This design comes from an exercise in tuning for small area on the open sky130 flow, not from production work.
Function was checked by simulation only, so behaviour that the tests miss may differ from the original.
Some runs may be left out. An edit can pass the tests and still lose a function that they never use.

--- flow/design.v: outline only ---
// module wavelet_transform: 3089 lines
module wavelet_transform #(
    parameter BITS_PER_ELEM = 8,
    parameter TOTAL_FILTERS = 7,
    parameter SUM_TRUNCATION = 8
) (
    input wire clk,
    input wire rst,
    input wire signed [BITS_PER_ELEM - 1:0] i_value,
    input wire i_data_clk,
    input wire [7:0] i_select_output_channel,
    output wire [SUM_TRUNCATION - 1:0] o_multiplexed_wavelet_out,
    output wire o_active,
    output [8:0] io_oeb
);
  // ...
==> flow/flow/run.sh <==
#!/bin/bash
# Own flow: the standard synthesis, then fixinv.py removes the inverters
# that synthesis left around full-adder cells (a full adder is self-dual, so
# some fa cells are flipped to take and give complemented signals), then
# the standard layout from floorplan to finish on that netlist, with
# clock tree synthesis told to use smaller clock buffers and no dummy loads.
set -euo pipefail
R=orfs/results/${FLOW_PLATFORM}/wavelet_transform/base
bash standard.sh synth > synth.log 2>&1
cp "$R/1_2_yosys.v" 1_2_yosys.std.v
python3 flow/fixinv.py 1_2_yosys.std.v "$R/1_2_yosys.v" > fixinv.log 2>&1
rm -f "$R/1_synth.odb" "$R/1_synth.sdc"
CTS="-sink_clustering_enable -repair_clock_nets -dont_use_dummy_load"
if [[ -f flow/cts_args ]]; then CTS="$CTS $(cat flow/cts_args)"; fi
bash standard.sh finish "CTS_ARGS=$CTS" > finish.log 2>&1
==> flow/flow/cts_args <==
-buf_list sky130_fd_sc_hd__clkbuf_16 -sink_clustering_size 30 -sink_clustering_max_diameter 100
==> flow/flow/fixinv.py <==
#!/usr/bin/env python3
"""Remove inverters around full adders in a flat Yosys netlist.

A full adder is self-dual: FA(~a, ~b, ~c) = ~FA(a, b, c) for both outputs.
So each sky130 fa cell may be "flipped": its inputs take the complements of
what they took and its outputs then carry the complements of what they
carried.  This script removes every inverter, chooses which full adders to
flip so that as few signals as possible are needed in both polarities, and
adds back one inverter per signal that is still needed inverted.  The logic
function of the netlist is unchanged.

usage: fixinv.py IN.v OUT.v
"""
import re
import sys
import random

INV = re.compile(r'^sky130_fd_sc_hd__(inv|clkinv)_\d+$')
FA = re.compile(r'^sky130_fd_sc_hd__fa_\d+$')
OUTPINS = {'X', 'Y', 'Q', 'Q_N', 'SUM', 'COUT', 'HI', 'LO'}

src = open(sys.argv[1]).read()
lines = src.split('\n')

# --- parse ---------------------------------------------------------------
ports = set()
mod_start = None
cells = []          # dict(type, name, pins: list[(pin, net)], lo, hi)
i = 0
first_cell_line = None
while i < len(lines):
    ln = lines[i]
    m = re.match(r'^\s*(input|output|inout)\s+(\[[^\]]*\]\s*)?(.*);', ln)
    if m:
        for p in m.group(3).split(','):
            ports.add(p.strip())
    m = re.match(r'^\s*(sky130_fd_sc_hd__\w+)\s+(\S+(?: )?)\s*\($', ln)
    if m:
        if first_cell_line is None:
            first_cell_line = i
        ty, nm = m.group(1), m.group(2)
        pins = []
        j = i + 1
        while not re.match(r'^\s*\);\s*$', lines[j]):
            pm = re.match(r'^\s*\.(\w+)\((.*)\),?\s*$', lines[j])
            assert pm, lines[j]
            pins.append((pm.group(1), pm.group(2).strip()))
            j += 1
        cells.append(dict(type=ty, name=nm, pins=pins, lo=i, hi=j))
        i = j + 1
        continue
    i += 1


def portbase(net):
    n = net.lstrip('\\').strip()
    return re.sub(r'\[\d+\]$', '', n)


isport = lambda net: portbase(net) in ports

driver = {}
for c in cells:
    for p, n in c['pins']:
        if p in OUTPINS:
            driver[n] = c

# removable inverters: output not a port
removable = set()
for ci, c in enumerate(cells):
    if INV.match(c['type']):
        y = dict(c['pins'])['Y']
        if not isport(y):
            removable.add(ci)
inv_in = {}
for ci in removable:
    d = dict(cells[ci]['pins'])
    inv_in[d['Y']] = d['A']


def literal(net):
    p = 0
    while net in inv_in:
        net = inv_in[net]
        p ^= 1
    return net, p


cellidx = {id(c): k for k, c in enumerate(cells)}
isfa = [bool(FA.match(c['type'])) for c in cells]
# FA whose outputs are ports cannot flip
flippable = [False] * len(cells)
for k, c in enumerate(cells):
    if isfa[k]:
        outs = [n for p, n in c['pins'] if p in OUTPINS]
        flippable[k] = not any(isport(n) for n in outs)

# loads: (cell index, pin index, root, parity)
loads = []
byroot = {}
for k, c in enumerate(cells):
    if k in removable:
        continue
    for pi, (p, n) in enumerate(c['pins']):
        if p in OUTPINS:
            continue
        r, par = literal(n)
        loads.append((k, pi, r, par))
        byroot.setdefault(r, []).append(len(loads) - 1)
# port nets that are roots need parity 0 (they are loads of themselves)
portroot = set()
for c in cells:
    for p, n in c['pins']:
        if p in OUTPINS and isport(n):
            portroot.add(n)

rootdrv = {}
for r in byroot:
    d = driver.get(r)
    rootdrv[r] = cellidx[id(d)] if d is not None else None

s = [0] * len(cells)


def phys(li):
    k, pi, r, par = loads[li]
    v = par
    d = rootdrv[r]
    if d is not None:
        v ^= s[d]
    if isfa[k] and cells[k]['pins'][pi][0] in ('A', 'B', 'CIN'):
        v ^= s[k]
    return v


def rootcost(r):
    return 1 if any(phys(li) for li in byroot[r]) else 0


# roots touched by each FA
touch = {}
for k in range(len(cells)):
    if not (isfa[k] and flippable[k]):
        continue
    rs = set()
    for p, n in cells[k]['pins']:
        if p in OUTPINS:
            if n in byroot:
                rs.add(n)
        else:
            rs.add(literal(n)[0])
    touch[k] = rs

total0 = sum(rootcost(r) for r in byroot)
cands = list(touch.keys())
rng = random.Random(1)
import math
cur = total0
best = cur
bests = list(s)
T = 2.0
steps = 400 * max(1, len(cands))
for it in range(steps):
    k = cands[rng.randrange(len(cands))]
    before = sum(rootcost(r) for r in touch[k])
    s[k] ^= 1
    d = sum(rootcost(r) for r in touch[k]) - before
    if d <= 0 or rng.random() < math.exp(-d / T):
        cur += d
        if cur < best:
            best = cur
            bests = list(s)
    else:
        s[k] ^= 1
    T = max(0.05, 2.0 * (1 - it / steps))
s = bests
passes = steps
total1 = sum(rootcost(r) for r in byroot)

def vnet(n):
    return n + ' ' if n.startswith('\\') else n


# --- rewrite ---------------------------------------------------------------
newinv = {}
newcells = []
newwires = []
conn = {}   # (k, pi) -> net
for li, (k, pi, r, par) in enumerate(loads):
    if phys(li):
        if r not in newinv:
            nm = 'fixinv_n%d' % len(newinv)
            newinv[r] = nm
            newwires.append(nm)
            newcells.append('  sky130_fd_sc_hd__inv_1 fixinv_%d (\n    .A(%s),\n    .Y(%s)\n  );'
                            % (len(newinv) - 1, vnet(r), nm))
        conn[(k, pi)] = newinv[r]
    else:
        conn[(k, pi)] = r

drop = set()
for ci in removable:
    for x in range(cells[ci]['lo'], cells[ci]['hi'] + 1):
        drop.add(x)
repl = {}
for k, c in enumerate(cells):
    if k in removable:
        continue
    for pi, (p, n) in enumerate(c['pins']):
        if (k, pi) in conn and conn[(k, pi)] != n:
            ln = c['lo'] + 1 + pi
            repl[ln] = re.sub(r'\.(\w+)\((.*)\)', lambda m: '.%s(%s)' % (m.group(1), vnet(conn[(k, pi)])), lines[ln], count=1)

out = []
for x, ln in enumerate(lines):
    if x == first_cell_line:
        out.extend('  wire %s;' % w for w in newwires)
    if x in drop:
        continue
    out.append(repl.get(x, ln))
    if x == first_cell_line - 1:
        pass
# append new inverter cells before endmodule
em = max(x for x, ln in enumerate(out) if ln.strip() == 'endmodule')
out[em:em] = newcells
open(sys.argv[2], 'w').write('\n'.join(out))
sys.stderr.write('inverters: %d removable, %d before, %d after; %d fa flipped of %d; passes %d\n'
                 % (len(removable), total0, total1, sum(s), len(cands), passes))
==> flow/standard.sh <==
#!/bin/bash
# synth_recipe.tcl (not shown) runs the flow's synth.tcl, then flattens the netlist and writes it again
# the make line also repeats each setting of config.mk as NAME=value (left out here)
make -C /OpenROAD-flow-scripts/flow DESIGN_CONFIG=/design/flow/config.mk WORK_HOME=/design/flow/orfs CLKGATE_MAP_FILE= SYNTH_SCRIPT=/design/flow/synth_recipe.tcl "${@:-finish}"
==> flow/config.mk <==
export PLATFORM = sky130hd
export DESIGN_NAME = wavelet_transform
export DESIGN_NICKNAME = wavelet_transform
export VERILOG_FILES = /design/flow/design.v
export SDC_FILE = /design/flow/constraint.sdc
export NUM_CORES = 4
export LEC_CHECK = 0
export CAP_MARGIN = 20
export CORE_MARGIN = 2
export CORE_UTILIZATION = 40
export SLEW_MARGIN = 20
==> flow/constraint.sdc <==
create_clock -name core_clock -period 14.0 [get_ports {clk}]
set_input_delay 2.8000 -clock core_clock [delete_from_list [all_inputs] [get_ports {clk}]]
set_output_delay 2.8000 -clock core_clock [all_outputs]
set_load 0.01 [all_outputs]
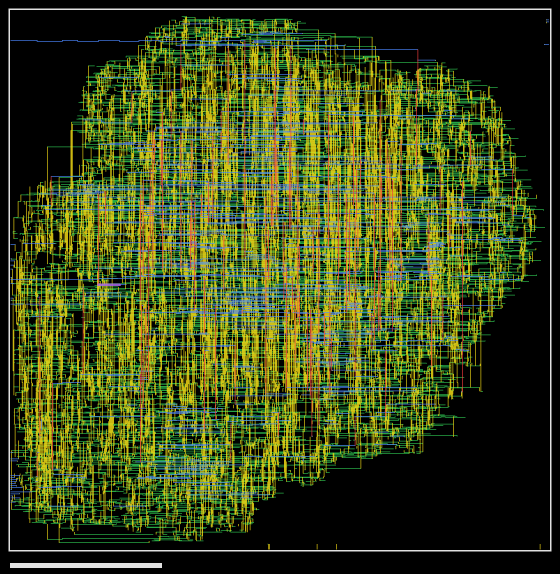
Run 1: metal layers overlaid
Bar = 100 um.
legend:
  metal 4:
    color: red
    wire_length: 5090 um
  metal 1:
    color: green
    wire_length: 70.0 mm
  metal 2:
    color: yellow
    wire_length: 72.5 mm
  metal 3:
    color: blue
    wire_length: 13000 um
  metal 5:
    color: purple
    wire_length: 13.8 um
Avg WL per Cell: 29.1 um
total number of vias: 32000
Total GRT Usage: 25.9%
drt total wl: 161000 um

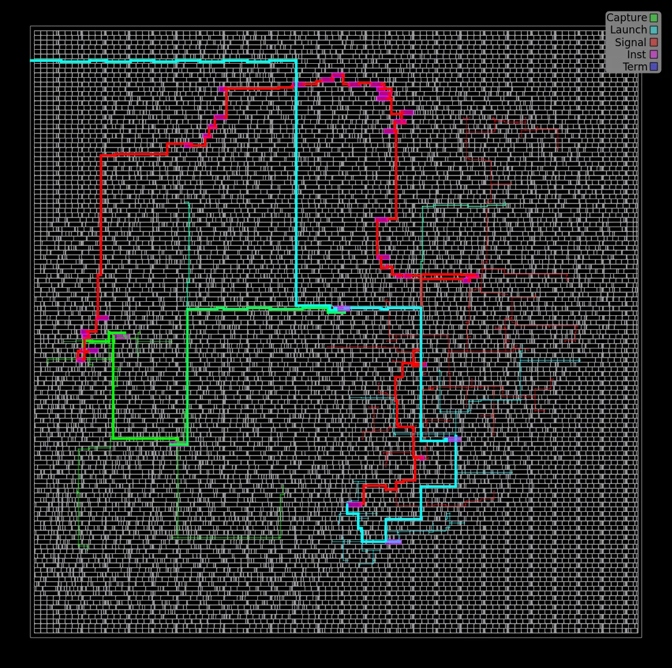
Run 1: worst path highlighted
Layout Cells excl Fill: 5521
Period minus WS final: 12600 ps
Final Util: 42.9%
final worst slack: 1400 ps

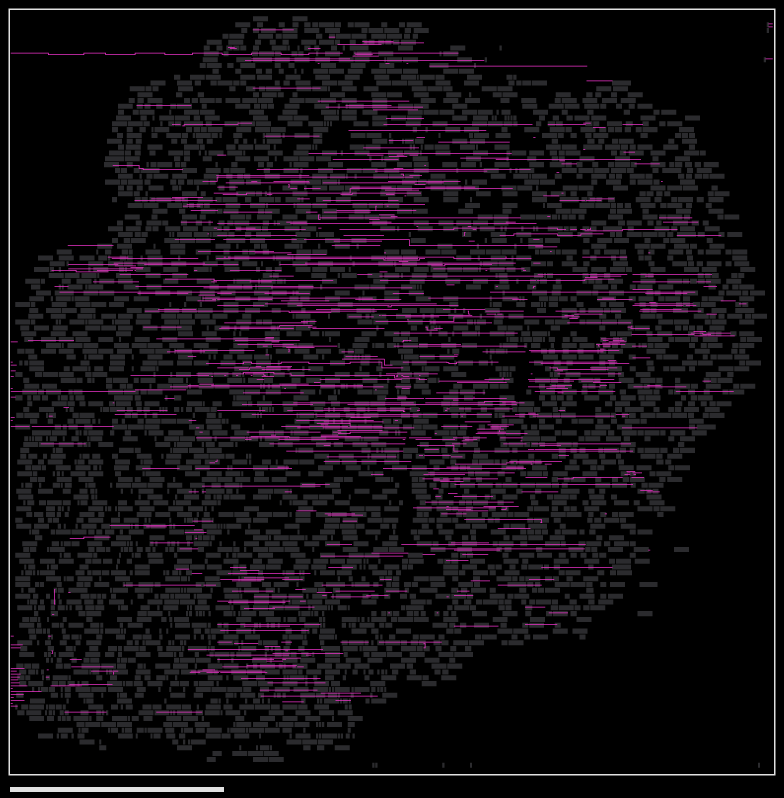
Run 1: M3 wires
Bar = 100 um.
wire length on this layer: 13000 um
longest straight run: 127 um
nets with wire on the layer: 434
share of all routed wire: 8.1%
main direction: horizontal
GRT met3 Usage: 5.90%

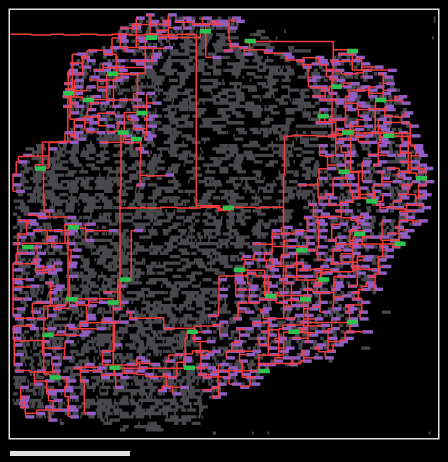
Run 1: clock wires, drivers and flops
Bar = 100 um.
legend:
  clock drivers:
    color: green
    count: 40
  clock wires:
    color: red
    length: 9290 um
  flip-flops:
    color: purple
    count: 770
routed clock nets: 41
flops lie: spread over the die
Layout Skew: 88.3 ps
clk latency of the worst-skew pair: 660 ps

==> summary.txt, run 1 <==
Synth
  • Yosys Warn Count: 1
  • Mapped Area: 49700 um^2

Setup path
  • WS Path Type: reg -> reg
  • CP max-delay cell: a222oi_1
  • Worst EP arrival: 13130 ps
  • Crit. End Element: flip-flop

Routing
  • Vias per cell: 5.79
  • DR iter-0 viols: 3643
  • Pre-antenna DRT Iters: 7

Clocking
  • CTS tree: done
  • Hold_buf cts: 0
  • Postcts setup bufs: 0
  • Number of H-tree levels: 2
  • PostCTS Resize Cnt: 0

Timing
  • Final Hold Fails: 0
  • # setup viols final: 0

Floorplan
  • Initial Util: 40.2%

Min path
  • Hold path cells: 1

Outcome
  • Status: complete, no violations

Global route
  • Vias in the first global route: 32900

Final layout
  • Largest register FFs: 20

Flow run
  • Maxcap violations: 0

Place
  • HPWL Detailed: 131000 um
run 1: through the flow:
stage	hold WS (ps)	util [%]	instances	area [um^2]	worst slack, ps
6_report	426	42.9	5521	52900	1400
2_1_floorplan	425	-	3967	49700	2170
4_1_cts	423	42.9	5517	52900	1450
3_3_place_gp	444	42.0	5474	51900	1250
3_5_place_dp	452	42.1	5477	51900	1480
5_1_grt	445	42.9	5520	52900	1110
run 1: area by class of cell:
class | count | area (um^2) | area share, %
Sequential cell | 770 | 15400 | 29.1
Multi-Input combinational cell | 2475 | 31600 | 59.6
Tap cell | 1637 | 2050 | 3.87
Inverter | 465 | 1750 | 3.31
Antenna cell | 1 | 2.50 | 0.00473
Timing Repair Buffer | 133 | 1150 | 2.17
Clock buffer | 40 | 1000 | 1.89
run 1: metal layers:
layer | vias up | GRT usage (%) | share of wire [%]
li1 | 13700 | - | -
met1 | 16900 | 37.2 | 44
met2 | 1170 | 39.0 | 45
met3 | 226 | 5.90 | 8.1
met4 | 2 | 7.76 | 3.2
met5 | - | 0 | 0.0081
run 1: cell usage in the layout (no fill, tap or decap), types with 5 or more instances in the layout:
| master | count |
|---|---|
| a211oi_1 | 6 |
| a21oi_1 | 20 |
| a222oi_1 | 155 |
| a22o_1 | 582 |
| a22oi_1 | 28 |
| buf_12 | 8 |
| buf_2 | 5 |
| buf_4 | 92 |
| clkbuf_16 | 40 |
| clkdlybuf4s50_1 | 26 |
| conb_1 | 9 |
| dfxtp_1 | 767 |
| fa_1 | 897 |
| ha_1 | 229 |
| inv_1 | 464 |
| maj3_1 | 9 |
| mux2_2 | 6 |
| mux2i_1 | 61 |
| nand2_1 | 51 |
| nand2b_1 | 20 |
| nor2_1 | 103 |
| nor2b_1 | 41 |
| nor3_1 | 6 |
| o21ai_0 | 37 |
| o22a_1 | 83 |
| o22ai_1 | 34 |
| or2_2 | 11 |
| xnor2_1 | 34 |
| xor2_1 | 6 |
Run 1, logic cells by family:
Bar = 100 um.
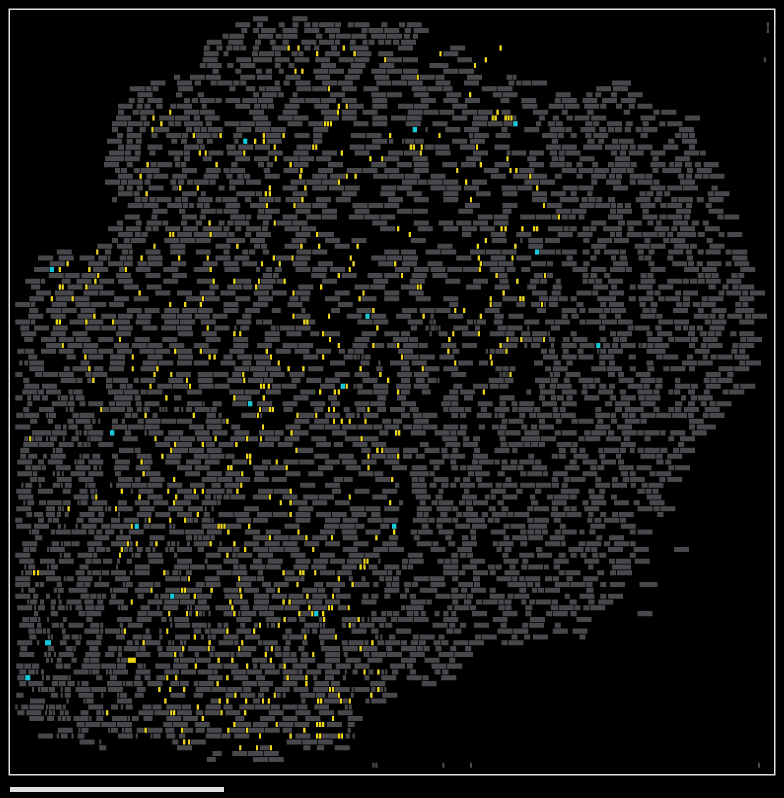

--- run 2 (diff from run 1) ---
==> flow/flow/run.sh (replaced) <==
#!/bin/bash
# Own flow: the standard synthesis, then fixinv.py removes the inverters
# that synthesis left around full-adder cells (a full adder is self-dual, so
# some fa cells are flipped to take and give complemented signals), then
# the standard layout from floorplan to finish on that netlist.
set -euo pipefail
R=orfs/results/${FLOW_PLATFORM}/wavelet_transform/base
bash standard.sh synth > synth.log 2>&1
cp "$R/1_2_yosys.v" 1_2_yosys.std.v
python3 flow/fixinv.py 1_2_yosys.std.v "$R/1_2_yosys.v" > fixinv.log 2>&1
rm -f "$R/1_synth.odb" "$R/1_synth.sdc"
bash standard.sh finish > finish.log 2>&1
removed: flow/flow/cts_args
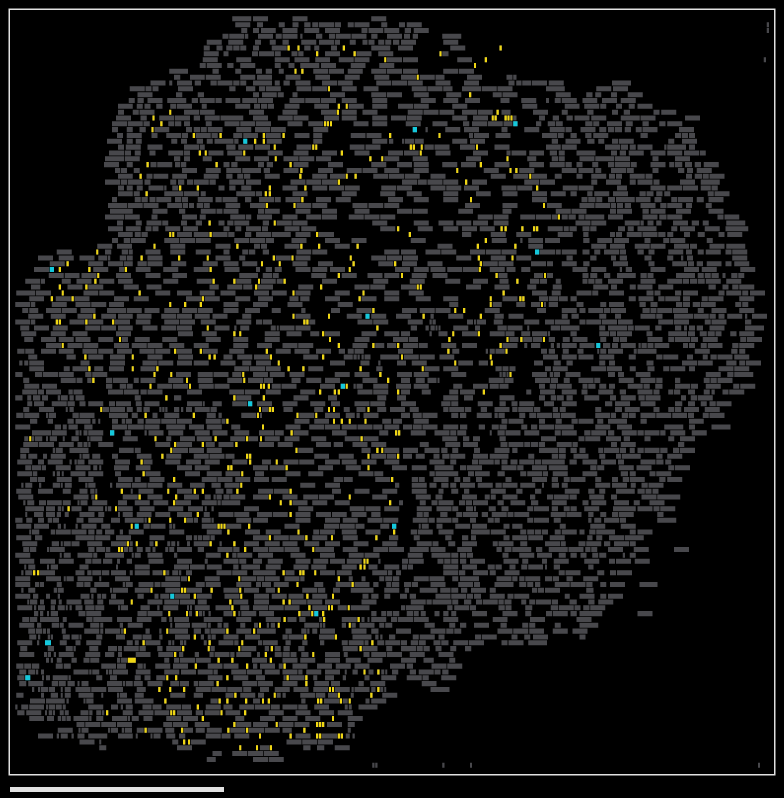
Run 2: logic cells by family
Bar = 100 um.
legend:
  and/or cells:
    color: cyan
    cells: 16
    where: spread over the die
  inv cells:
    color: yellow
    cells: 465
fraction of area in multi-input gates: 57.4%
most common cell after layout, fill and taps aside: fa_1

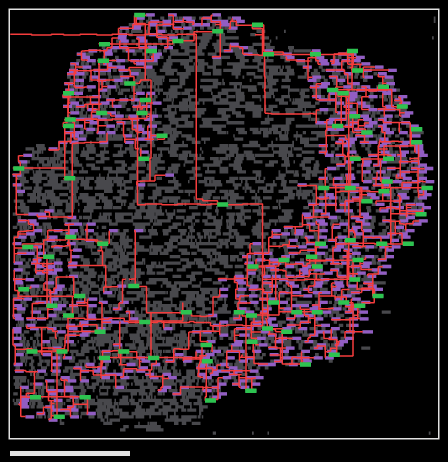
Run 2: clock wires, drivers and flops
Bar = 100 um.
legend:
  clock wires:
    color: red
    length: 10600 um
  flip-flops:
    color: purple
    count: 770
  clock drivers:
    color: green
    count: 88
flops lie: spread over the die
clk latency of the worst-skew pair: 730 ps
Layout Skew: 65.6 ps

==> run 2 against run 1 <==
  * Still clean on timing, DRC and antenna
  * Hold slack better by 36 ps
  * Core utilization is 1.6 points higher
  * Highest routed layer unchanged
  * Via count is 1.3% higher
  * Critical path type unchanged
  * Synthesized cell count stayed put
  * Area after synthesis stayed put
  * First-iteration DRC count is 3.8% higher
  * Critical endpoint is now acc6[19]$_DFF_P_
==> summary.txt, run 2 <==
Synth
  • Mapped Area: 49700 um^2 (unchanged)
  • Yosys Warn Count: 1 (unchanged)

Routing
  • DR iter-0 viols: 3782 (+3.8%)
  • Met2 Wirelength: 73300 um (+1.1%)
  • Vias per cell: 5.74 (-0.83%)
  • Avg WL per Cell: 28.8 um (-0.83%)
  • Post-Route M1 WL: 69500 um (-0.71%)
  • Pre-antenna DRT Iters: 7 (unchanged)
  • DR top layer: met5

Timing
  • Setup TNS: 0 ps
  • Final worst slack: 1390 ps (-10.5 ps)
  • Final Hold Fails: 0 (unchanged)
  • # setup viols final: 0 (unchanged)

Final layout
  • Most frequent cells in the layout: 897 x fa_1, 767 x dfxtp_1, 582 x a22o_1
  • Multi-input logic area: 31600 um^2 (unchanged)
  • Largest register FFs: 20 (unchanged)

Setup path
  • CP max-delay cell: a222oi_1
  • WS Path Type: reg -> reg
  • Crit. End Element: flip-flop
  • Worst EP arrival: 13190 ps (+60 ps)

Min path
  • Hold path cells: 2 (+1)

Clocking
  • PostCTS Resize Cnt: 0 (unchanged)
  • Hold_buf cts: 0 (unchanged)
  • CTS tree: done
  • Number of H-tree levels: 3 (+1)

Place
  • HPWL Detailed: 131000 um (unchanged)
  • Pre-CTS setup slack: 1480 ps (unchanged)

Flow run
  • Maxcap violations: 0 (unchanged)

Outcome
  • Status: complete, no violations
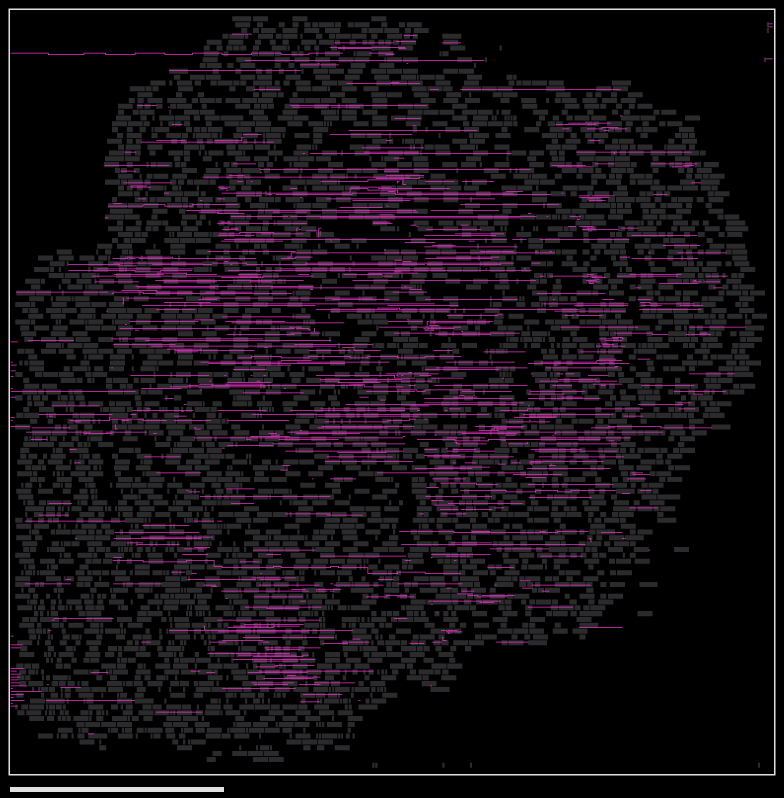
Run 2: M3 wires
Bar = 100 um.
wire length on this layer: 14500 um
longest straight run: 151 um
share of all routed wire: 8.9%
main direction: horizontal
drt total wl: 163000 um
total number of vias: 32400
GRT met3 Usage: 6.80%

run 2: cell count changes in the layout (fill, tap and decap cells not counted), sizes merged:
cell / before / now
clkinvlp: 0 / 4
bufinv: 0 / 7
clkbuf: 42 / 119
clkinv: 0 / 24
inv: 465 / 473
run 2: worst max-delay path: cells and delay by family (launching register included):
family	cells	cell delay, ps
adder cells (fa/ha/maj)	25	9850
AO/OA/AOI/OAI	2	1230
flip-flops	1	560
buffers and inverters	2	440
XOR/XNOR	2	310
run 2: final cells by class:
type	instances	area share (%)
tap	1637	3.73
clock inverter	43	0.991
clock buffer	118	4.49
multi-input combinational	2475	57.4
antenna	1	0.00455
timing repair buffer	132	2.08
sequential	770	28.1
inverter	465	3.19
run 2: per-layer routing:
layer  track usage [%]  vias to the layer above
met3              6.80                      233
met2              39.5                     1300
met1              37.1                    17000
li1                  -                    13800
met4              8.08                        2
met5                 0                        -
run 2: per-stage QoR:
step	cells	area (um^2)	hold WS, ps	util, %
floorplan	3967	49700	425	-
global placement	5474	51900	444	42.0
detailed placement	5477	51900	452	42.1
CTS	5638	54900	466	44.5
global route	5640	54900	482	44.5
finish	5641	54900	462	44.5
--- run 3 (diff from run 2) ---
==> flow/flow/run.sh (replaced) <==
#!/bin/bash
# Own flow: the standard synthesis, then fixinv2.py removes inverters
# that synthesis left around full-adder cells (a full adder is self-dual, so
# some fa cells are flipped to take and give complemented signals), then
# the standard layout from floorplan to finish on that netlist, with
# clock tree synthesis told to use smaller clock buffers and no dummy loads.
set -euo pipefail
R=orfs/results/${FLOW_PLATFORM}/wavelet_transform/base
bash standard.sh synth > synth.log 2>&1
cp "$R/1_2_yosys.v" 1_2_yosys.std.v
python3 flow/fixinv4.py 1_2_yosys.std.v "$R/1_2_yosys.v" > fixinv.log 2>&1
rm -f "$R/1_synth.odb" "$R/1_synth.sdc"
CTS="-sink_clustering_enable -repair_clock_nets -dont_use_dummy_load"
if [[ -f flow/cts_args ]]; then CTS="$CTS $(cat flow/cts_args)"; fi
bash standard.sh finish "CTS_ARGS=$CTS" > finish.log 2>&1
==> flow/flow/cts_args (new file) <==
-buf_list sky130_fd_sc_hd__clkbuf_16 -sink_clustering_size 25 -sink_clustering_max_diameter 80
==> flow/flow/fixinv4.py (new file) <==
#!/usr/bin/env python3
"""Remove inverters from a flat Yosys netlist of sky130hd cells.

Every inverter is removed; then each cell below may change form, and one
inverter is added back for each signal some load still needs inverted:
  * fa (full adder) is self-dual: FA(~a,~b,~c) = ~FA(a,b,c), so a fa cell may
    take complemented inputs and give complemented outputs;
  * a cell may be swapped for its inverted-output twin with the same pins:
    a22o/a22oi, xor2/xnor2, mux2/mux2i;
  * ha (half adder) may be rebuilt from two gates of the same total area:
    xor2 or xnor2 for the sum, and nand2 (carry given inverted) or nor2 (on
    inverted inputs) for the carry.
The choice minimises the added inverters plus any area change (simulated
annealing).  The logic function of the netlist does not change.

usage: fixinv2.py IN.v OUT.v
"""
import re
import sys
import math
import random

P = 'sky130_fd_sc_hd__'
INV = re.compile(r'^sky130_fd_sc_hd__(inv|clkinv)_\d+$')
OUTPINS = {'X', 'Y', 'Q', 'Q_N', 'SUM', 'COUT', 'HI', 'LO'}
INV_AREA = 3.7536
LIB = '/OpenROAD-flow-scripts/flow/platforms/sky130hd/lib/sky130_fd_sc_hd__tt_025C_1v80.lib'


def load_twins():
    """type -> (twin type, output pin map, area delta): cells with the same
    input pins whose single output is the complement of this cell's."""
    import os
    import itertools
    lib = os.path.join(os.environ.get('FLOW_HOME', '/OpenROAD-flow-scripts/flow'),
                       'platforms/sky130hd/lib/sky130_fd_sc_hd__tt_025C_1v80.lib')
    if not os.path.exists(lib):
        lib = LIB
    t = open(lib).read()
    cells = {}
    for m in re.finditer(r'cell \("sky130_fd_sc_hd__(\w+)"\)\s*\{(.*?)\n    \}\n', t, re.S):
        name, body = m.group(1), m.group(2)
        if name.startswith(('lpflow', 'probe')) or 'dont_use : true' in body:
            continue
        if not re.match(r'^[a-z0-9]+_\d+$', name):
            continue
        a = re.search(r'area\s*:\s*([\d.]+)', body)
        pins = re.findall(r'pin \("(\w+)"\)\s*\{(.*?)\n        \}', body, re.S)
        outs = [(p, re.search(r'function\s*:\s*"([^"]*)"', b)) for p, b in pins if 'direction : "output"' in b]
        ins = sorted(p for p, b in pins if 'direction : "input"' in b)
        if len(outs) != 1 or not outs[0][1] or len(ins) > 6 or outs[0][0] == 'Z':
            continue
        if re.search(r'\bff\s*\(|\blatch\s*\(|clock\s*:\s*true', body):
            continue
        fn = outs[0][1].group(1)
        expr = fn.replace('!', ' not ').replace('&', ' and ').replace('|', ' or ').replace('^', ' != ')
        tt = []
        for vals in itertools.product((False, True), repeat=len(ins)):
            env = dict(zip(ins, vals))
            try:
                tt.append(bool(eval(expr, {}, env)))
            except Exception:
                tt = None
                break
        if tt is None:
            continue
        cells[name] = (float(a.group(1)), outs[0][0], tuple(ins), tuple(tt))
    byfn = {}
    for n, (ar, op, ins, tt) in cells.items():
        byfn.setdefault((ins, tt), []).append((ar, n, op))
    tw = {}
    for n, (ar, op, ins, tt) in cells.items():
        comp = tuple(not x for x in tt)
        c = byfn.get((ins, comp))
        if not c:
            continue
        ar2, n2, op2 = min(c)
        tw[n] = (n2, {op: op2}, ar2 - ar)
    return tw


TWIN = load_twins()

lines = open(sys.argv[1]).read().split('\n')

ports = set()
cells = []
first_cell_line = None
i = 0
while i < len(lines):
    ln = lines[i]
    m = re.match(r'^\s*(input|output|inout)\s+(\[[^\]]*\]\s*)?(.*);', ln)
    if m:
        for p in m.group(3).split(','):
            ports.add(p.strip())
    m = re.match(r'^\s*(sky130_fd_sc_hd__\w+)\s+(\S+(?: )?)\s*\($', ln)
    if m:
        if first_cell_line is None:
            first_cell_line = i
        pins = []
        j = i + 1
        while not re.match(r'^\s*\);\s*$', lines[j]):
            pm = re.match(r'^\s*\.(\w+)\((.*)\),?\s*$', lines[j])
            assert pm, lines[j]
            pins.append((pm.group(1), pm.group(2).strip()))
            j += 1
        cells.append(dict(type=m.group(1)[len(P):], name=m.group(2).strip(), pins=pins, lo=i, hi=j))
        i = j + 1
        continue
    i += 1


def portbase(net):
    return re.sub(r'\[\d+\]$', '', net.lstrip('\\').strip())


def isport(net):
    return portbase(net) in ports


def vnet(n):
    return n + ' ' if n.startswith('\\') else n


driver = {}
for k, c in enumerate(cells):
    for p, n in c['pins']:
        if p in OUTPINS:
            driver[n] = (k, p)

BUF = re.compile(r'^sky130_fd_sc_hd__(buf|clkbuf)_\d+$')
DROPBUF = '--keepbuf' not in sys.argv
removable = set()
inv_in = {}
buf_in = {}
for k, c in enumerate(cells):
    if INV.match(P + c['type']):
        d = dict(c['pins'])
        if not isport(d['Y']):
            removable.add(k)
            inv_in[d['Y']] = d['A']
    elif DROPBUF and BUF.match(P + c['type']):
        d = dict(c['pins'])
        if not isport(d['X']) and not isport(d['A']):
            removable.add(k)
            buf_in[d['X']] = d['A']


def literal(net):
    p = 0
    while True:
        if net in inv_in:
            net = inv_in[net]
            p ^= 1
        elif net in buf_in:
            net = buf_in[net]
        else:
            return net, p


# node kinds
KIND = [None] * len(cells)
for k, c in enumerate(cells):
    if k in removable:
        continue
    outs = [n for p, n in c['pins'] if p in OUTPINS]
    if any(isport(n) for n in outs):
        continue
    t = c['type']
    if re.match(r'^fa_\d+$', t):
        KIND[k] = 'fa'
    elif t == 'ha_1' and all(n for p, n in c['pins']) and len(c['pins']) == 4:
        KIND[k] = 'ha'
    elif t in TWIN and TWIN[t][2] < INV_AREA:
        KIND[k] = 'twin'

# state: fa: 0/1 flip; twin: 0/1 swapped; ha: (mode 0..2, sumpol 0/1)
state = [0] * len(cells)


def outpar(k, pin):
    kd = KIND[k]
    st = state[k]
    if kd == 'fa' or kd == 'twin':
        return st & 1
    if kd == 'ha':
        mode, sp = st >> 1, st & 1
        if pin == 'SUM':
            return 0 if mode == 0 else sp
        return (0, 1, 0)[mode]
    return 0


def inreq(k, pin):
    kd = KIND[k]
    if kd == 'fa':
        return state[k] & 1
    if kd == 'ha':
        return 1 if (state[k] >> 1) == 2 else 0
    return 0


def areadelta(k):
    if KIND[k] == 'twin' and state[k]:
        return TWIN[cells[k]['type']][2]
    return 0.0


loads = []
byroot = {}
for k, c in enumerate(cells):
    if k in removable:
        continue
    for pi, (p, n) in enumerate(c['pins']):
        if p in OUTPINS:
            continue
        r, par = literal(n)
        loads.append((k, pi, p, r, par))
        byroot.setdefault(r, []).append(len(loads) - 1)


def phys(li):
    k, pi, p, r, par = loads[li]
    v = par
    d = driver.get(r)
    if d is not None:
        v ^= outpar(d[0], d[1])
    return v ^ inreq(k, p)


def rootcost(r):
    return INV_AREA if any(phys(li) for li in byroot[r]) else 0.0


touch = {}
for k in range(len(cells)):
    if KIND[k] is None:
        continue
    rs = set()
    for p, n in cells[k]['pins']:
        if p in OUTPINS:
            if n in byroot:
                rs.add(n)
        else:
            rs.add(literal(n)[0])
    touch[k] = list(rs)


def localcost(k):
    return sum(rootcost(r) for r in touch[k]) + areadelta(k)


def moves(k):
    kd = KIND[k]
    if kd in ('fa', 'twin'):
        return [state[k] ^ 1]
    return [x for x in range(6) if x != state[k] and x != 1]   # mode 0 has one sum form


total0 = sum(rootcost(r) for r in byroot)
cands = list(touch.keys())
rng = random.Random(1)
cur = total0
best = cur
bests = list(state)
steps = 400 * max(1, len(cands))
T0 = 2.0 * INV_AREA
for it in range(steps):
    k = cands[rng.randrange(len(cands))]
    old = state[k]
    before = localcost(k)
    state[k] = rng.choice(moves(k))
    d = localcost(k) - before
    T = max(0.05, T0 * (1 - it / steps))
    if d <= 0 or rng.random() < math.exp(-d / T):
        cur += d
        if cur < best - 1e-9:
            best = cur
            bests = list(state)
    else:
        state[k] = old
state = bests
total1 = sum(rootcost(r) for r in byroot) + sum(areadelta(k) for k in range(len(cells)))

# --- rewrite ---------------------------------------------------------------
newinv = {}
newcells = []
newwires = []
conn = {}
for li, (k, pi, p, r, par) in enumerate(loads):
    if phys(li):
        if r not in newinv:
            nm = 'fixinv_n%d' % len(newinv)
            newinv[r] = nm
            newwires.append(nm)
            newcells.append('  %sinv_1 fixinv_%d (\n    .A(%s),\n    .Y(%s)\n  );'
                            % (P, len(newinv) - 1, vnet(r), nm))
        conn[(k, pi)] = newinv[r]
    else:
        conn[(k, pi)] = r

drop = set()
for k in removable:
    drop.update(range(cells[k]['lo'], cells[k]['hi'] + 1))
repl = {}
nha = [0, 0, 0]
ntwin = 0
for k, c in enumerate(cells):
    if k in removable:
        continue
    pins = [(p, conn.get((k, pi), n)) for pi, (p, n) in enumerate(c['pins'])]
    kd = KIND[k]
    if kd == 'ha' and (state[k] >> 1) != 0:
        mode, sp = state[k] >> 1, state[k] & 1
        nha[mode] += 1
        d = dict(pins)
        st = 'xnor2_1' if sp else 'xor2_1'
        ct = 'nand2_1' if mode == 1 else 'nor2_1'
        txt = ['  %s%s %s (' % (P, st, vnet(c['name'] + '_hs')),
               '    .A(%s),' % vnet(d['A']), '    .B(%s),' % vnet(d['B']),
               '    .%s(%s)' % ('Y' if sp else 'X', vnet(d['SUM'])), '  );',
               '  %s%s %s (' % (P, ct, vnet(c['name'] + '_hc')),
               '    .A(%s),' % vnet(d['A']), '    .B(%s),' % vnet(d['B']),
               '    .Y(%s)' % vnet(d['COUT']), '  );']
        for x in range(c['lo'], c['hi'] + 1):
            drop.add(x)
        repl[c['lo']] = '\n'.join(txt)
        continue
    ty = c['type']
    if kd == 'twin' and state[k]:
        ntwin += 1
        ty, pm, _ = TWIN[ty]
        pins = [(pm.get(p, p), n) for p, n in pins]
    if kd == 'fa' and state[k]:
        pass
    txt = ['  %s%s %s (' % (P, ty, vnet(c['name'])) if c['name'].startswith('\\') else '  %s%s %s (' % (P, ty, c['name'])]
    for x, (p, n) in enumerate(pins):
        txt.append('    .%s(%s)%s' % (p, vnet(n), ',' if x < len(pins) - 1 else ''))
    txt.append('  );')
    for x in range(c['lo'], c['hi'] + 1):
        drop.add(x)
    repl[c['lo']] = '\n'.join(txt)

out = []
for x, ln in enumerate(lines):
    if x == first_cell_line:
        out.extend('  wire %s;' % w for w in newwires)
    if x in repl:
        out.append(repl[x])
        continue
    if x in drop:
        continue
    out.append(ln)
em = max(x for x, ln in enumerate(out) if ln.strip() == 'endmodule')
out[em:em] = newcells
open(sys.argv[2], 'w').write('\n'.join(out) + '\n')
sys.stderr.write('inverters removed %d, added back %d; cost %.1f -> %.1f um2; fa flipped %d; '
                 'twins swapped %d; ha rebuilt nand %d nor %d\n'
                 % (len(removable), len(newinv), total0, total1,
                    sum(1 for k in range(len(cells)) if KIND[k] == 'fa' and state[k]),
                    ntwin, nha[1], nha[2]))
removed: flow/flow/fixinv.py
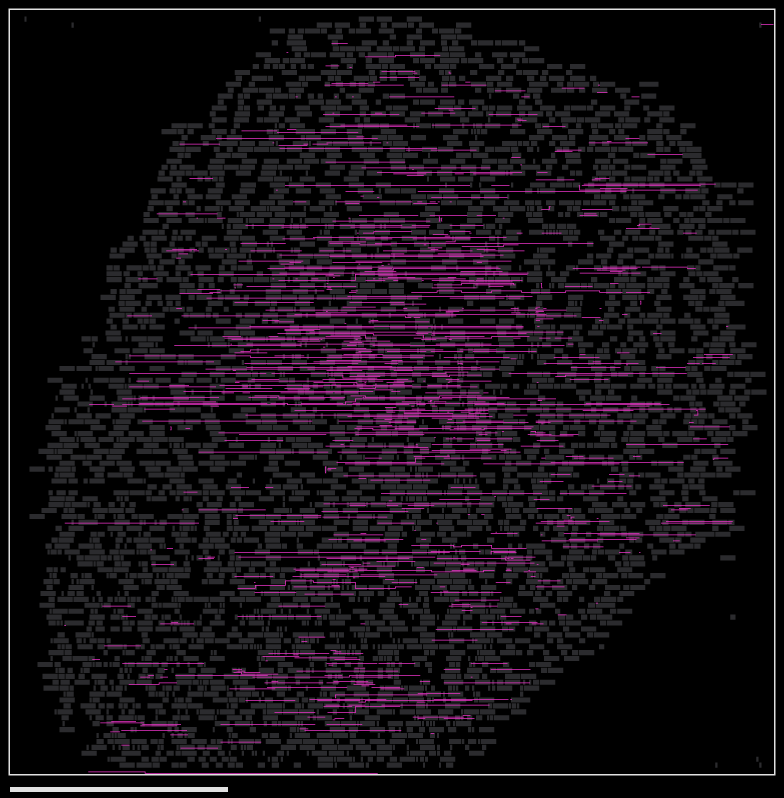
Run 3: M3 wires
Bar = 100 um.
longest straight run: 138 um
main direction: horizontal
nets with wire on the layer: 487
wire length on this layer: 14700 um
drt total wl: 157000 um
total number of vias: 32000
GRT met3 Usage: 6.78%

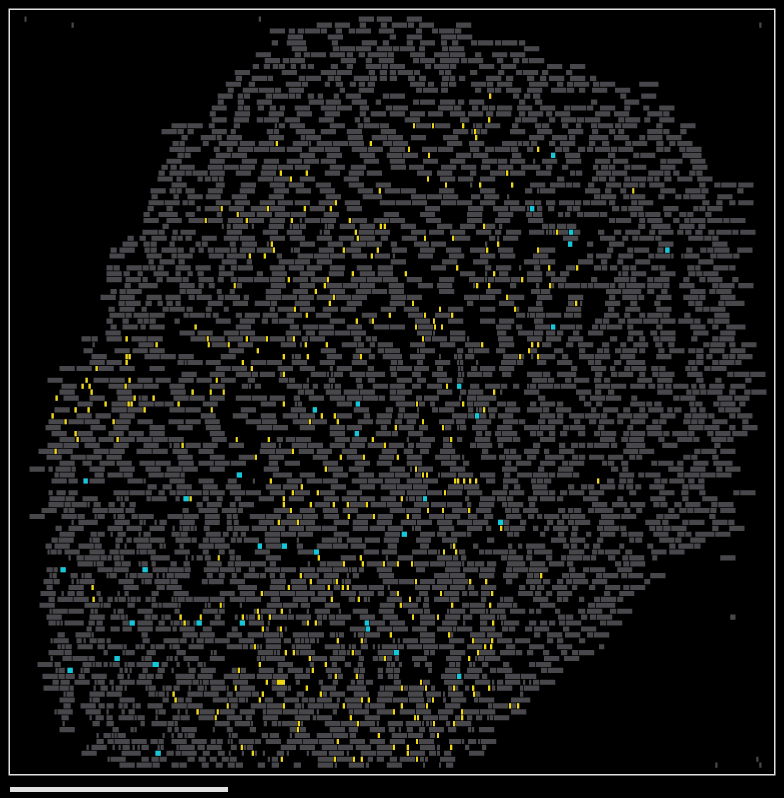
Run 3: logic cells by family
Bar = 100 um.
legend:
  inv cells:
    color: yellow
    cells: 324
  and/or cells:
    color: cyan
    cells: 33
Layout Cells excl Fill: 5470
fraction of area in multi-input gates: 60.0%

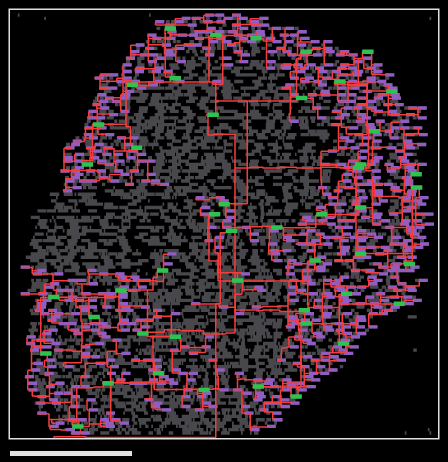
Run 3: clock wires, drivers and flops
Bar = 100 um.
legend:
  flip-flops:
    color: purple
    count: 770
  clock drivers:
    color: green
    count: 47
  clock wires:
    color: red
    length: 9310 um
routed clock nets: 48
flops lie: spread over the die

==> run 3 against run 2 <==
  * Still clean
  * Synthesized cell count decreased by 7.1%
  * Sequential share of layout area is 1.3 points higher
  * Register-to-register slack better by 290 ps
  * Count of clock-buffer cells in the layout shrank 71
  * Final cell count down 3.0%
  * Non-clock buffer count increased by 8
  * Area after synthesis decreased by 3.0%
  * Routed wire length is 3.7% lower
  * Flip-flop and latch count unchanged
  * Highest routed layer unchanged
==> summary.txt, run 3 <==
Setup path
  • Critical path required time: 14520 ps
  • Cell repeated most along the worst path: fa_1
  • CP max-delay cell: a222oi_1
  • Crit. End Element: flip-flop
  • R2R setup slack: 1680 ps
  • WS Path Type: reg -> reg
  • Worst EP arrival: 12840 ps (-350 ps)

Place
  • IO Port Bufs: 27
  • Pre-CTS setup slack: 1610 ps (+126 ps)
  • HPWL Detailed: 127000 um (-3.2%)

Timing
  • Setup TNS: 0 ps (unchanged)
  • Peak Freq: 81.1 MHz
  • # setup viols final: 0 (unchanged)
  • Hold Slack: 436 ps (-25.4 ps)
  • Final worst slack: 1680 ps (+286 ps)
  • Layout Skew: 94.4 ps (+28.8 ps)
  • Final Hold Fails: 0 (unchanged)

Min path
  • HP Class: reg -> reg
  • Hold path cells: 1 (-1)

Routing
  • Vias per cell: 5.85 (+1.8%)
  • Pre-antenna DRT Iters: 8 (+1)
  • DR iter-0 viols: 3964 (+4.8%)
  • Avg WL per Cell: 28.6 um (-0.74%)

Global route
  • Antenna violations before repair: 1
  • First-pass GRT wire length: 233000 um
  • Largest net degree at the start of global routing: 200

Clocking
  • Clk latency of the worst-skew pair: 680 ps (-50 ps)
  • PostCTS Resize Cnt: 0 (unchanged)
  • CTS Sinks: 770
  • Hold_buf cts: 0 (unchanged)
  • Number of H-tree levels: 2 (-1)
  • CTS tree: done

Flow run
  • Maxcap violations: 0 (unchanged)

Final layout
  • Nets: 4903
  • Most frequent cells in the layout: 897 x fa_1, 767 x dfxtp_1, 529 x a22o_1
  • Most common cell after layout, fill and taps aside: fa_1
  • ANT cells: 0 (-1)
  • Largest register FFs: 20 (unchanged)

Outcome
  • Status: complete, no violations

Synth
  • Yosys Warn Count: 1 (unchanged)
  • Mapped Area: 48200 um^2 (-3.0%)
-- run 3: stage by stage --
stage / util, % / cells / area, um^2
floorplan: - / 3685 / 48200
global placement: 42.9 / 5419 / 51300
detailed placement: 42.9 / 5422 / 51400
CTS: 43.9 / 5469 / 52500
global route: 43.9 / 5470 / 52500
finish: 43.9 / 5470 / 52500
-- run 3: per-layer routing --
layer,track usage (%),vias up,routed length (um)
met4,9.92,2,7030
li1,-,13600,-
met5,0,-,10
met3,6.78,248,14700
met2,36.2,1358,65200
met1,38.9,16700,69700
-- run 3: area by class of cell --
| type | count | area (um^2) |
|---|---|---|
| Inverter | 324 | 1220 |
| Fill cell | 11000 | 67100 |
| Tap cell | 1612 | 2020 |
| Sequential cell | 770 | 15400 |
| Multi-Input combinational cell | 2577 | 31500 |
| Timing Repair Buffer | 140 | 1190 |
| Clock buffer | 47 | 1180 |
-- run 3: worst max-delay path, delay by kind of cell (launching register included) --
family                     cells  cell delay, ps
DFF                            1             600
AOI/OAI and AO/OA              2             980
xor gates and xnor gates       3             800
buffers and inverters          2             420
adders and majority gates     23            9350
--- run 4 (diff from run 3) ---
--- a/flow/flow/run.sh
+++ b/flow/flow/run.sh
@@ -10,3 +10,3 @@
 cp "$R/1_2_yosys.v" 1_2_yosys.std.v
-python3 flow/fixinv4.py 1_2_yosys.std.v "$R/1_2_yosys.v" > fixinv.log 2>&1
+python3 flow/fixinv2.py 1_2_yosys.std.v "$R/1_2_yosys.v" > fixinv.log 2>&1
 rm -f "$R/1_synth.odb" "$R/1_synth.sdc"
==> flow/flow/cts_args (replaced) <==
-buf_list sky130_fd_sc_hd__clkbuf_16 -sink_clustering_size 30 -sink_clustering_max_diameter 60
==> flow/flow/fixinv2.py (new file) <==
#!/usr/bin/env python3
"""Remove inverters from a flat Yosys netlist of sky130hd cells.

Every inverter is removed; then each cell below may change form, and one
inverter is added back for each signal some load still needs inverted:
  * fa (full adder) is self-dual: FA(~a,~b,~c) = ~FA(a,b,c), so a fa cell may
    take complemented inputs and give complemented outputs;
  * a cell may be swapped for its inverted-output twin with the same pins:
    a22o/a22oi, xor2/xnor2, mux2/mux2i;
  * ha (half adder) may be rebuilt from two gates of the same total area:
    xor2 or xnor2 for the sum, and nand2 (carry given inverted) or nor2 (on
    inverted inputs) for the carry.
The choice minimises the added inverters plus any area change (simulated
annealing).  The logic function of the netlist does not change.

usage: fixinv2.py IN.v OUT.v
"""
import re
import sys
import math
import random

P = 'sky130_fd_sc_hd__'
INV = re.compile(r'^sky130_fd_sc_hd__(inv|clkinv)_\d+$')
OUTPINS = {'X', 'Y', 'Q', 'Q_N', 'SUM', 'COUT', 'HI', 'LO'}
INV_AREA = 3.7536
# twin cells: type -> (twin type, output pin map, area delta of going to twin)
TWIN = {
    'a22o_1': ('a22oi_1', {'X': 'Y'}, 0.0),
    'a22oi_1': ('a22o_1', {'Y': 'X'}, 0.0),
    'xor2_1': ('xnor2_1', {'X': 'Y'}, 0.0),
    'xnor2_1': ('xor2_1', {'Y': 'X'}, 0.0),
    'mux2i_1': ('mux2_1', {'Y': 'X'}, 1.2512),
    'mux2_1': ('mux2i_1', {'X': 'Y'}, -1.2512),
}

lines = open(sys.argv[1]).read().split('\n')

ports = set()
cells = []
first_cell_line = None
i = 0
while i < len(lines):
    ln = lines[i]
    m = re.match(r'^\s*(input|output|inout)\s+(\[[^\]]*\]\s*)?(.*);', ln)
    if m:
        for p in m.group(3).split(','):
            ports.add(p.strip())
    m = re.match(r'^\s*(sky130_fd_sc_hd__\w+)\s+(\S+(?: )?)\s*\($', ln)
    if m:
        if first_cell_line is None:
            first_cell_line = i
        pins = []
        j = i + 1
        while not re.match(r'^\s*\);\s*$', lines[j]):
            pm = re.match(r'^\s*\.(\w+)\((.*)\),?\s*$', lines[j])
            assert pm, lines[j]
            pins.append((pm.group(1), pm.group(2).strip()))
            j += 1
        cells.append(dict(type=m.group(1)[len(P):], name=m.group(2).strip(), pins=pins, lo=i, hi=j))
        i = j + 1
        continue
    i += 1


def portbase(net):
    return re.sub(r'\[\d+\]$', '', net.lstrip('\\').strip())


def isport(net):
    return portbase(net) in ports


def vnet(n):
    return n + ' ' if n.startswith('\\') else n


driver = {}
for k, c in enumerate(cells):
    for p, n in c['pins']:
        if p in OUTPINS:
            driver[n] = (k, p)

removable = set()
inv_in = {}
for k, c in enumerate(cells):
    if INV.match(P + c['type']):
        d = dict(c['pins'])
        if not isport(d['Y']):
            removable.add(k)
            inv_in[d['Y']] = d['A']


def literal(net):
    p = 0
    while net in inv_in:
        net = inv_in[net]
        p ^= 1
    return net, p


# node kinds
KIND = [None] * len(cells)
for k, c in enumerate(cells):
    if k in removable:
        continue
    outs = [n for p, n in c['pins'] if p in OUTPINS]
    if any(isport(n) for n in outs):
        continue
    t = c['type']
    if re.match(r'^fa_\d+$', t):
        KIND[k] = 'fa'
    elif t == 'ha_1' and all(n for p, n in c['pins']) and len(c['pins']) == 4:
        KIND[k] = 'ha'
    elif t in TWIN:
        KIND[k] = 'twin'

# state: fa: 0/1 flip; twin: 0/1 swapped; ha: (mode 0..2, sumpol 0/1)
state = [0] * len(cells)


def outpar(k, pin):
    kd = KIND[k]
    st = state[k]
    if kd == 'fa' or kd == 'twin':
        return st & 1
    if kd == 'ha':
        mode, sp = st >> 1, st & 1
        if pin == 'SUM':
            return 0 if mode == 0 else sp
        return (0, 1, 0)[mode]
    return 0


def inreq(k, pin):
    kd = KIND[k]
    if kd == 'fa':
        return state[k] & 1
    if kd == 'ha':
        return 1 if (state[k] >> 1) == 2 else 0
    return 0


def areadelta(k):
    if KIND[k] == 'twin' and state[k]:
        return TWIN[cells[k]['type']][2]
    return 0.0


loads = []
byroot = {}
for k, c in enumerate(cells):
    if k in removable:
        continue
    for pi, (p, n) in enumerate(c['pins']):
        if p in OUTPINS:
            continue
        r, par = literal(n)
        loads.append((k, pi, p, r, par))
        byroot.setdefault(r, []).append(len(loads) - 1)


def phys(li):
    k, pi, p, r, par = loads[li]
    v = par
    d = driver.get(r)
    if d is not None:
        v ^= outpar(d[0], d[1])
    return v ^ inreq(k, p)


def rootcost(r):
    return INV_AREA if any(phys(li) for li in byroot[r]) else 0.0


touch = {}
for k in range(len(cells)):
    if KIND[k] is None:
        continue
    rs = set()
    for p, n in cells[k]['pins']:
        if p in OUTPINS:
            if n in byroot:
                rs.add(n)
        else:
            rs.add(literal(n)[0])
    touch[k] = list(rs)


def localcost(k):
    return sum(rootcost(r) for r in touch[k]) + areadelta(k)


def moves(k):
    kd = KIND[k]
    if kd in ('fa', 'twin'):
        return [state[k] ^ 1]
    return [x for x in range(6) if x != state[k] and x != 1]   # mode 0 has one sum form


total0 = sum(rootcost(r) for r in byroot)
cands = list(touch.keys())
rng = random.Random(1)
cur = total0
best = cur
bests = list(state)
steps = 400 * max(1, len(cands))
T0 = 2.0 * INV_AREA
for it in range(steps):
    k = cands[rng.randrange(len(cands))]
    old = state[k]
    before = localcost(k)
    state[k] = rng.choice(moves(k))
    d = localcost(k) - before
    T = max(0.05, T0 * (1 - it / steps))
    if d <= 0 or rng.random() < math.exp(-d / T):
        cur += d
        if cur < best - 1e-9:
            best = cur
            bests = list(state)
    else:
        state[k] = old
state = bests
total1 = sum(rootcost(r) for r in byroot) + sum(areadelta(k) for k in range(len(cells)))

# --- rewrite ---------------------------------------------------------------
newinv = {}
newcells = []
newwires = []
conn = {}
for li, (k, pi, p, r, par) in enumerate(loads):
    if phys(li):
        if r not in newinv:
            nm = 'fixinv_n%d' % len(newinv)
            newinv[r] = nm
            newwires.append(nm)
            newcells.append('  %sinv_1 fixinv_%d (\n    .A(%s),\n    .Y(%s)\n  );'
                            % (P, len(newinv) - 1, vnet(r), nm))
        conn[(k, pi)] = newinv[r]
    else:
        conn[(k, pi)] = r

drop = set()
for k in removable:
    drop.update(range(cells[k]['lo'], cells[k]['hi'] + 1))
repl = {}
nha = [0, 0, 0]
ntwin = 0
for k, c in enumerate(cells):
    if k in removable:
        continue
    pins = [(p, conn.get((k, pi), n)) for pi, (p, n) in enumerate(c['pins'])]
    kd = KIND[k]
    if kd == 'ha' and (state[k] >> 1) != 0:
        mode, sp = state[k] >> 1, state[k] & 1
        nha[mode] += 1
        d = dict(pins)
        st = 'xnor2_1' if sp else 'xor2_1'
        ct = 'nand2_1' if mode == 1 else 'nor2_1'
        txt = ['  %s%s %s (' % (P, st, vnet(c['name'] + '_hs')),
               '    .A(%s),' % vnet(d['A']), '    .B(%s),' % vnet(d['B']),
               '    .%s(%s)' % ('Y' if sp else 'X', vnet(d['SUM'])), '  );',
               '  %s%s %s (' % (P, ct, vnet(c['name'] + '_hc')),
               '    .A(%s),' % vnet(d['A']), '    .B(%s),' % vnet(d['B']),
               '    .Y(%s)' % vnet(d['COUT']), '  );']
        for x in range(c['lo'], c['hi'] + 1):
            drop.add(x)
        repl[c['lo']] = '\n'.join(txt)
        continue
    ty = c['type']
    if kd == 'twin' and state[k]:
        ntwin += 1
        ty, pm, _ = TWIN[ty]
        pins = [(pm.get(p, p), n) for p, n in pins]
    if kd == 'fa' and state[k]:
        pass
    txt = ['  %s%s %s (' % (P, ty, vnet(c['name'])) if c['name'].startswith('\\') else '  %s%s %s (' % (P, ty, c['name'])]
    for x, (p, n) in enumerate(pins):
        txt.append('    .%s(%s)%s' % (p, vnet(n), ',' if x < len(pins) - 1 else ''))
    txt.append('  );')
    for x in range(c['lo'], c['hi'] + 1):
        drop.add(x)
    repl[c['lo']] = '\n'.join(txt)

out = []
for x, ln in enumerate(lines):
    if x == first_cell_line:
        out.extend('  wire %s;' % w for w in newwires)
    if x in repl:
        out.append(repl[x])
        continue
    if x in drop:
        continue
    out.append(ln)
em = max(x for x, ln in enumerate(out) if ln.strip() == 'endmodule')
out[em:em] = newcells
open(sys.argv[2], 'w').write('\n'.join(out) + '\n')
sys.stderr.write('inverters removed %d, added back %d; cost %.1f -> %.1f um2; fa flipped %d; '
                 'twins swapped %d; ha rebuilt nand %d nor %d\n'
                 % (len(removable), len(newinv), total0, total1,
                    sum(1 for k in range(len(cells)) if KIND[k] == 'fa' and state[k]),
                    ntwin, nha[1], nha[2]))
--- a/flow/config.mk
+++ b/flow/config.mk
@@ -9,3 +9,3 @@
 export CORE_MARGIN = 2
-export CORE_UTILIZATION = 40
+export CORE_UTILIZATION = 60
 export SLEW_MARGIN = 20
removed: flow/flow/fixinv4.py
==> run 4 against run 3 <==
  * Worst setup slack got worse by 240 ps
  * Register-to-register slack lost 240 ps
  * First-iteration DRC count is 15% higher
  * Highest routed layer is now met4
==> summary.txt, run 4 <==
Clocking
  • CTS Sinks: 770 (unchanged)
  • Hold_buf cts: 0 (unchanged)
  • PostCTS Resize Cnt: 0 (unchanged)
  • Number of H-tree levels: 2 (unchanged)
  • Clk latency of the worst-skew pair: 700 ps (+20 ps)
  • CTS tree: done

Setup path
  • Cell repeated most along the worst path: fa_1
  • Critical path required time: 14500 ps (-20 ps)
  • R2R setup slack: 1430 ps (-240 ps)
  • WS Path Type: reg -> reg
  • Crit. End Element: flip-flop
  • CP max-delay cell: a222oi_1
  • Worst EP arrival: 13070 ps (+230 ps)

Timing
  • Setup TNS: 0 ps (unchanged)
  • Peak Freq: 79.6 MHz (-1.9%)
  • # setup viols final: 0 (unchanged)
  • Layout Skew: 114 ps (+19.7 ps)

Place
  • IO Port Bufs: 27 (unchanged)
  • HPWL Detailed: 131000 um (+3.2%)

Min path
  • HP Class: reg -> reg
  • Hold path cells: 1 (unchanged)

Outcome
  • Status: complete, no violations

Flow run
  • Maxcap violations: 0 (unchanged)

Synth
  • Mapped Area: 49200 um^2 (+2.0%)

Final layout
  • Most frequent cells in the layout: 897 x fa_1, 767 x dfxtp_1, 538 x a22o_1
  • Largest register FFs: 20 (unchanged)
  • ANT cells: 0 (unchanged)
  • Most common cell after layout, fill and taps aside: fa_1

Routing
  • Pre-antenna DRT Iters: 7 (-1)
  • DR iter-0 viols: 4569 (+15%)
  • Vias per cell: 6.74 (+15%)
  • Avg WL per Cell: 32.8 um (+14%)

Global route
  • Antenna violations before repair: 0 (-1)
  • First-pass GRT wire length: 238000 um (+2.0%)
  • Largest net degree at the start of global routing: 219 (+9.5%)
-- run 4: area by class of cell --
class,instances,area [um^2]
fillers,6118,28800
inverters,343,1290
repair buffers,122,1080
flip-flops and latches,770,15400
clock buffers,56,1400
multi-input cells,2557,31500
well taps,1060,1330
-- run 4: critical path, delay by kind of cell (launching register included) --
kind | cells | cell delay (ps)
DFF | 1 | 600
adders and majority gates | 24 | 9460
xor gates and xnor gates | 3 | 870
buffers and inverters | 2 | 450
AOI/OAI and AO/OA | 2 | 940
-- run 4: per-stage QoR --
| step | area [um^2] | hold WS [ps] | setup WS, ps | util, % |
|---|---|---|---|---|
| 2_1_floorplan | 49200 | 425 | 2120 | - |
| 3_3_place_gp | 50600 | 437 | 1410 | 62.6 |
| 3_5_place_dp | 50600 | 460 | 1520 | 62.7 |
| 4_1_cts | 52000 | 417 | 1540 | 64.4 |
| 5_1_grt | 52000 | 453 | 1140 | 64.4 |
| 6_report | 52000 | 424 | 1430 | 64.4 |
-- run 4: per-layer routing --
metal	vias to the layer above	share of wire, %	GRT usage (%)
li1	13600	-	-
met1	17300	37	50.6
met2	1759	47	61.8
met3	453	8.0	6.86
met4	0	7.5	23.6
met5	-	0	0
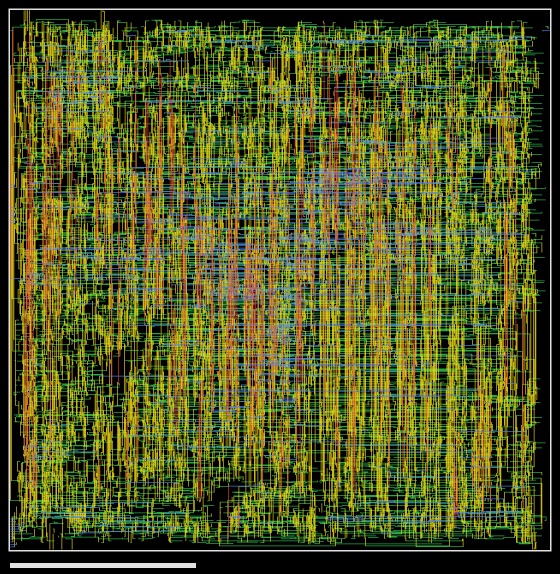
Run 4: metal layers overlaid
Bar = 100 um.
drt total wl: 161000 um
total number of vias: 33100

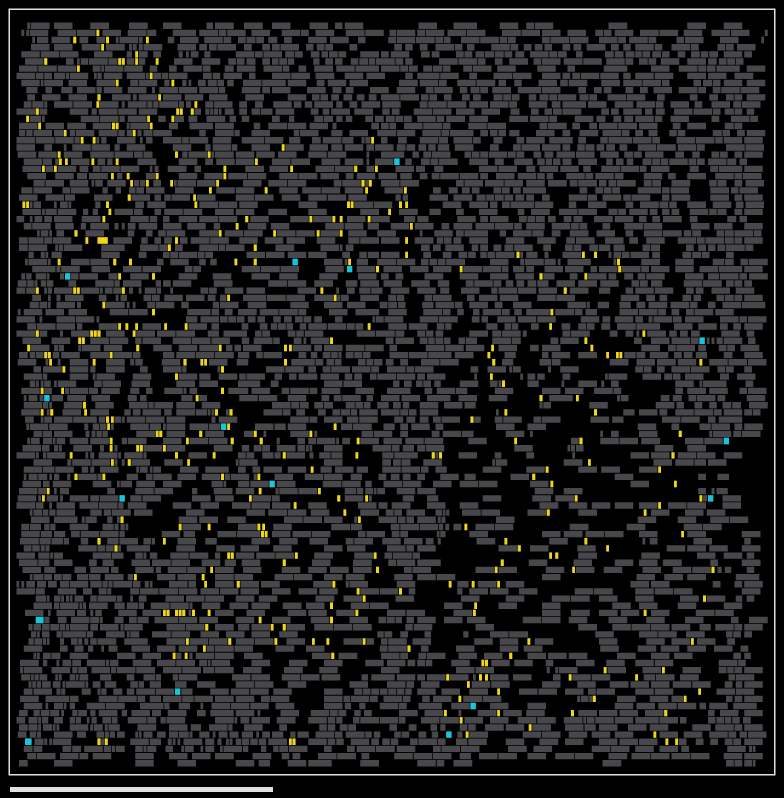
Run 4: logic cells by family
Bar = 100 um.
Layout Cells excl Fill: 4908
fraction of area in multi-input gates: 60.5%

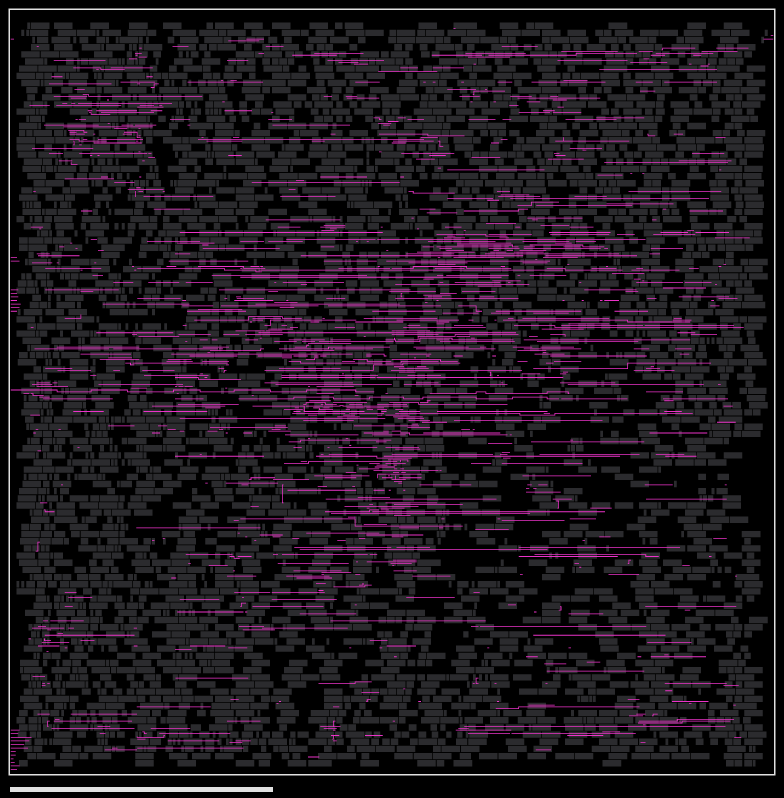
Run 4: M3 wires
Bar = 100 um.
longest straight run: 116 um
share of all routed wire: 8.0%
nets with wire on the layer: 585
wire length on this layer: 12800 um
GRT met3 Usage: 6.86%

--- run 5 (diff from run 4) ---
==> flow/flow/cts_args (replaced) <==
-buf_list sky130_fd_sc_hd__clkbuf_16 -sink_clustering_size 30 -sink_clustering_max_diameter 100
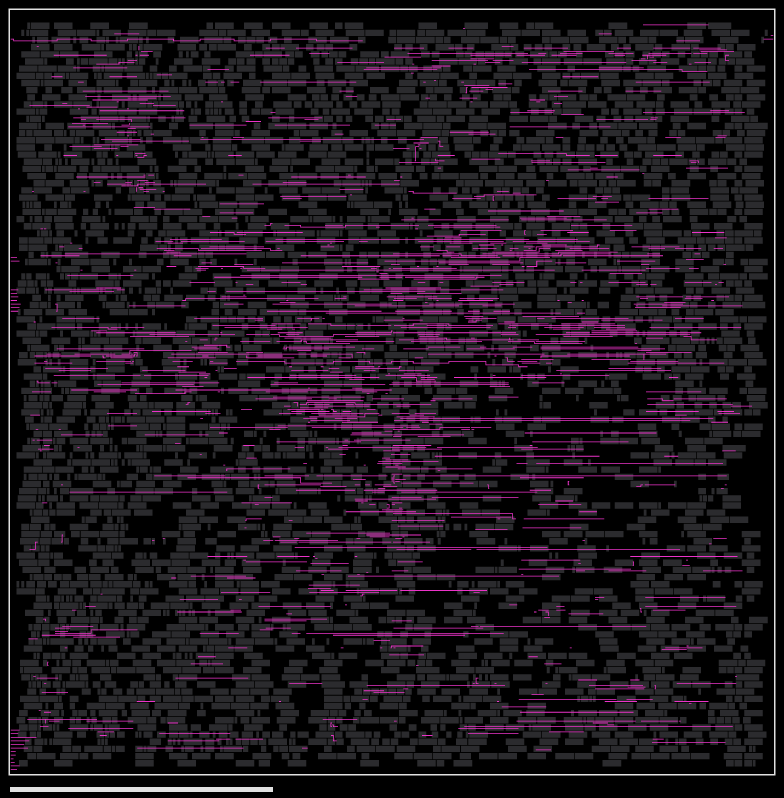
Run 5: M3 wires
Bar = 100 um.
nets with wire on the layer: 612
main direction: horizontal
wire length on this layer: 13400 um
share of all routed wire: 8.4%
longest straight run: 123 um
total number of vias: 32900
drt total wl: 160000 um
GRT met3 Usage: 6.84%

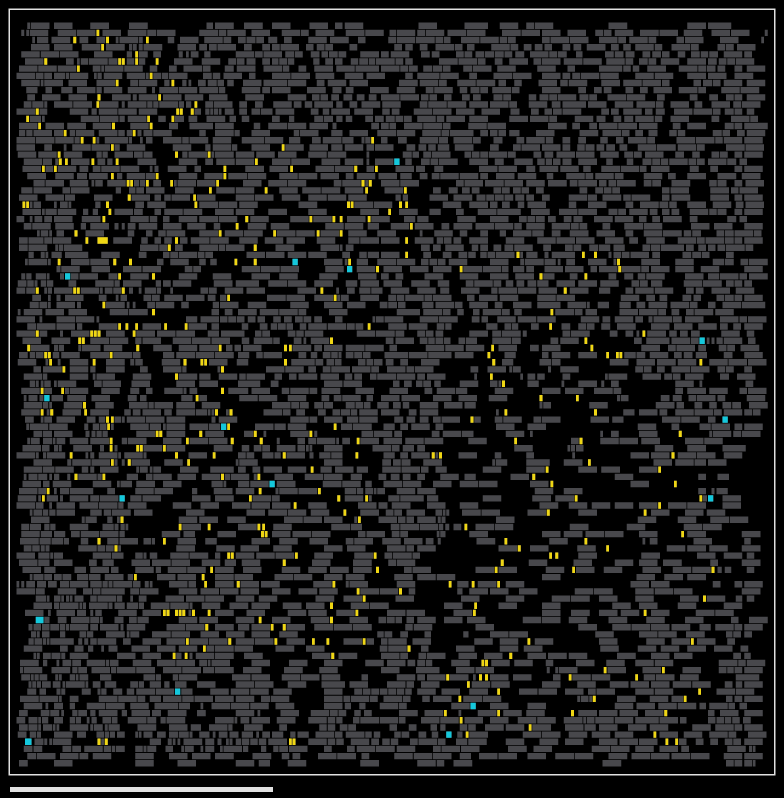
Run 5: logic cells by family
Bar = 100 um.
legend:
  inv cells:
    color: yellow
    cells: 343
    where: spread over the die
  and/or cells:
    color: cyan
    cells: 16
fraction of area in multi-input gates: 61.2%
Layout Cells excl Fill: 4887

==> run 5 against run 4 <==
  * Still clean on timing, DRC and antenna
  * Non-clock buffer count stayed put
  * Global-route usage is 0.23 points lower
  * Critical path depth stayed put
  * Final cell count decreased by 0.43%
  * Routed wire length decreased by 0.49%
  * Via count shrank 0.54%
  * Hold slack improved by 32 ps
  * First-iteration DRC count shrank 3.4%
==> summary.txt, run 5 <==
Final layout
  • FILL cells: 6183 (+1.1%)
  • Most frequent cells in the layout: 897 x fa_1, 767 x dfxtp_1, 538 x a22o_1
  • Largest register FFs: 20 (unchanged)
  • Most common cell after layout, fill and taps aside: fa_1
  • Final Util: 63.8% (-0.65 points)
  • Post-route cell area: 51500 um^2 (-1.0%)

Setup path
  • Cell repeated most along the worst path: fa_1
  • Crit. End Element: flip-flop
  • WS Path Type: reg -> reg
  • CP max-delay cell: a222oi_1
  • Critical path required time: 14450 ps (-50 ps)

Place
  • HPWL Detailed: 131000 um (unchanged)
  • Dpl cell area: 50600 um^2 (unchanged)

Global route
  • First-pass GRT wire length: 237000 um (-0.58%)
  • Antenna violations before repair: 0 (unchanged)
  • Vias in the first global route: 34500
  • Largest net degree at the start of global routing: 219 (unchanged)

Outcome
  • Status: complete, no violations

Min path
  • Hold path cells: 1 (unchanged)
  • HP Class: reg -> reg

Timing
  • Setup TNS: 0 ps (unchanged)
  • # setup viols final: 0 (unchanged)

Routing
  • DR top layer: met4
  • DR iter-0 viols: 4412 (-3.4%)
  • Pre-antenna DRT Iters: 10 (+3)
  • Met2 Wirelength: 75300 um (-0.54%)
  • Post-Route M1 WL: 59700 um (-0.83%)

Clocking
  • Number of H-tree levels: 2 (unchanged)
  • Hold_buf cts: 0 (unchanged)
  • CTS tree: done

Flow run
  • Maxcap violations: 0 (unchanged)

Synth
  • Mapped Area: 49200 um^2 (unchanged)
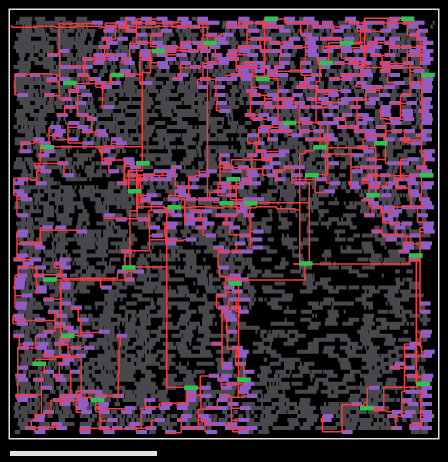
Run 5: clock wires, drivers and flops
Bar = 100 um.
legend:
  flip-flops:
    color: purple
    count: 770
  clock wires:
    color: red
    length: 8300 um
  clock drivers:
    color: green
    count: 35
routed clock nets: 36
clk latency of the worst-skew pair: 640 ps

==> run 5: cell count changes in the layout (fill, tap and decap cells not counted), sizes merged <==
cell / before / now
clkbuf: 56 / 35
==> run 5: layout make-up <==
class	count	area [um^2]	area share, %
multi-input cells	2557	31500	61.2
inverters	343	1290	2.51
well taps	1060	1330	2.57
repair buffers	122	1080	2.11
flip-flops and latches	770	15400	29.9
clock buffers	35	876	1.70
==> run 5: metrics by stage <==
step	hold slack [ps]	worst slack, ps
after floorplan	425	2120
after global placement	437	1410
after detailed placement	460	1520
after CTS	445	1500
after global routing	454	1090
final	456	1390
==> run 5: critical path, delay by kind of cell, from the launching register on <==
family | cells | cell delay, ps
buffers and inverters | 2 | 470
AO/OA/AOI/OAI | 2 | 930
adder cells (fa/ha/maj) | 24 | 9490
XOR/XNOR | 3 | 830
flip-flops | 1 | 600
==> run 5: metal layers <==
layer | up-vias | track usage (%)
met5 | - | 0
met4 | 0 | 22.8
met3 | 421 | 6.84
met2 | 1774 | 61.6
met1 | 17200 | 50.4
li1 | 13500 | -
Run 5, worst path highlighted:
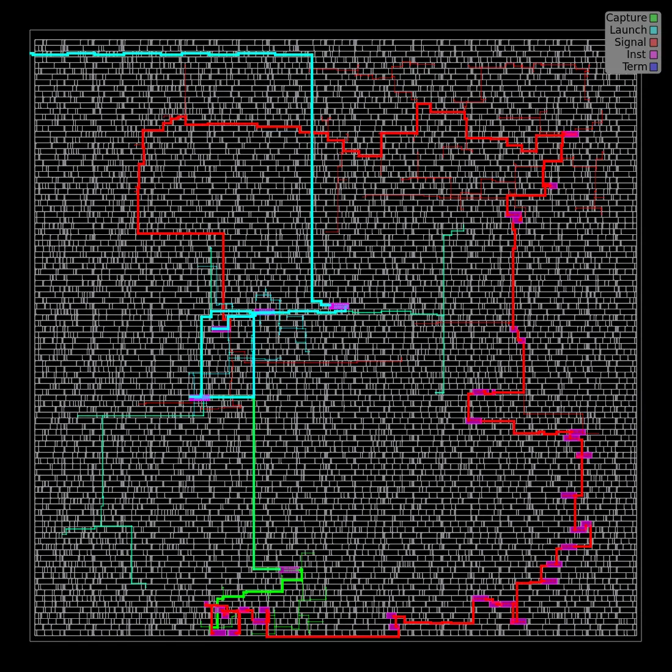

--- run 6 (diff from run 5) ---
==> flow/flow/cts_args (replaced) <==
-buf_list sky130_fd_sc_hd__clkbuf_16 -sink_clustering_size 25 -sink_clustering_max_diameter 80
--- a/flow/config.mk
+++ b/flow/config.mk
@@ -9,3 +9,3 @@
 export CORE_MARGIN = 2
-export CORE_UTILIZATION = 60
+export CORE_UTILIZATION = 40
 export SLEW_MARGIN = 20
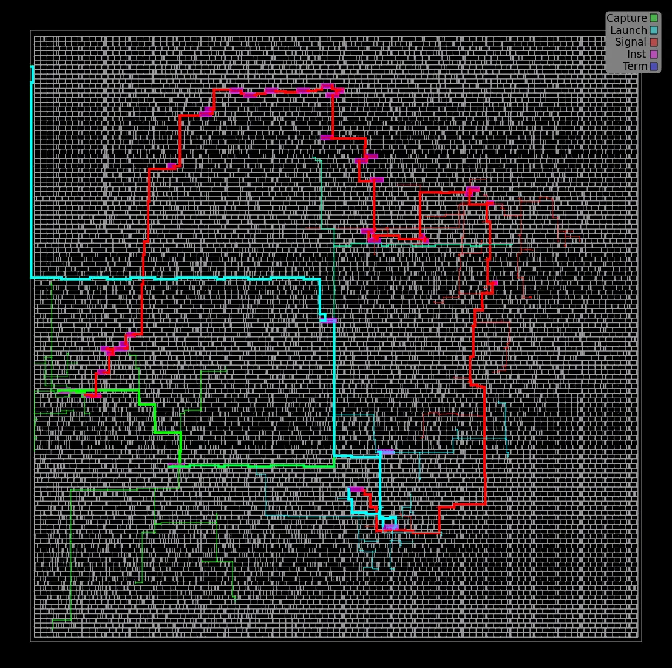
Run 6: worst path highlighted
Period minus WS final: 12500 ps
setup TNS: 0 ps
Final Util: 43.2%
final worst slack: 1500 ps

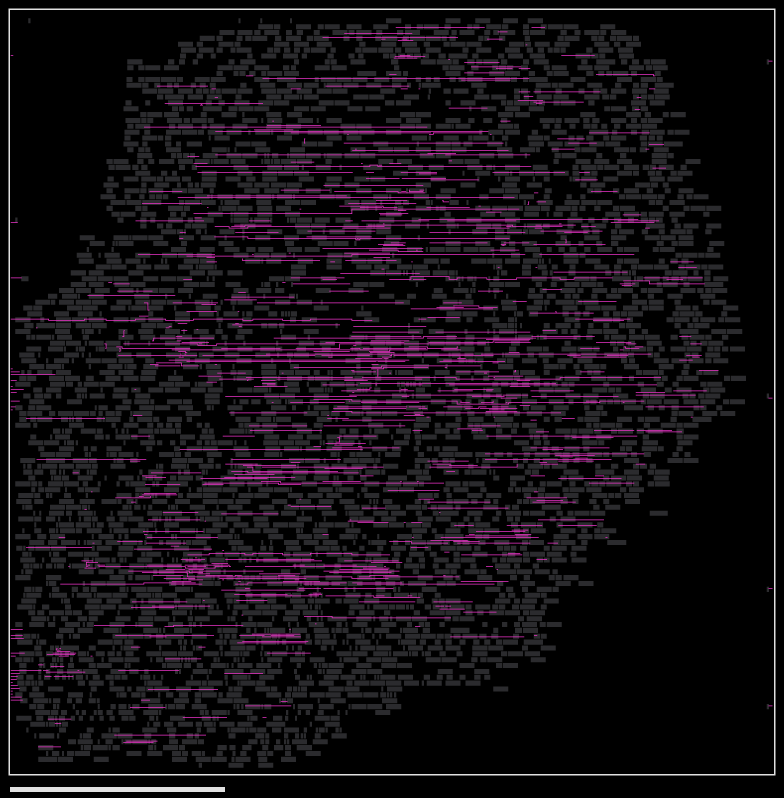
Run 6: M3 wires
Bar = 100 um.
main direction: horizontal
longest straight run: 156 um
total number of vias: 32000
drt total wl: 162000 um

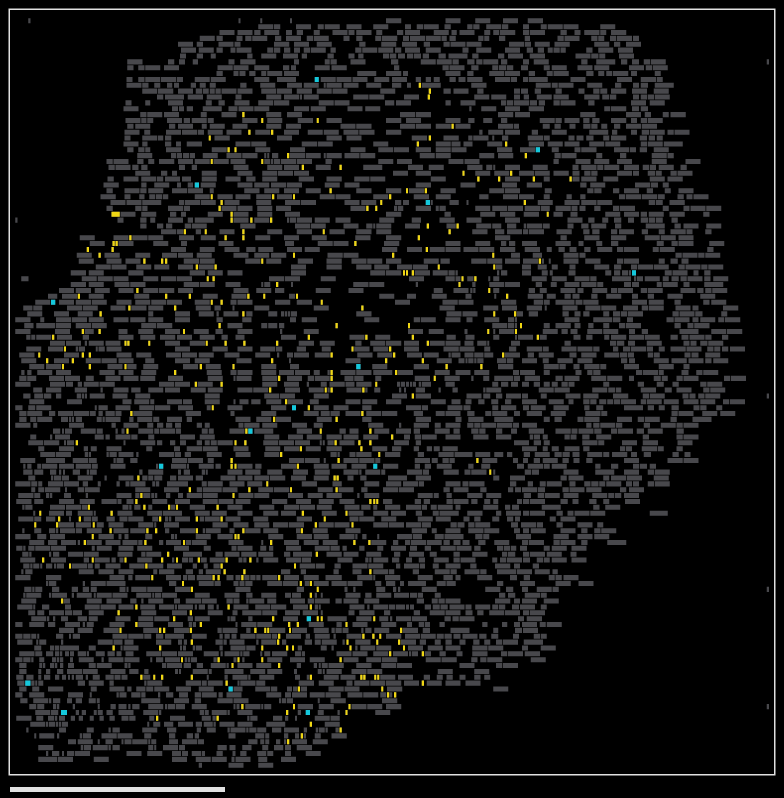
Run 6: logic cells by family
Bar = 100 um.
fraction of area in multi-input gates: 59.8%
Layout Cells excl Fill: 5481

==> run 6 against run 5 <==
  * Via count is 2.6% lower
  * Largest cell class unchanged
  * Final cell count is 12% higher
  * Critical path type unchanged
  * Design area is 2.3% higher
==> summary.txt, run 6 <==
Global route
  • Vias in the first global route: 33200 (-3.8%)
  • Largest net degree at the start of global routing: 237 (+8.2%)
  • First-pass GRT wire length: 240000 um (+1.3%)
  • Antenna violations before repair: 0 (unchanged)

Outcome
  • Status: complete, no violations

Setup path
  • Cell repeated most along the worst path: fa_1
  • CP max-delay cell: a222oi_1
  • WS Path Type: reg -> reg

Final layout
  • Largest register FFs: 20 (unchanged)
  • FF/Latch Area: 15400 um^2 (unchanged)
  • Most common cell after layout, fill and taps aside: fa_1
  • Multi-input logic area: 31500 um^2 (about the same)

Timing
  • # setup viols final: 0 (unchanged)
  • Hold Slack: 424 ps (-32.0 ps)

Routing
  • Pre-antenna DRT Iters: 7 (-3)

Clocking
  • CTS tree: done
  • Number of H-tree levels: 2 (unchanged)
  • Hold_buf cts: 0 (unchanged)
  • Clk latency of the worst-skew pair: 700 ps (+60 ps)

Place
  • Pre-CTS setup slack: 1560 ps (+42.4 ps)
  • HPWL Detailed: 131000 um (+0.29%)

Min path
  • HP Class: reg -> reg
  • Hold path cells: 1 (unchanged)

Synth
  • Mapped Area: 49200 um^2 (unchanged)

Flow run
  • Maxcap violations: 0 (unchanged)
## run 6: per-layer routing
layer | vias up | track usage (%) | part of all wire (%) | routed length (um)
met5 | - | 0 | 0 | 0
met4 | 0 | 8.92 | 4.0 | 6470
met3 | 234 | 5.75 | 8.2 | 13200
met2 | 1244 | 39.5 | 45 | 72300
met1 | 17000 | 37.5 | 43 | 69700
li1 | 13600 | - | - | -
## run 6: cell type report
type	count	area share, %
sequential	770	29.3
inverter	343	2.46
clock buffer	51	2.42
multi-input combinational	2557	59.8
tap	1625	3.86
timing repair buffer	135	2.20
## run 6: worst max-delay path: cells and delay by family (launching register included)
kind / cells / cell delay [ps]
buffers and inverters: 2 / 440
DFF: 1 / 510
AOI/OAI and AO/OA: 2 / 1130
adders and majority gates: 24 / 9610
xor gates and xnor gates: 2 / 730
## run 6: metrics by stage
| stage | cells | utilization, % | cell area (um^2) |
|---|---|---|---|
| floorplan | 3927 | - | 49200 |
| global placement | 5425 | 42.2 | 51400 |
| detailed placement | 5428 | 42.2 | 51400 |
| CTS | 5479 | 43.2 | 52700 |
| global route | 5481 | 43.2 | 52700 |
| finish | 5481 | 43.2 | 52700 |
--- run 7 (diff from run 6) ---
--- a/flow/flow/run.sh
+++ b/flow/flow/run.sh
@@ -10,3 +10,3 @@
 cp "$R/1_2_yosys.v" 1_2_yosys.std.v
-python3 flow/fixinv2.py 1_2_yosys.std.v "$R/1_2_yosys.v" > fixinv.log 2>&1
+python3 flow/fixinv3.py 1_2_yosys.std.v "$R/1_2_yosys.v" > fixinv.log 2>&1
 rm -f "$R/1_synth.odb" "$R/1_synth.sdc"
==> flow/flow/cts_args (replaced) <==
-buf_list sky130_fd_sc_hd__clkbuf_16 -sink_clustering_size 25 -sink_clustering_max_diameter 100
==> flow/flow/fixinv3.py (new file) <==
#!/usr/bin/env python3
"""Remove inverters from a flat Yosys netlist of sky130hd cells.

Every inverter is removed; then each cell below may change form, and one
inverter is added back for each signal some load still needs inverted:
  * fa (full adder) is self-dual: FA(~a,~b,~c) = ~FA(a,b,c), so a fa cell may
    take complemented inputs and give complemented outputs;
  * a cell may be swapped for its inverted-output twin with the same pins:
    a22o/a22oi, xor2/xnor2, mux2/mux2i;
  * ha (half adder) may be rebuilt from two gates of the same total area:
    xor2 or xnor2 for the sum, and nand2 (carry given inverted) or nor2 (on
    inverted inputs) for the carry.
The choice minimises the added inverters plus any area change (simulated
annealing).  The logic function of the netlist does not change.

usage: fixinv2.py IN.v OUT.v
"""
import re
import sys
import math
import random

P = 'sky130_fd_sc_hd__'
INV = re.compile(r'^sky130_fd_sc_hd__(inv|clkinv)_\d+$')
OUTPINS = {'X', 'Y', 'Q', 'Q_N', 'SUM', 'COUT', 'HI', 'LO'}
INV_AREA = 3.7536
LIB = '/OpenROAD-flow-scripts/flow/platforms/sky130hd/lib/sky130_fd_sc_hd__tt_025C_1v80.lib'


def load_twins():
    """type -> (twin type, output pin map, area delta): cells with the same
    input pins whose single output is the complement of this cell's."""
    import os
    import itertools
    lib = os.path.join(os.environ.get('FLOW_HOME', '/OpenROAD-flow-scripts/flow'),
                       'platforms/sky130hd/lib/sky130_fd_sc_hd__tt_025C_1v80.lib')
    if not os.path.exists(lib):
        lib = LIB
    t = open(lib).read()
    cells = {}
    for m in re.finditer(r'cell \("sky130_fd_sc_hd__(\w+)"\)\s*\{(.*?)\n    \}\n', t, re.S):
        name, body = m.group(1), m.group(2)
        if name.startswith(('lpflow', 'probe')) or 'dont_use : true' in body:
            continue
        if not re.match(r'^[a-z0-9]+_\d+$', name):
            continue
        a = re.search(r'area\s*:\s*([\d.]+)', body)
        pins = re.findall(r'pin \("(\w+)"\)\s*\{(.*?)\n        \}', body, re.S)
        outs = [(p, re.search(r'function\s*:\s*"([^"]*)"', b)) for p, b in pins if 'direction : "output"' in b]
        ins = sorted(p for p, b in pins if 'direction : "input"' in b)
        if len(outs) != 1 or not outs[0][1] or len(ins) > 6 or outs[0][0] == 'Z':
            continue
        if re.search(r'\bff\s*\(|\blatch\s*\(|clock\s*:\s*true', body):
            continue
        fn = outs[0][1].group(1)
        expr = fn.replace('!', ' not ').replace('&', ' and ').replace('|', ' or ').replace('^', ' != ')
        tt = []
        for vals in itertools.product((False, True), repeat=len(ins)):
            env = dict(zip(ins, vals))
            try:
                tt.append(bool(eval(expr, {}, env)))
            except Exception:
                tt = None
                break
        if tt is None:
            continue
        cells[name] = (float(a.group(1)), outs[0][0], tuple(ins), tuple(tt))
    byfn = {}
    for n, (ar, op, ins, tt) in cells.items():
        byfn.setdefault((ins, tt), []).append((ar, n, op))
    tw = {}
    for n, (ar, op, ins, tt) in cells.items():
        comp = tuple(not x for x in tt)
        c = byfn.get((ins, comp))
        if not c:
            continue
        ar2, n2, op2 = min(c)
        tw[n] = (n2, {op: op2}, ar2 - ar)
    return tw


TWIN = load_twins()

lines = open(sys.argv[1]).read().split('\n')

ports = set()
cells = []
first_cell_line = None
i = 0
while i < len(lines):
    ln = lines[i]
    m = re.match(r'^\s*(input|output|inout)\s+(\[[^\]]*\]\s*)?(.*);', ln)
    if m:
        for p in m.group(3).split(','):
            ports.add(p.strip())
    m = re.match(r'^\s*(sky130_fd_sc_hd__\w+)\s+(\S+(?: )?)\s*\($', ln)
    if m:
        if first_cell_line is None:
            first_cell_line = i
        pins = []
        j = i + 1
        while not re.match(r'^\s*\);\s*$', lines[j]):
            pm = re.match(r'^\s*\.(\w+)\((.*)\),?\s*$', lines[j])
            assert pm, lines[j]
            pins.append((pm.group(1), pm.group(2).strip()))
            j += 1
        cells.append(dict(type=m.group(1)[len(P):], name=m.group(2).strip(), pins=pins, lo=i, hi=j))
        i = j + 1
        continue
    i += 1


def portbase(net):
    return re.sub(r'\[\d+\]$', '', net.lstrip('\\').strip())


def isport(net):
    return portbase(net) in ports


def vnet(n):
    return n + ' ' if n.startswith('\\') else n


driver = {}
for k, c in enumerate(cells):
    for p, n in c['pins']:
        if p in OUTPINS:
            driver[n] = (k, p)

removable = set()
inv_in = {}
for k, c in enumerate(cells):
    if INV.match(P + c['type']):
        d = dict(c['pins'])
        if not isport(d['Y']):
            removable.add(k)
            inv_in[d['Y']] = d['A']


def literal(net):
    p = 0
    while net in inv_in:
        net = inv_in[net]
        p ^= 1
    return net, p


# node kinds
KIND = [None] * len(cells)
for k, c in enumerate(cells):
    if k in removable:
        continue
    outs = [n for p, n in c['pins'] if p in OUTPINS]
    if any(isport(n) for n in outs):
        continue
    t = c['type']
    if re.match(r'^fa_\d+$', t):
        KIND[k] = 'fa'
    elif t == 'ha_1' and all(n for p, n in c['pins']) and len(c['pins']) == 4:
        KIND[k] = 'ha'
    elif t in TWIN and TWIN[t][2] < INV_AREA:
        KIND[k] = 'twin'

# state: fa: 0/1 flip; twin: 0/1 swapped; ha: (mode 0..2, sumpol 0/1)
state = [0] * len(cells)


def outpar(k, pin):
    kd = KIND[k]
    st = state[k]
    if kd == 'fa' or kd == 'twin':
        return st & 1
    if kd == 'ha':
        mode, sp = st >> 1, st & 1
        if pin == 'SUM':
            return 0 if mode == 0 else sp
        return (0, 1, 0)[mode]
    return 0


def inreq(k, pin):
    kd = KIND[k]
    if kd == 'fa':
        return state[k] & 1
    if kd == 'ha':
        return 1 if (state[k] >> 1) == 2 else 0
    return 0


def areadelta(k):
    if KIND[k] == 'twin' and state[k]:
        return TWIN[cells[k]['type']][2]
    return 0.0


loads = []
byroot = {}
for k, c in enumerate(cells):
    if k in removable:
        continue
    for pi, (p, n) in enumerate(c['pins']):
        if p in OUTPINS:
            continue
        r, par = literal(n)
        loads.append((k, pi, p, r, par))
        byroot.setdefault(r, []).append(len(loads) - 1)


def phys(li):
    k, pi, p, r, par = loads[li]
    v = par
    d = driver.get(r)
    if d is not None:
        v ^= outpar(d[0], d[1])
    return v ^ inreq(k, p)


def rootcost(r):
    return INV_AREA if any(phys(li) for li in byroot[r]) else 0.0


touch = {}
for k in range(len(cells)):
    if KIND[k] is None:
        continue
    rs = set()
    for p, n in cells[k]['pins']:
        if p in OUTPINS:
            if n in byroot:
                rs.add(n)
        else:
            rs.add(literal(n)[0])
    touch[k] = list(rs)


def localcost(k):
    return sum(rootcost(r) for r in touch[k]) + areadelta(k)


def moves(k):
    kd = KIND[k]
    if kd in ('fa', 'twin'):
        return [state[k] ^ 1]
    return [x for x in range(6) if x != state[k] and x != 1]   # mode 0 has one sum form


total0 = sum(rootcost(r) for r in byroot)
cands = list(touch.keys())
rng = random.Random(1)
cur = total0
best = cur
bests = list(state)
steps = 400 * max(1, len(cands))
T0 = 2.0 * INV_AREA
for it in range(steps):
    k = cands[rng.randrange(len(cands))]
    old = state[k]
    before = localcost(k)
    state[k] = rng.choice(moves(k))
    d = localcost(k) - before
    T = max(0.05, T0 * (1 - it / steps))
    if d <= 0 or rng.random() < math.exp(-d / T):
        cur += d
        if cur < best - 1e-9:
            best = cur
            bests = list(state)
    else:
        state[k] = old
state = bests
total1 = sum(rootcost(r) for r in byroot) + sum(areadelta(k) for k in range(len(cells)))

# --- rewrite ---------------------------------------------------------------
newinv = {}
newcells = []
newwires = []
conn = {}
for li, (k, pi, p, r, par) in enumerate(loads):
    if phys(li):
        if r not in newinv:
            nm = 'fixinv_n%d' % len(newinv)
            newinv[r] = nm
            newwires.append(nm)
            newcells.append('  %sinv_1 fixinv_%d (\n    .A(%s),\n    .Y(%s)\n  );'
                            % (P, len(newinv) - 1, vnet(r), nm))
        conn[(k, pi)] = newinv[r]
    else:
        conn[(k, pi)] = r

drop = set()
for k in removable:
    drop.update(range(cells[k]['lo'], cells[k]['hi'] + 1))
repl = {}
nha = [0, 0, 0]
ntwin = 0
for k, c in enumerate(cells):
    if k in removable:
        continue
    pins = [(p, conn.get((k, pi), n)) for pi, (p, n) in enumerate(c['pins'])]
    kd = KIND[k]
    if kd == 'ha' and (state[k] >> 1) != 0:
        mode, sp = state[k] >> 1, state[k] & 1
        nha[mode] += 1
        d = dict(pins)
        st = 'xnor2_1' if sp else 'xor2_1'
        ct = 'nand2_1' if mode == 1 else 'nor2_1'
        txt = ['  %s%s %s (' % (P, st, vnet(c['name'] + '_hs')),
               '    .A(%s),' % vnet(d['A']), '    .B(%s),' % vnet(d['B']),
               '    .%s(%s)' % ('Y' if sp else 'X', vnet(d['SUM'])), '  );',
               '  %s%s %s (' % (P, ct, vnet(c['name'] + '_hc')),
               '    .A(%s),' % vnet(d['A']), '    .B(%s),' % vnet(d['B']),
               '    .Y(%s)' % vnet(d['COUT']), '  );']
        for x in range(c['lo'], c['hi'] + 1):
            drop.add(x)
        repl[c['lo']] = '\n'.join(txt)
        continue
    ty = c['type']
    if kd == 'twin' and state[k]:
        ntwin += 1
        ty, pm, _ = TWIN[ty]
        pins = [(pm.get(p, p), n) for p, n in pins]
    if kd == 'fa' and state[k]:
        pass
    txt = ['  %s%s %s (' % (P, ty, vnet(c['name'])) if c['name'].startswith('\\') else '  %s%s %s (' % (P, ty, c['name'])]
    for x, (p, n) in enumerate(pins):
        txt.append('    .%s(%s)%s' % (p, vnet(n), ',' if x < len(pins) - 1 else ''))
    txt.append('  );')
    for x in range(c['lo'], c['hi'] + 1):
        drop.add(x)
    repl[c['lo']] = '\n'.join(txt)

out = []
for x, ln in enumerate(lines):
    if x == first_cell_line:
        out.extend('  wire %s;' % w for w in newwires)
    if x in repl:
        out.append(repl[x])
        continue
    if x in drop:
        continue
    out.append(ln)
em = max(x for x, ln in enumerate(out) if ln.strip() == 'endmodule')
out[em:em] = newcells
open(sys.argv[2], 'w').write('\n'.join(out) + '\n')
sys.stderr.write('inverters removed %d, added back %d; cost %.1f -> %.1f um2; fa flipped %d; '
                 'twins swapped %d; ha rebuilt nand %d nor %d\n'
                 % (len(removable), len(newinv), total0, total1,
                    sum(1 for k in range(len(cells)) if KIND[k] == 'fa' and state[k]),
                    ntwin, nha[1], nha[2]))
--- a/flow/config.mk
+++ b/flow/config.mk
@@ -9,3 +9,3 @@
 export CORE_MARGIN = 2
-export CORE_UTILIZATION = 40
+export CORE_UTILIZATION = 60
 export SLEW_MARGIN = 20
removed: flow/flow/fixinv2.py
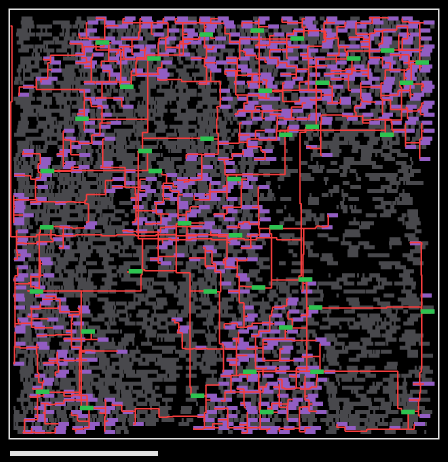
Run 7: clock wires, drivers and flops
Bar = 100 um.
legend:
  flip-flops:
    color: purple
    count: 770
  clock wires:
    color: red
    length: 8640 um
  clock drivers:
    color: green
    count: 41
routed clock nets: 42
flops lie: spread over the die
Layout Skew: 91.2 ps

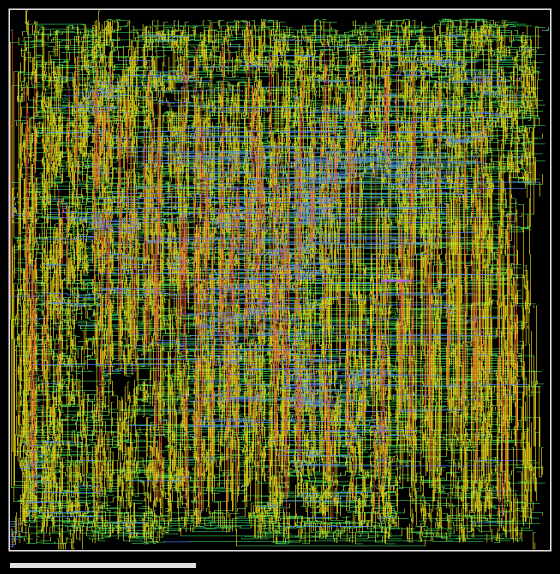
Run 7: metal layers overlaid
Bar = 100 um.
total number of vias: 33100
drt total wl: 163000 um
Total GRT Usage: 39.6%
Avg WL per Cell: 33.5 um

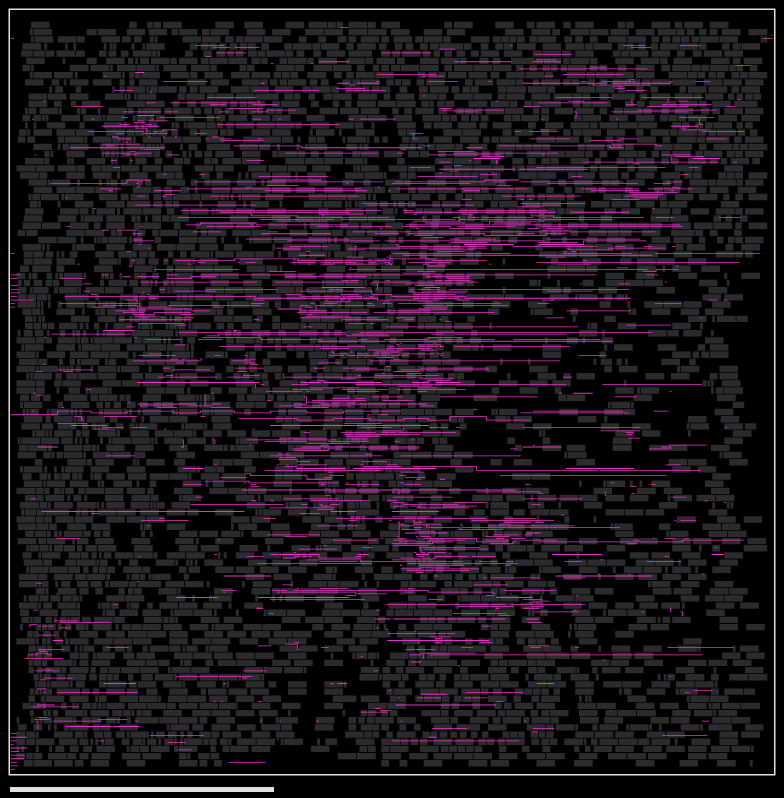
Run 7: M3 wires
Bar = 100 um.
GRT met3 Usage: 7.73%

==> run 7 against run 6 <==
  * Critical path depth rose by 1
  * Critical path type unchanged
  * Sequential share of layout area up 0.63 points
  * Non-clock buffer count fell by 6
  * Still clean
  * Maximum frequency down 1.5%
  * Highest routed layer is now met5
==> summary.txt, run 7 <==
Global route
  • Vias in the first global route: 35100 (+5.8%)
  • First-pass GRT wire length: 241000 um (+0.47%)
  • Largest net degree at the start of global routing: 244 (+3.0%)
  • Antenna violations before repair: 2 (+2)

Final layout
  • Largest register FFs: 20 (unchanged)
  • Post-route cell area: 51600 um^2 (-2.1%)
  • Final Util: 63.9% (+21 points)
  • P&R area growth vs syn: 5.16%
  • Most common cell after layout, fill and taps aside: fa_1

Timing
  • Fin crit share: 90.6%
  • Peak Freq: 78.8 MHz
  • Period minus WS final: 12690 ps (+189 ps)
  • Setup TNS: 0 ps (unchanged)
  • # setup viols final: 0 (unchanged)

Clocking
  • Clk latency of the worst-skew pair: 640 ps (-60 ps)
  • Hold_buf cts: 0 (unchanged)
  • Number of H-tree levels: 2 (unchanged)
  • CTS tree: done
  • CTS Buf Count: 41
  • Clock transition at path regs: 100 ps

Setup path
  • WS Path Type: reg -> reg
  • Crit path buf inv count: 2 (unchanged)
  • Crit path depth: 31 (+3.3%)
  • CP max-delay cell: a222oi_1
  • Delay-heaviest family, CP: adder cells
  • Cell repeated most along the worst path: fa_1
  • R2R setup slack: 1310 ps

Floorplan
  • Initial Util: 60.8%

Flow run
  • Maxcap violations: 0 (unchanged)

Synth
  • Yosys Warn Count: 1
  • Mapped Area: 49100 um^2 (-0.19%)

Place
  • Dpl cell area: 50500 um^2 (-1.6%)
  • HPWL Detailed: 132000 um (+0.85%)

Outcome
  • Status: complete, no violations

Routing
  • Pre-antenna DRT Iters: 12 (+5)
  • DR iter-0 viols: 4352

Min path
  • HP Class: reg -> reg
  • Hold path cells: 1 (unchanged)
## run 7: cell types whose count changed in the layout (fill, tap and decap cells not counted), moves of 10 or more
cell       change
a22o_1        -15
a22oi_1       +15
clkbuf_16     -10
inv_1         -28
nand2_1       -14
nor2_1        +14
xor2_1        +14
## run 7: routing by layer
layer  wire length, um  track usage [%]  part of all wire (%)
met1             57700             48.3                    35
met2             79500             65.4                    49
met3             13700             7.73                   8.4
met4             12500             24.5                   7.7
met5                13                0                0.0080
## run 7: layout make-up
type	count	area [um^2]
antenna	4	10.0
clock buffer	41	1030
sequential	770	15400
timing repair buffer	129	1080
tap	1060	1330
inverter	317	1200
multi-input combinational	2564	31500
fill	6136	29100
## run 7: per-stage QoR
stage | setup slack, ps | cells | hold WS (ps)
6_report | 1310 | 4885 | 455
5_1_grt | 968 | 4881 | 464
4_1_cts | 1360 | 4881 | 463
3_5_place_dp | 1350 | 4840 | 451
3_3_place_gp | 1070 | 4833 | 439
2_1_floorplan | 2200 | 3907 | 425
--- run 8 (diff from run 7) ---
--- a/flow/flow/run.sh
+++ b/flow/flow/run.sh
@@ -1,3 +1,3 @@
 #!/bin/bash
-# Own flow: the standard synthesis, then fixinv2.py removes inverters
+# Own flow: the standard synthesis, then fixinv3.py removes inverters
 # that synthesis left around full-adder cells (a full adder is self-dual, so
==> run 8 against run 7 <==
  * Final cell count unchanged
  * Clock skew is the same
  * Non-clock buffer count unchanged
  * Design area did not move
  * Via count is the same
==> summary.txt, run 8 <==
Place
  • Pre-CTS setup slack: 1350 ps (unchanged)
  • Placed cells: 4840 (unchanged)
  • HPWL Detailed: 132000 um (unchanged)
  • Dpl cell area: 50500 um^2 (unchanged)

Setup path
  • R2R setup slack: 1310 ps (about the same)
  • CP max-delay cell: a222oi_1
  • WS Path Type: reg -> reg

Routing
  • DRT antenna net count: 0
  • Pre-antenna DRT Iters: 12 (unchanged)
  • Drt total wl: 163000 um (unchanged)
  • Avg WL per Cell: 33.5 um (unchanged)
  • Total number of vias: 33100 (unchanged)

Global route
  • Antenna violations before repair: 2 (unchanged)
  • Vias in the first global route: 35100 (unchanged)
  • Total GRT Usage: 39.6% (unchanged)
  • First-pass GRT wire length: 241000 um (unchanged)

Floorplan
  • Initial Util: 60.8% (unchanged)

Min path
  • Hold path cells: 1 (unchanged)
  • HP Class: reg -> reg

Clocking
  • Clk latency of the worst-skew pair: 640 ps (about the same)
  • CTS tree: done
  • Hold_buf cts: 0 (unchanged)
  • Clock transition at path regs: 100 ps (about the same)
  • Number of H-tree levels: 2 (unchanged)

Outcome
  • Status: complete, no violations

Final layout
  • Post-route cell area: 51600 um^2 (unchanged)
  • Largest register FFs: 20 (unchanged)
  • FILL cells: 6136 (unchanged)
  • P&R area growth vs syn: 5.16% (unchanged)
  • Most common cell after layout, fill and taps aside: fa_1

Timing
  • Peak Freq: 78.8 MHz (unchanged)
  • Setup TNS: 0 ps (unchanged)
  • Layout Skew: 91.2 ps (unchanged)
  • Hold Slack: 455 ps (unchanged)
  • Fin crit share: 90.6% (unchanged)
  • Final worst slack: 1310 ps (unchanged)

Synth
  • Yosys Warn Count: 1 (unchanged)
  • Mapped Area: 49100 um^2 (unchanged)
-- run 8: routing by layer --
layer,GRT usage (%),wire length [um],share of wire (%),vias up
li1,-,-,-,13500
met1,48.3,57700,35,17300
met2,65.4,79500,49,1862
met3,7.73,13700,8.4,482
met4,24.5,12500,7.7,2
met5,0,13,0.0080,-
-- run 8: layout make-up --
class | instances | area (um^2) | area share [%]
Inverter | 317 | 1200 | 2.34
Timing Repair Buffer | 129 | 1080 | 2.10
Sequential cell | 770 | 15400 | 29.9
Clock buffer | 41 | 1030 | 1.99
Antenna cell | 4 | 10.0 | 0.0194
Tap cell | 1060 | 1330 | 2.57
Multi-Input combinational cell | 2564 | 31500 | 61.1
-- run 8: worst max-delay path: cells and delay by family (launching register included) --
family	cells	cell delay (ps)
adder cells (fa/ha/maj)	24	9350
buffers and inverters	2	490
flip-flops	1	570
AO/OA/AOI/OAI	3	1410
AND/OR/NAND/NOR	1	70
XOR/XNOR	1	590
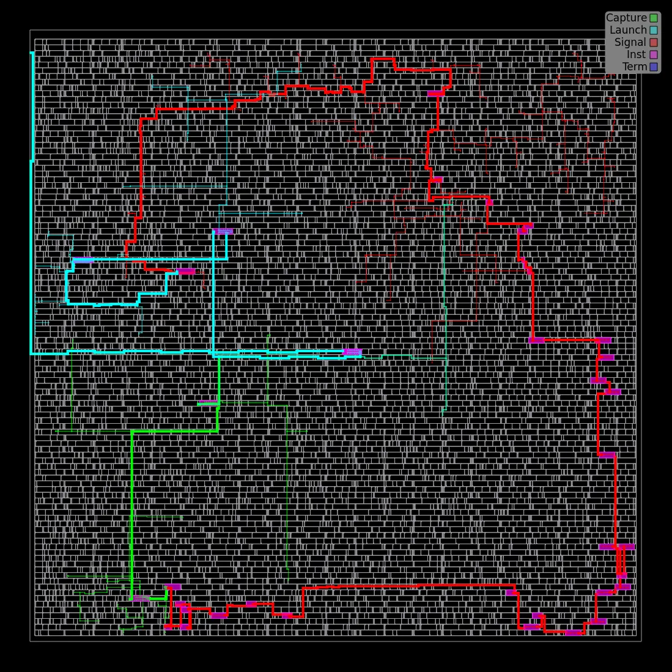
Run 8: worst path highlighted
Period minus WS final: 12690 ps
Final Util: 63.9%

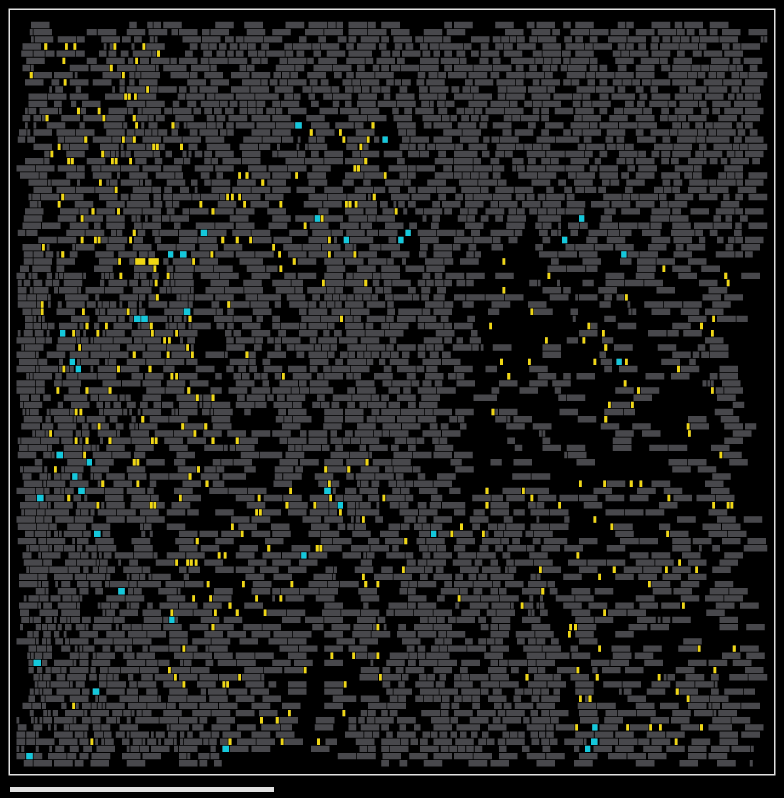
Run 8: logic cells by family
Bar = 100 um.
fraction of area in multi-input gates: 61.1%
Layout Cells excl Fill: 4885

==> run 9: too many edits to list; what changed since run 8 <==
flow/design.v: 3090 -> 3050 lines; modules unchanged: 0
  wavelet_transform: edited, 3089 -> 3049 lines
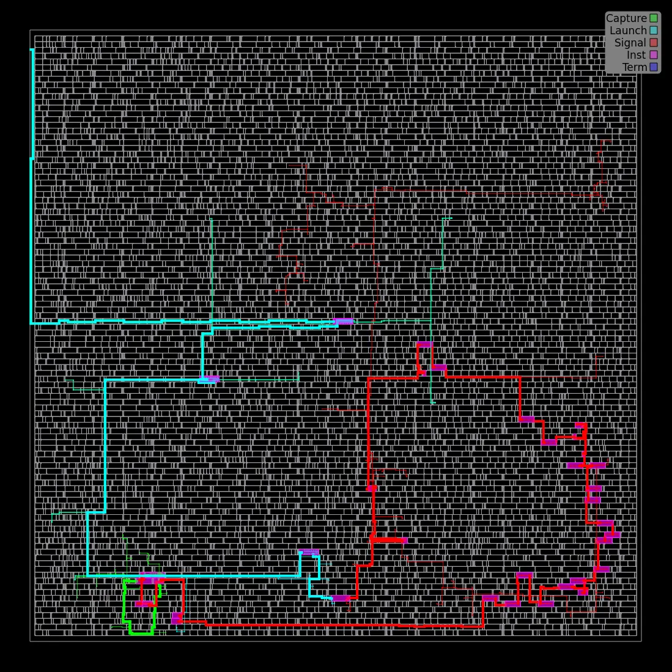
Run 9: worst path highlighted
Layout Cells excl Fill: 4859
Period minus WS final: 13120 ps
final worst slack: 881 ps
Final Util: 64.1%

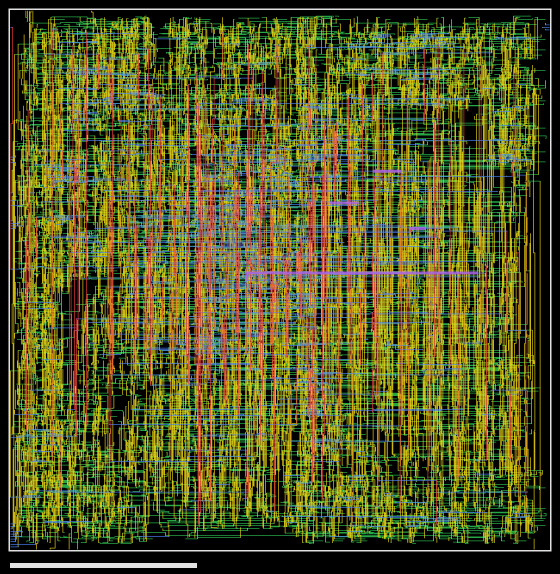
Run 9: metal layers overlaid
Bar = 100 um.
total number of vias: 33100
Avg WL per Cell: 34.1 um
Total GRT Usage: 40.8%
drt total wl: 166000 um

==> run 9 against run 8 <==
  * Flip-flop and latch count unchanged
  * Worst setup slack worse by 430 ps
  * Area after synthesis down 1.1%
  * Maximum frequency down 3.3%
  * Count of clock-buffer cells in the layout down 1
  * Via count about the same
  * Non-clock buffer count up 56
  * Clock skew down 14 ps
  * Critical path type unchanged
  * Critical endpoint is now acc6[19]$_DFF_P_
  * Highest routed layer unchanged
==> summary.txt, run 9 <==
Setup path
  • Critical path required time: 14480 ps
  • R2R depth: 31
  • WS Path Type: reg -> reg
  • CP max-delay cell: a222oi_1
  • Critical Path Max Stage Delay: 940 ps
  • R2R setup slack: 880 ps (-430 ps)

Synth
  • Yosys Warn Count: 1 (unchanged)
  • Mapped Area: 48500 um^2 (-1.1%)
  • Synth Instances: 3818

Timing
  • Setup TNS: 0 ps (unchanged)
  • Hold Slack: 461 ps (+6.94 ps)
  • Peak Freq: 76.2 MHz (-3.3%)
  • Pins over their slew limit: 0
  • Fin crit share: 93.7% (+3.1 points)
  • # setup viols final: 0

Global route
  • Remaining Overflow, GRT: 0
  • Largest net degree at the start of global routing: 251
  • Vias in the first global route: 34700 (-1.2%)
  • Antenna violations before repair: 5 (+3)
  • First-pass GRT wire length: 240000 um (-0.25%)

Clocking
  • PostCTS Resize Cnt: 0
  • Number of H-tree levels: 2 (unchanged)
  • Hold_buf cts: 0 (unchanged)
  • Clock transition at path regs: 100 ps (about the same)
  • CTS Buf Count: 40
  • CTS Sinks: 770
  • Postcts setup bufs: 0
  • CTS tree: done

Final layout
  • Largest register FFs: 20 (unchanged)
  • Layout cells sized above 1: 5.90%
  • P&R area growth vs syn: 6.12%
  • Nets: 4856
  • Post-route cell area: 51500 um^2 (-0.17%)
  • Most common cell after layout, fill and taps aside: fa_1
  • Most frequent cells in the layout: 889 x fa_1, 767 x dfxtp_1, 529 x a22o_1

Outcome
  • Status: complete, no violations

Place
  • Pre-CTS setup slack: 916 ps (-430 ps)
  • HPWL Detailed: 135000 um (+2.3%)
  • GPL Wtd Cong: 1.05
  • Placed cells: 4816 (-0.50%)
  • Dpl cell area: 50500 um^2 (-0.14%)

Floorplan
  • Initial Util: 60.4% (-0.37 points)

Routing
  • Drt drc: 0
  • DRT antenna net count: 0 (unchanged)
  • Pre-antenna DRT Iters: 12 (unchanged)
  • Vias per cell: 6.82

Min path
  • Hold path cells: 1 (unchanged)
  • HP Class: reg -> reg
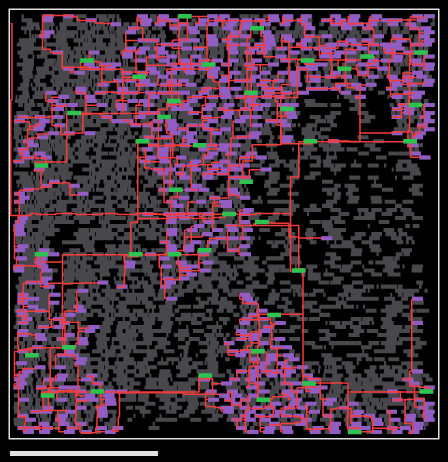
Run 9: clock wires, drivers and flops
Bar = 100 um.
legend:
  flip-flops:
    color: purple
    count: 770
  clock wires:
    color: red
    length: 8140 um
  clock drivers:
    color: green
    count: 40
flops lie: spread over the die
Layout Skew: 77.6 ps
clk latency of the worst-skew pair: 630 ps

[run 9: final cells by class]
type                    count  area, um^2
inverters                 296        1120
multi-input cells        2506       31100
repair buffers            185        1560
well taps                1060        1330
diodes                      2        5.00
clock buffers              40        1000
fillers                  5956       28800
flip-flops and latches    770       15400
[run 9: critical path: cells and delay by family (launching register included)]
kind	cells	cell delay [ps]
simple gates	1	230
flops	1	570
xor+xnor	1	160
fa+ha+maj	24	10580
buf+inv	3	470
compound gates	2	1030
[run 9: layer usage]
| metal | part of all wire (%) | global-route usage [%] |
|---|---|---|
| met1 | 34 | 48.6 |
| met2 | 48 | 66.0 |
| met3 | 8.4 | 8.63 |
| met4 | 9.4 | 29.5 |
| met5 | 0.097 | 1.08 |
Run 9, M3 wires:
Bar = 100 um.
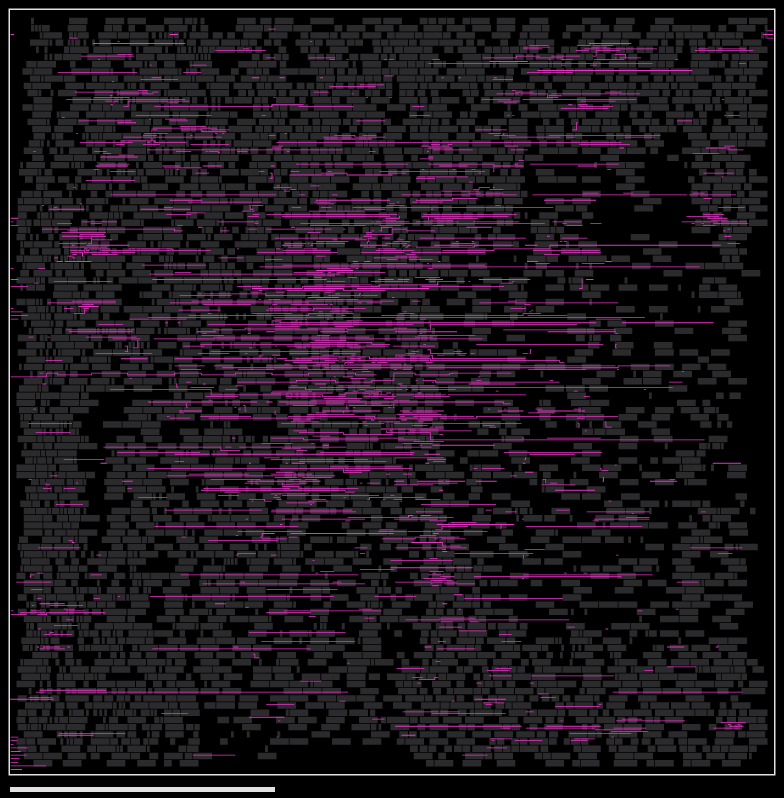

==> run 10: too many edits to list; what changed since run 9 <==
flow/design.v: 3050 -> 3024 lines; modules unchanged: 0
  wavelet_transform: edited, 3049 -> 3023 lines
==> flow/flow/run.sh (replaced) <==
#!/bin/bash
# Own flow: the standard synthesis; then fixinv3.py removes the inverters
# synthesis left between cells, mostly around full adders (a full adder is
# self-dual, so some fa cells are flipped to take and give complemented
# signals; some gates are swapped for their inverted-output twins); then
# the standard layout from floorplan to finish on that netlist, with clock
# tree synthesis given the buffer list and sink clustering in flow/cts_args
# and no dummy loads.  Each step's output goes to its own log here.
set -euo pipefail
R=orfs/results/${FLOW_PLATFORM}/wavelet_transform/base
bash standard.sh synth > synth.log 2>&1
cp "$R/1_2_yosys.v" 1_2_yosys.std.v
python3 flow/fixinv3.py 1_2_yosys.std.v "$R/1_2_yosys.v" > fixinv.log 2>&1
rm -f "$R/1_synth.odb" "$R/1_synth.sdc"
CTS="-sink_clustering_enable -repair_clock_nets -dont_use_dummy_load"
if [[ -f flow/cts_args ]]; then CTS="$CTS $(cat flow/cts_args)"; fi
bash standard.sh finish "CTS_ARGS=$CTS" > finish.log 2>&1
--- a/flow/flow/fixinv3.py
+++ b/flow/flow/fixinv3.py
@@ -6,6 +6,7 @@
   * fa (full adder) is self-dual: FA(~a,~b,~c) = ~FA(a,b,c), so a fa cell may
     take complemented inputs and give complemented outputs;
-  * a cell may be swapped for its inverted-output twin with the same pins:
-    a22o/a22oi, xor2/xnor2, mux2/mux2i;
+  * a gate may be swapped for its inverted-output twin with the same inputs
+    (a22o/a22oi, xor2/xnor2, nand2/and2, ...; found from the liberty file),
+    which may change its area (counted in the cost);
   * ha (half adder) may be rebuilt from two gates of the same total area:
     xor2 or xnor2 for the sum, and nand2 (carry given inverted) or nor2 (on
@@ -14,5 +15,5 @@
 annealing).  The logic function of the netlist does not change.
 
-usage: fixinv2.py IN.v OUT.v
+usage: fixinv3.py IN.v OUT.v
 """
 import re
--- a/flow/config.mk
+++ b/flow/config.mk
@@ -9,3 +9,4 @@
 export CORE_MARGIN = 2
 export CORE_UTILIZATION = 60
+export GPL_TIMING_DRIVEN = 0
 export SLEW_MARGIN = 20
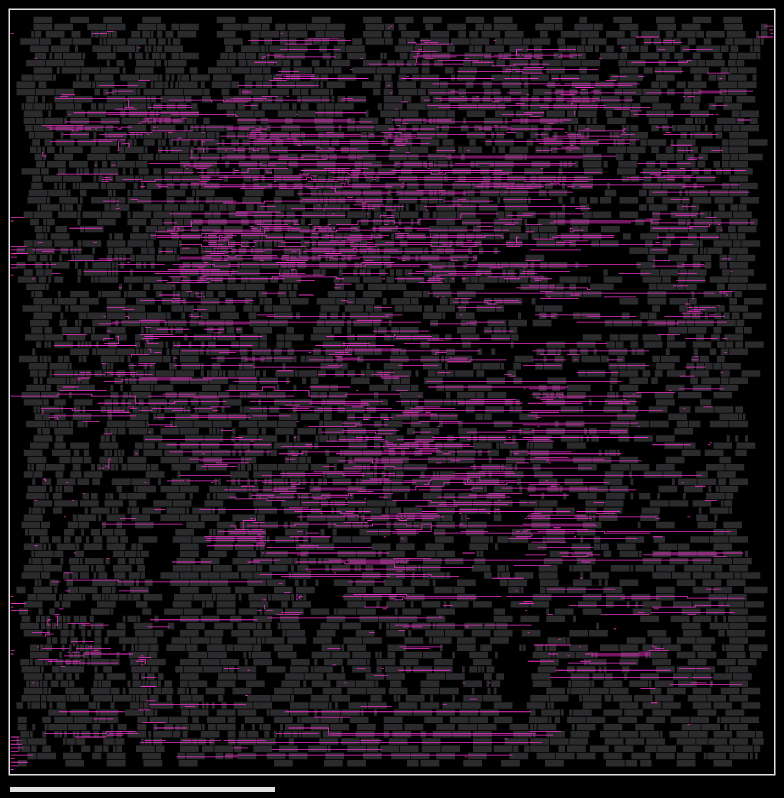
Run 10: M3 wires
Bar = 100 um.
total number of vias: 34400
drt total wl: 175000 um

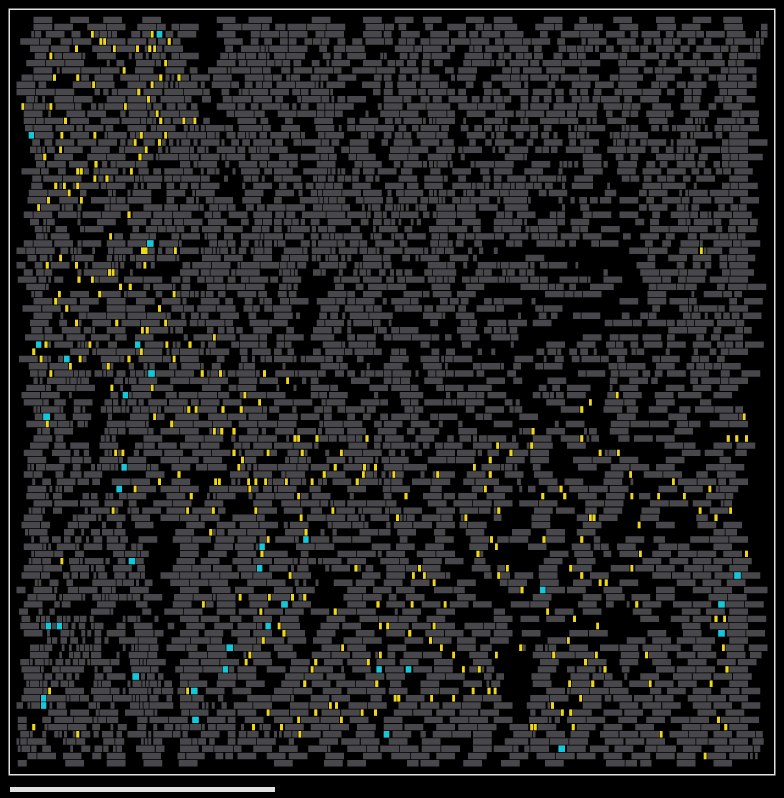
Run 10: logic cells by family
Bar = 100 um.
Layout Cells excl Fill: 5118
fraction of area in multi-input gates: 59.2%

==> run 10 against run 9 <==
  * Non-clock buffer count increased by 267
  * Critical path type unchanged
  * Critical endpoint unchanged
==> summary.txt, run 10 <==
Outcome
  • Status: complete, no violations

Setup path
  • Critical Path Max Stage Delay: 860 ps (-80 ps)
  • Crit path buf inv count: 3 (unchanged)
  • Delay-heaviest family, CP: adder cells
  • Critical path required time: 14500 ps (+20 ps)

Clocking
  • Clock transition at path regs: 100 ps (about the same)
  • CTS Sinks: 770 (unchanged)
  • CTS tree: done
  • Number of H-tree levels: 2 (unchanged)
  • CTS Buf Count: 41 (+2.5%)
  • Clk latency of the worst-skew pair: 670 ps (+40 ps)
  • Hold_buf cts: 0 (unchanged)

Final layout
  • Nets: 5088 (+4.8%)
  • P&R area growth vs syn: 8.00%
  • Largest register FFs: 20 (unchanged)
  • Layout cells sized above 1: 8.53% (+2.6 points)
  • ANT cells: 0 (-2)

Synth
  • Synth Instances: 3809 (-0.24%)
  • Yosys Warn Count: 1 (unchanged)
  • Mapped Area: 48400 um^2 (-0.30%)

Timing
  • Layout Skew: 123 ps (+45.6 ps)
  • Fin crit share: 98.2% (+4.5 points)
  • Hold Slack: 428 ps (-33.3 ps)
  • # setup viols final: 0 (unchanged)
  • Setup TNS: 0 ps (unchanged)
  • Peak Freq: 72.8 MHz (-4.5%)

Routing
  • Vias per cell: 6.71 (-1.5%)
  • Pre-antenna DRT Iters: 10 (-2)
  • Drt drc: 0 (unchanged)

Floorplan
  • Initial Util: 60.4% (-0.085 points)

Global route
  • Largest net degree at the start of global routing: 26 (-90%)

Min path
  • HP Class: reg -> reg

Place
  • Pre-CTS setup slack: -735 ps (-1650 ps)
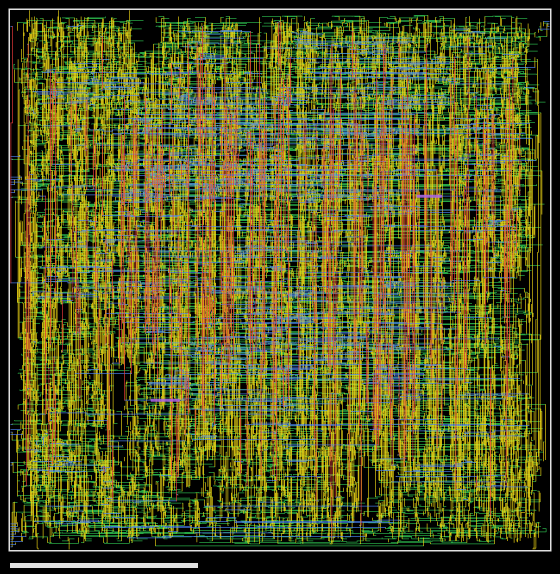
Run 10: metal layers overlaid
Bar = 100 um.
legend:
  metal 5:
    color: purple
    wire_length: 25.8 um
  metal 1:
    color: green
    wire_length: 60.7 mm
  metal 3:
    color: blue
    wire_length: 17800 um
  metal 4:
    color: red
    wire_length: 15900 um
  metal 2:
    color: yellow
    wire_length: 81.0 mm
Avg WL per Cell: 34.3 um
Total GRT Usage: 43.2%

[run 10: cell count changes in the layout (fill, tap and decap cells not counted), moves of 7 or more]
cell	change
a22oi_1	-14
a22oi_2	+8
buf_1	+19
buf_12	-9
buf_2	+164
buf_4	-104
buf_6	+7
clkbuf_1	+134
clkbuf_2	+37
clkdlybuf4s18_2	+8
ha_1	-30
nor2_1	+17
nor2b_1	-12
xor2_1	+13
[run 10: final cells by class]
class / instances / area [um^2]
inverters: 296 / 1110
flip-flops and latches: 770 / 15400
plain buffers: 250 / 1100
well taps: 1060 / 1330
clock buffers: 41 / 1030
fillers: 6141 / 27900
repair buffers: 202 / 1350
multi-input cells: 2499 / 30900
[run 10: layer usage]
layer / share of wire (%) / GRT usage (%)
met5: 0.014 / 0
met2: 46 / 67.6
met4: 9.1 / 31.3
met1: 35 / 52.9
met3: 10 / 9.97
[run 10: metrics by stage]
step                cell area [um^2]  util [%]
finish                         52300      65.2
floorplan                      48400         -
CTS                            52100      65.0
global route                   52300      65.2
detailed placement             51000      63.7
global placement               50000      62.4
[run 10: timing repair]
item                                    4_1_cts  5_1_grt
pin swaps                                     0        7
endpoints found under the setup margin        5        4
gates resized for setup                      19       49
buffers inserted                              0        9

static timing again, ports no longer ideal:
The results above use ideal ports. As a check the final layouts listed here were re-extracted and re-timed, cells and wires unchanged.
Step 1, drivers: a clkbuf_16 drives clk and a buf_2 each remaining input, both assumed.
Step 2 moves the port delays by t, midway between the first and last clock arrival at a register: inputs arrive t later, outputs are due t later. That takes back most of the time a late clock gives input paths.
Slacks: ideal / step 1 / step 2; pairs: ideal / step 1.
run	t (ns)	setup WS [ns]	slew at the worst register clock pin (ns)
run 1	0.692	1.401 / 1.401 / 1.401	0.12 / 0.12
run 2	0.773	1.390 / 1.390 / 1.390	0.07 / 0.07
run 3	0.705	1.676 / 1.676 / 1.676	0.10 / 0.10
run 4	0.714	1.433 / 1.433 / 1.433	0.10 / 0.10
run 5	0.673	1.390 / 1.390 / 1.390	0.12 / 0.12
run 6	0.702	1.502 / 1.502 / 1.502	0.10 / 0.10
run 7	0.672	1.313 / 1.313 / 1.313	0.10 / 0.10
run 8	0.672	1.313 / 1.313 / 1.313	0.10 / 0.10
run 9	0.662	0.881 / 0.881 / 0.881	0.10 / 0.10
run 10	0.677	0.258 / 0.258 / 0.258	0.11 / 0.11
After both steps every run listed still meets setup and hold.
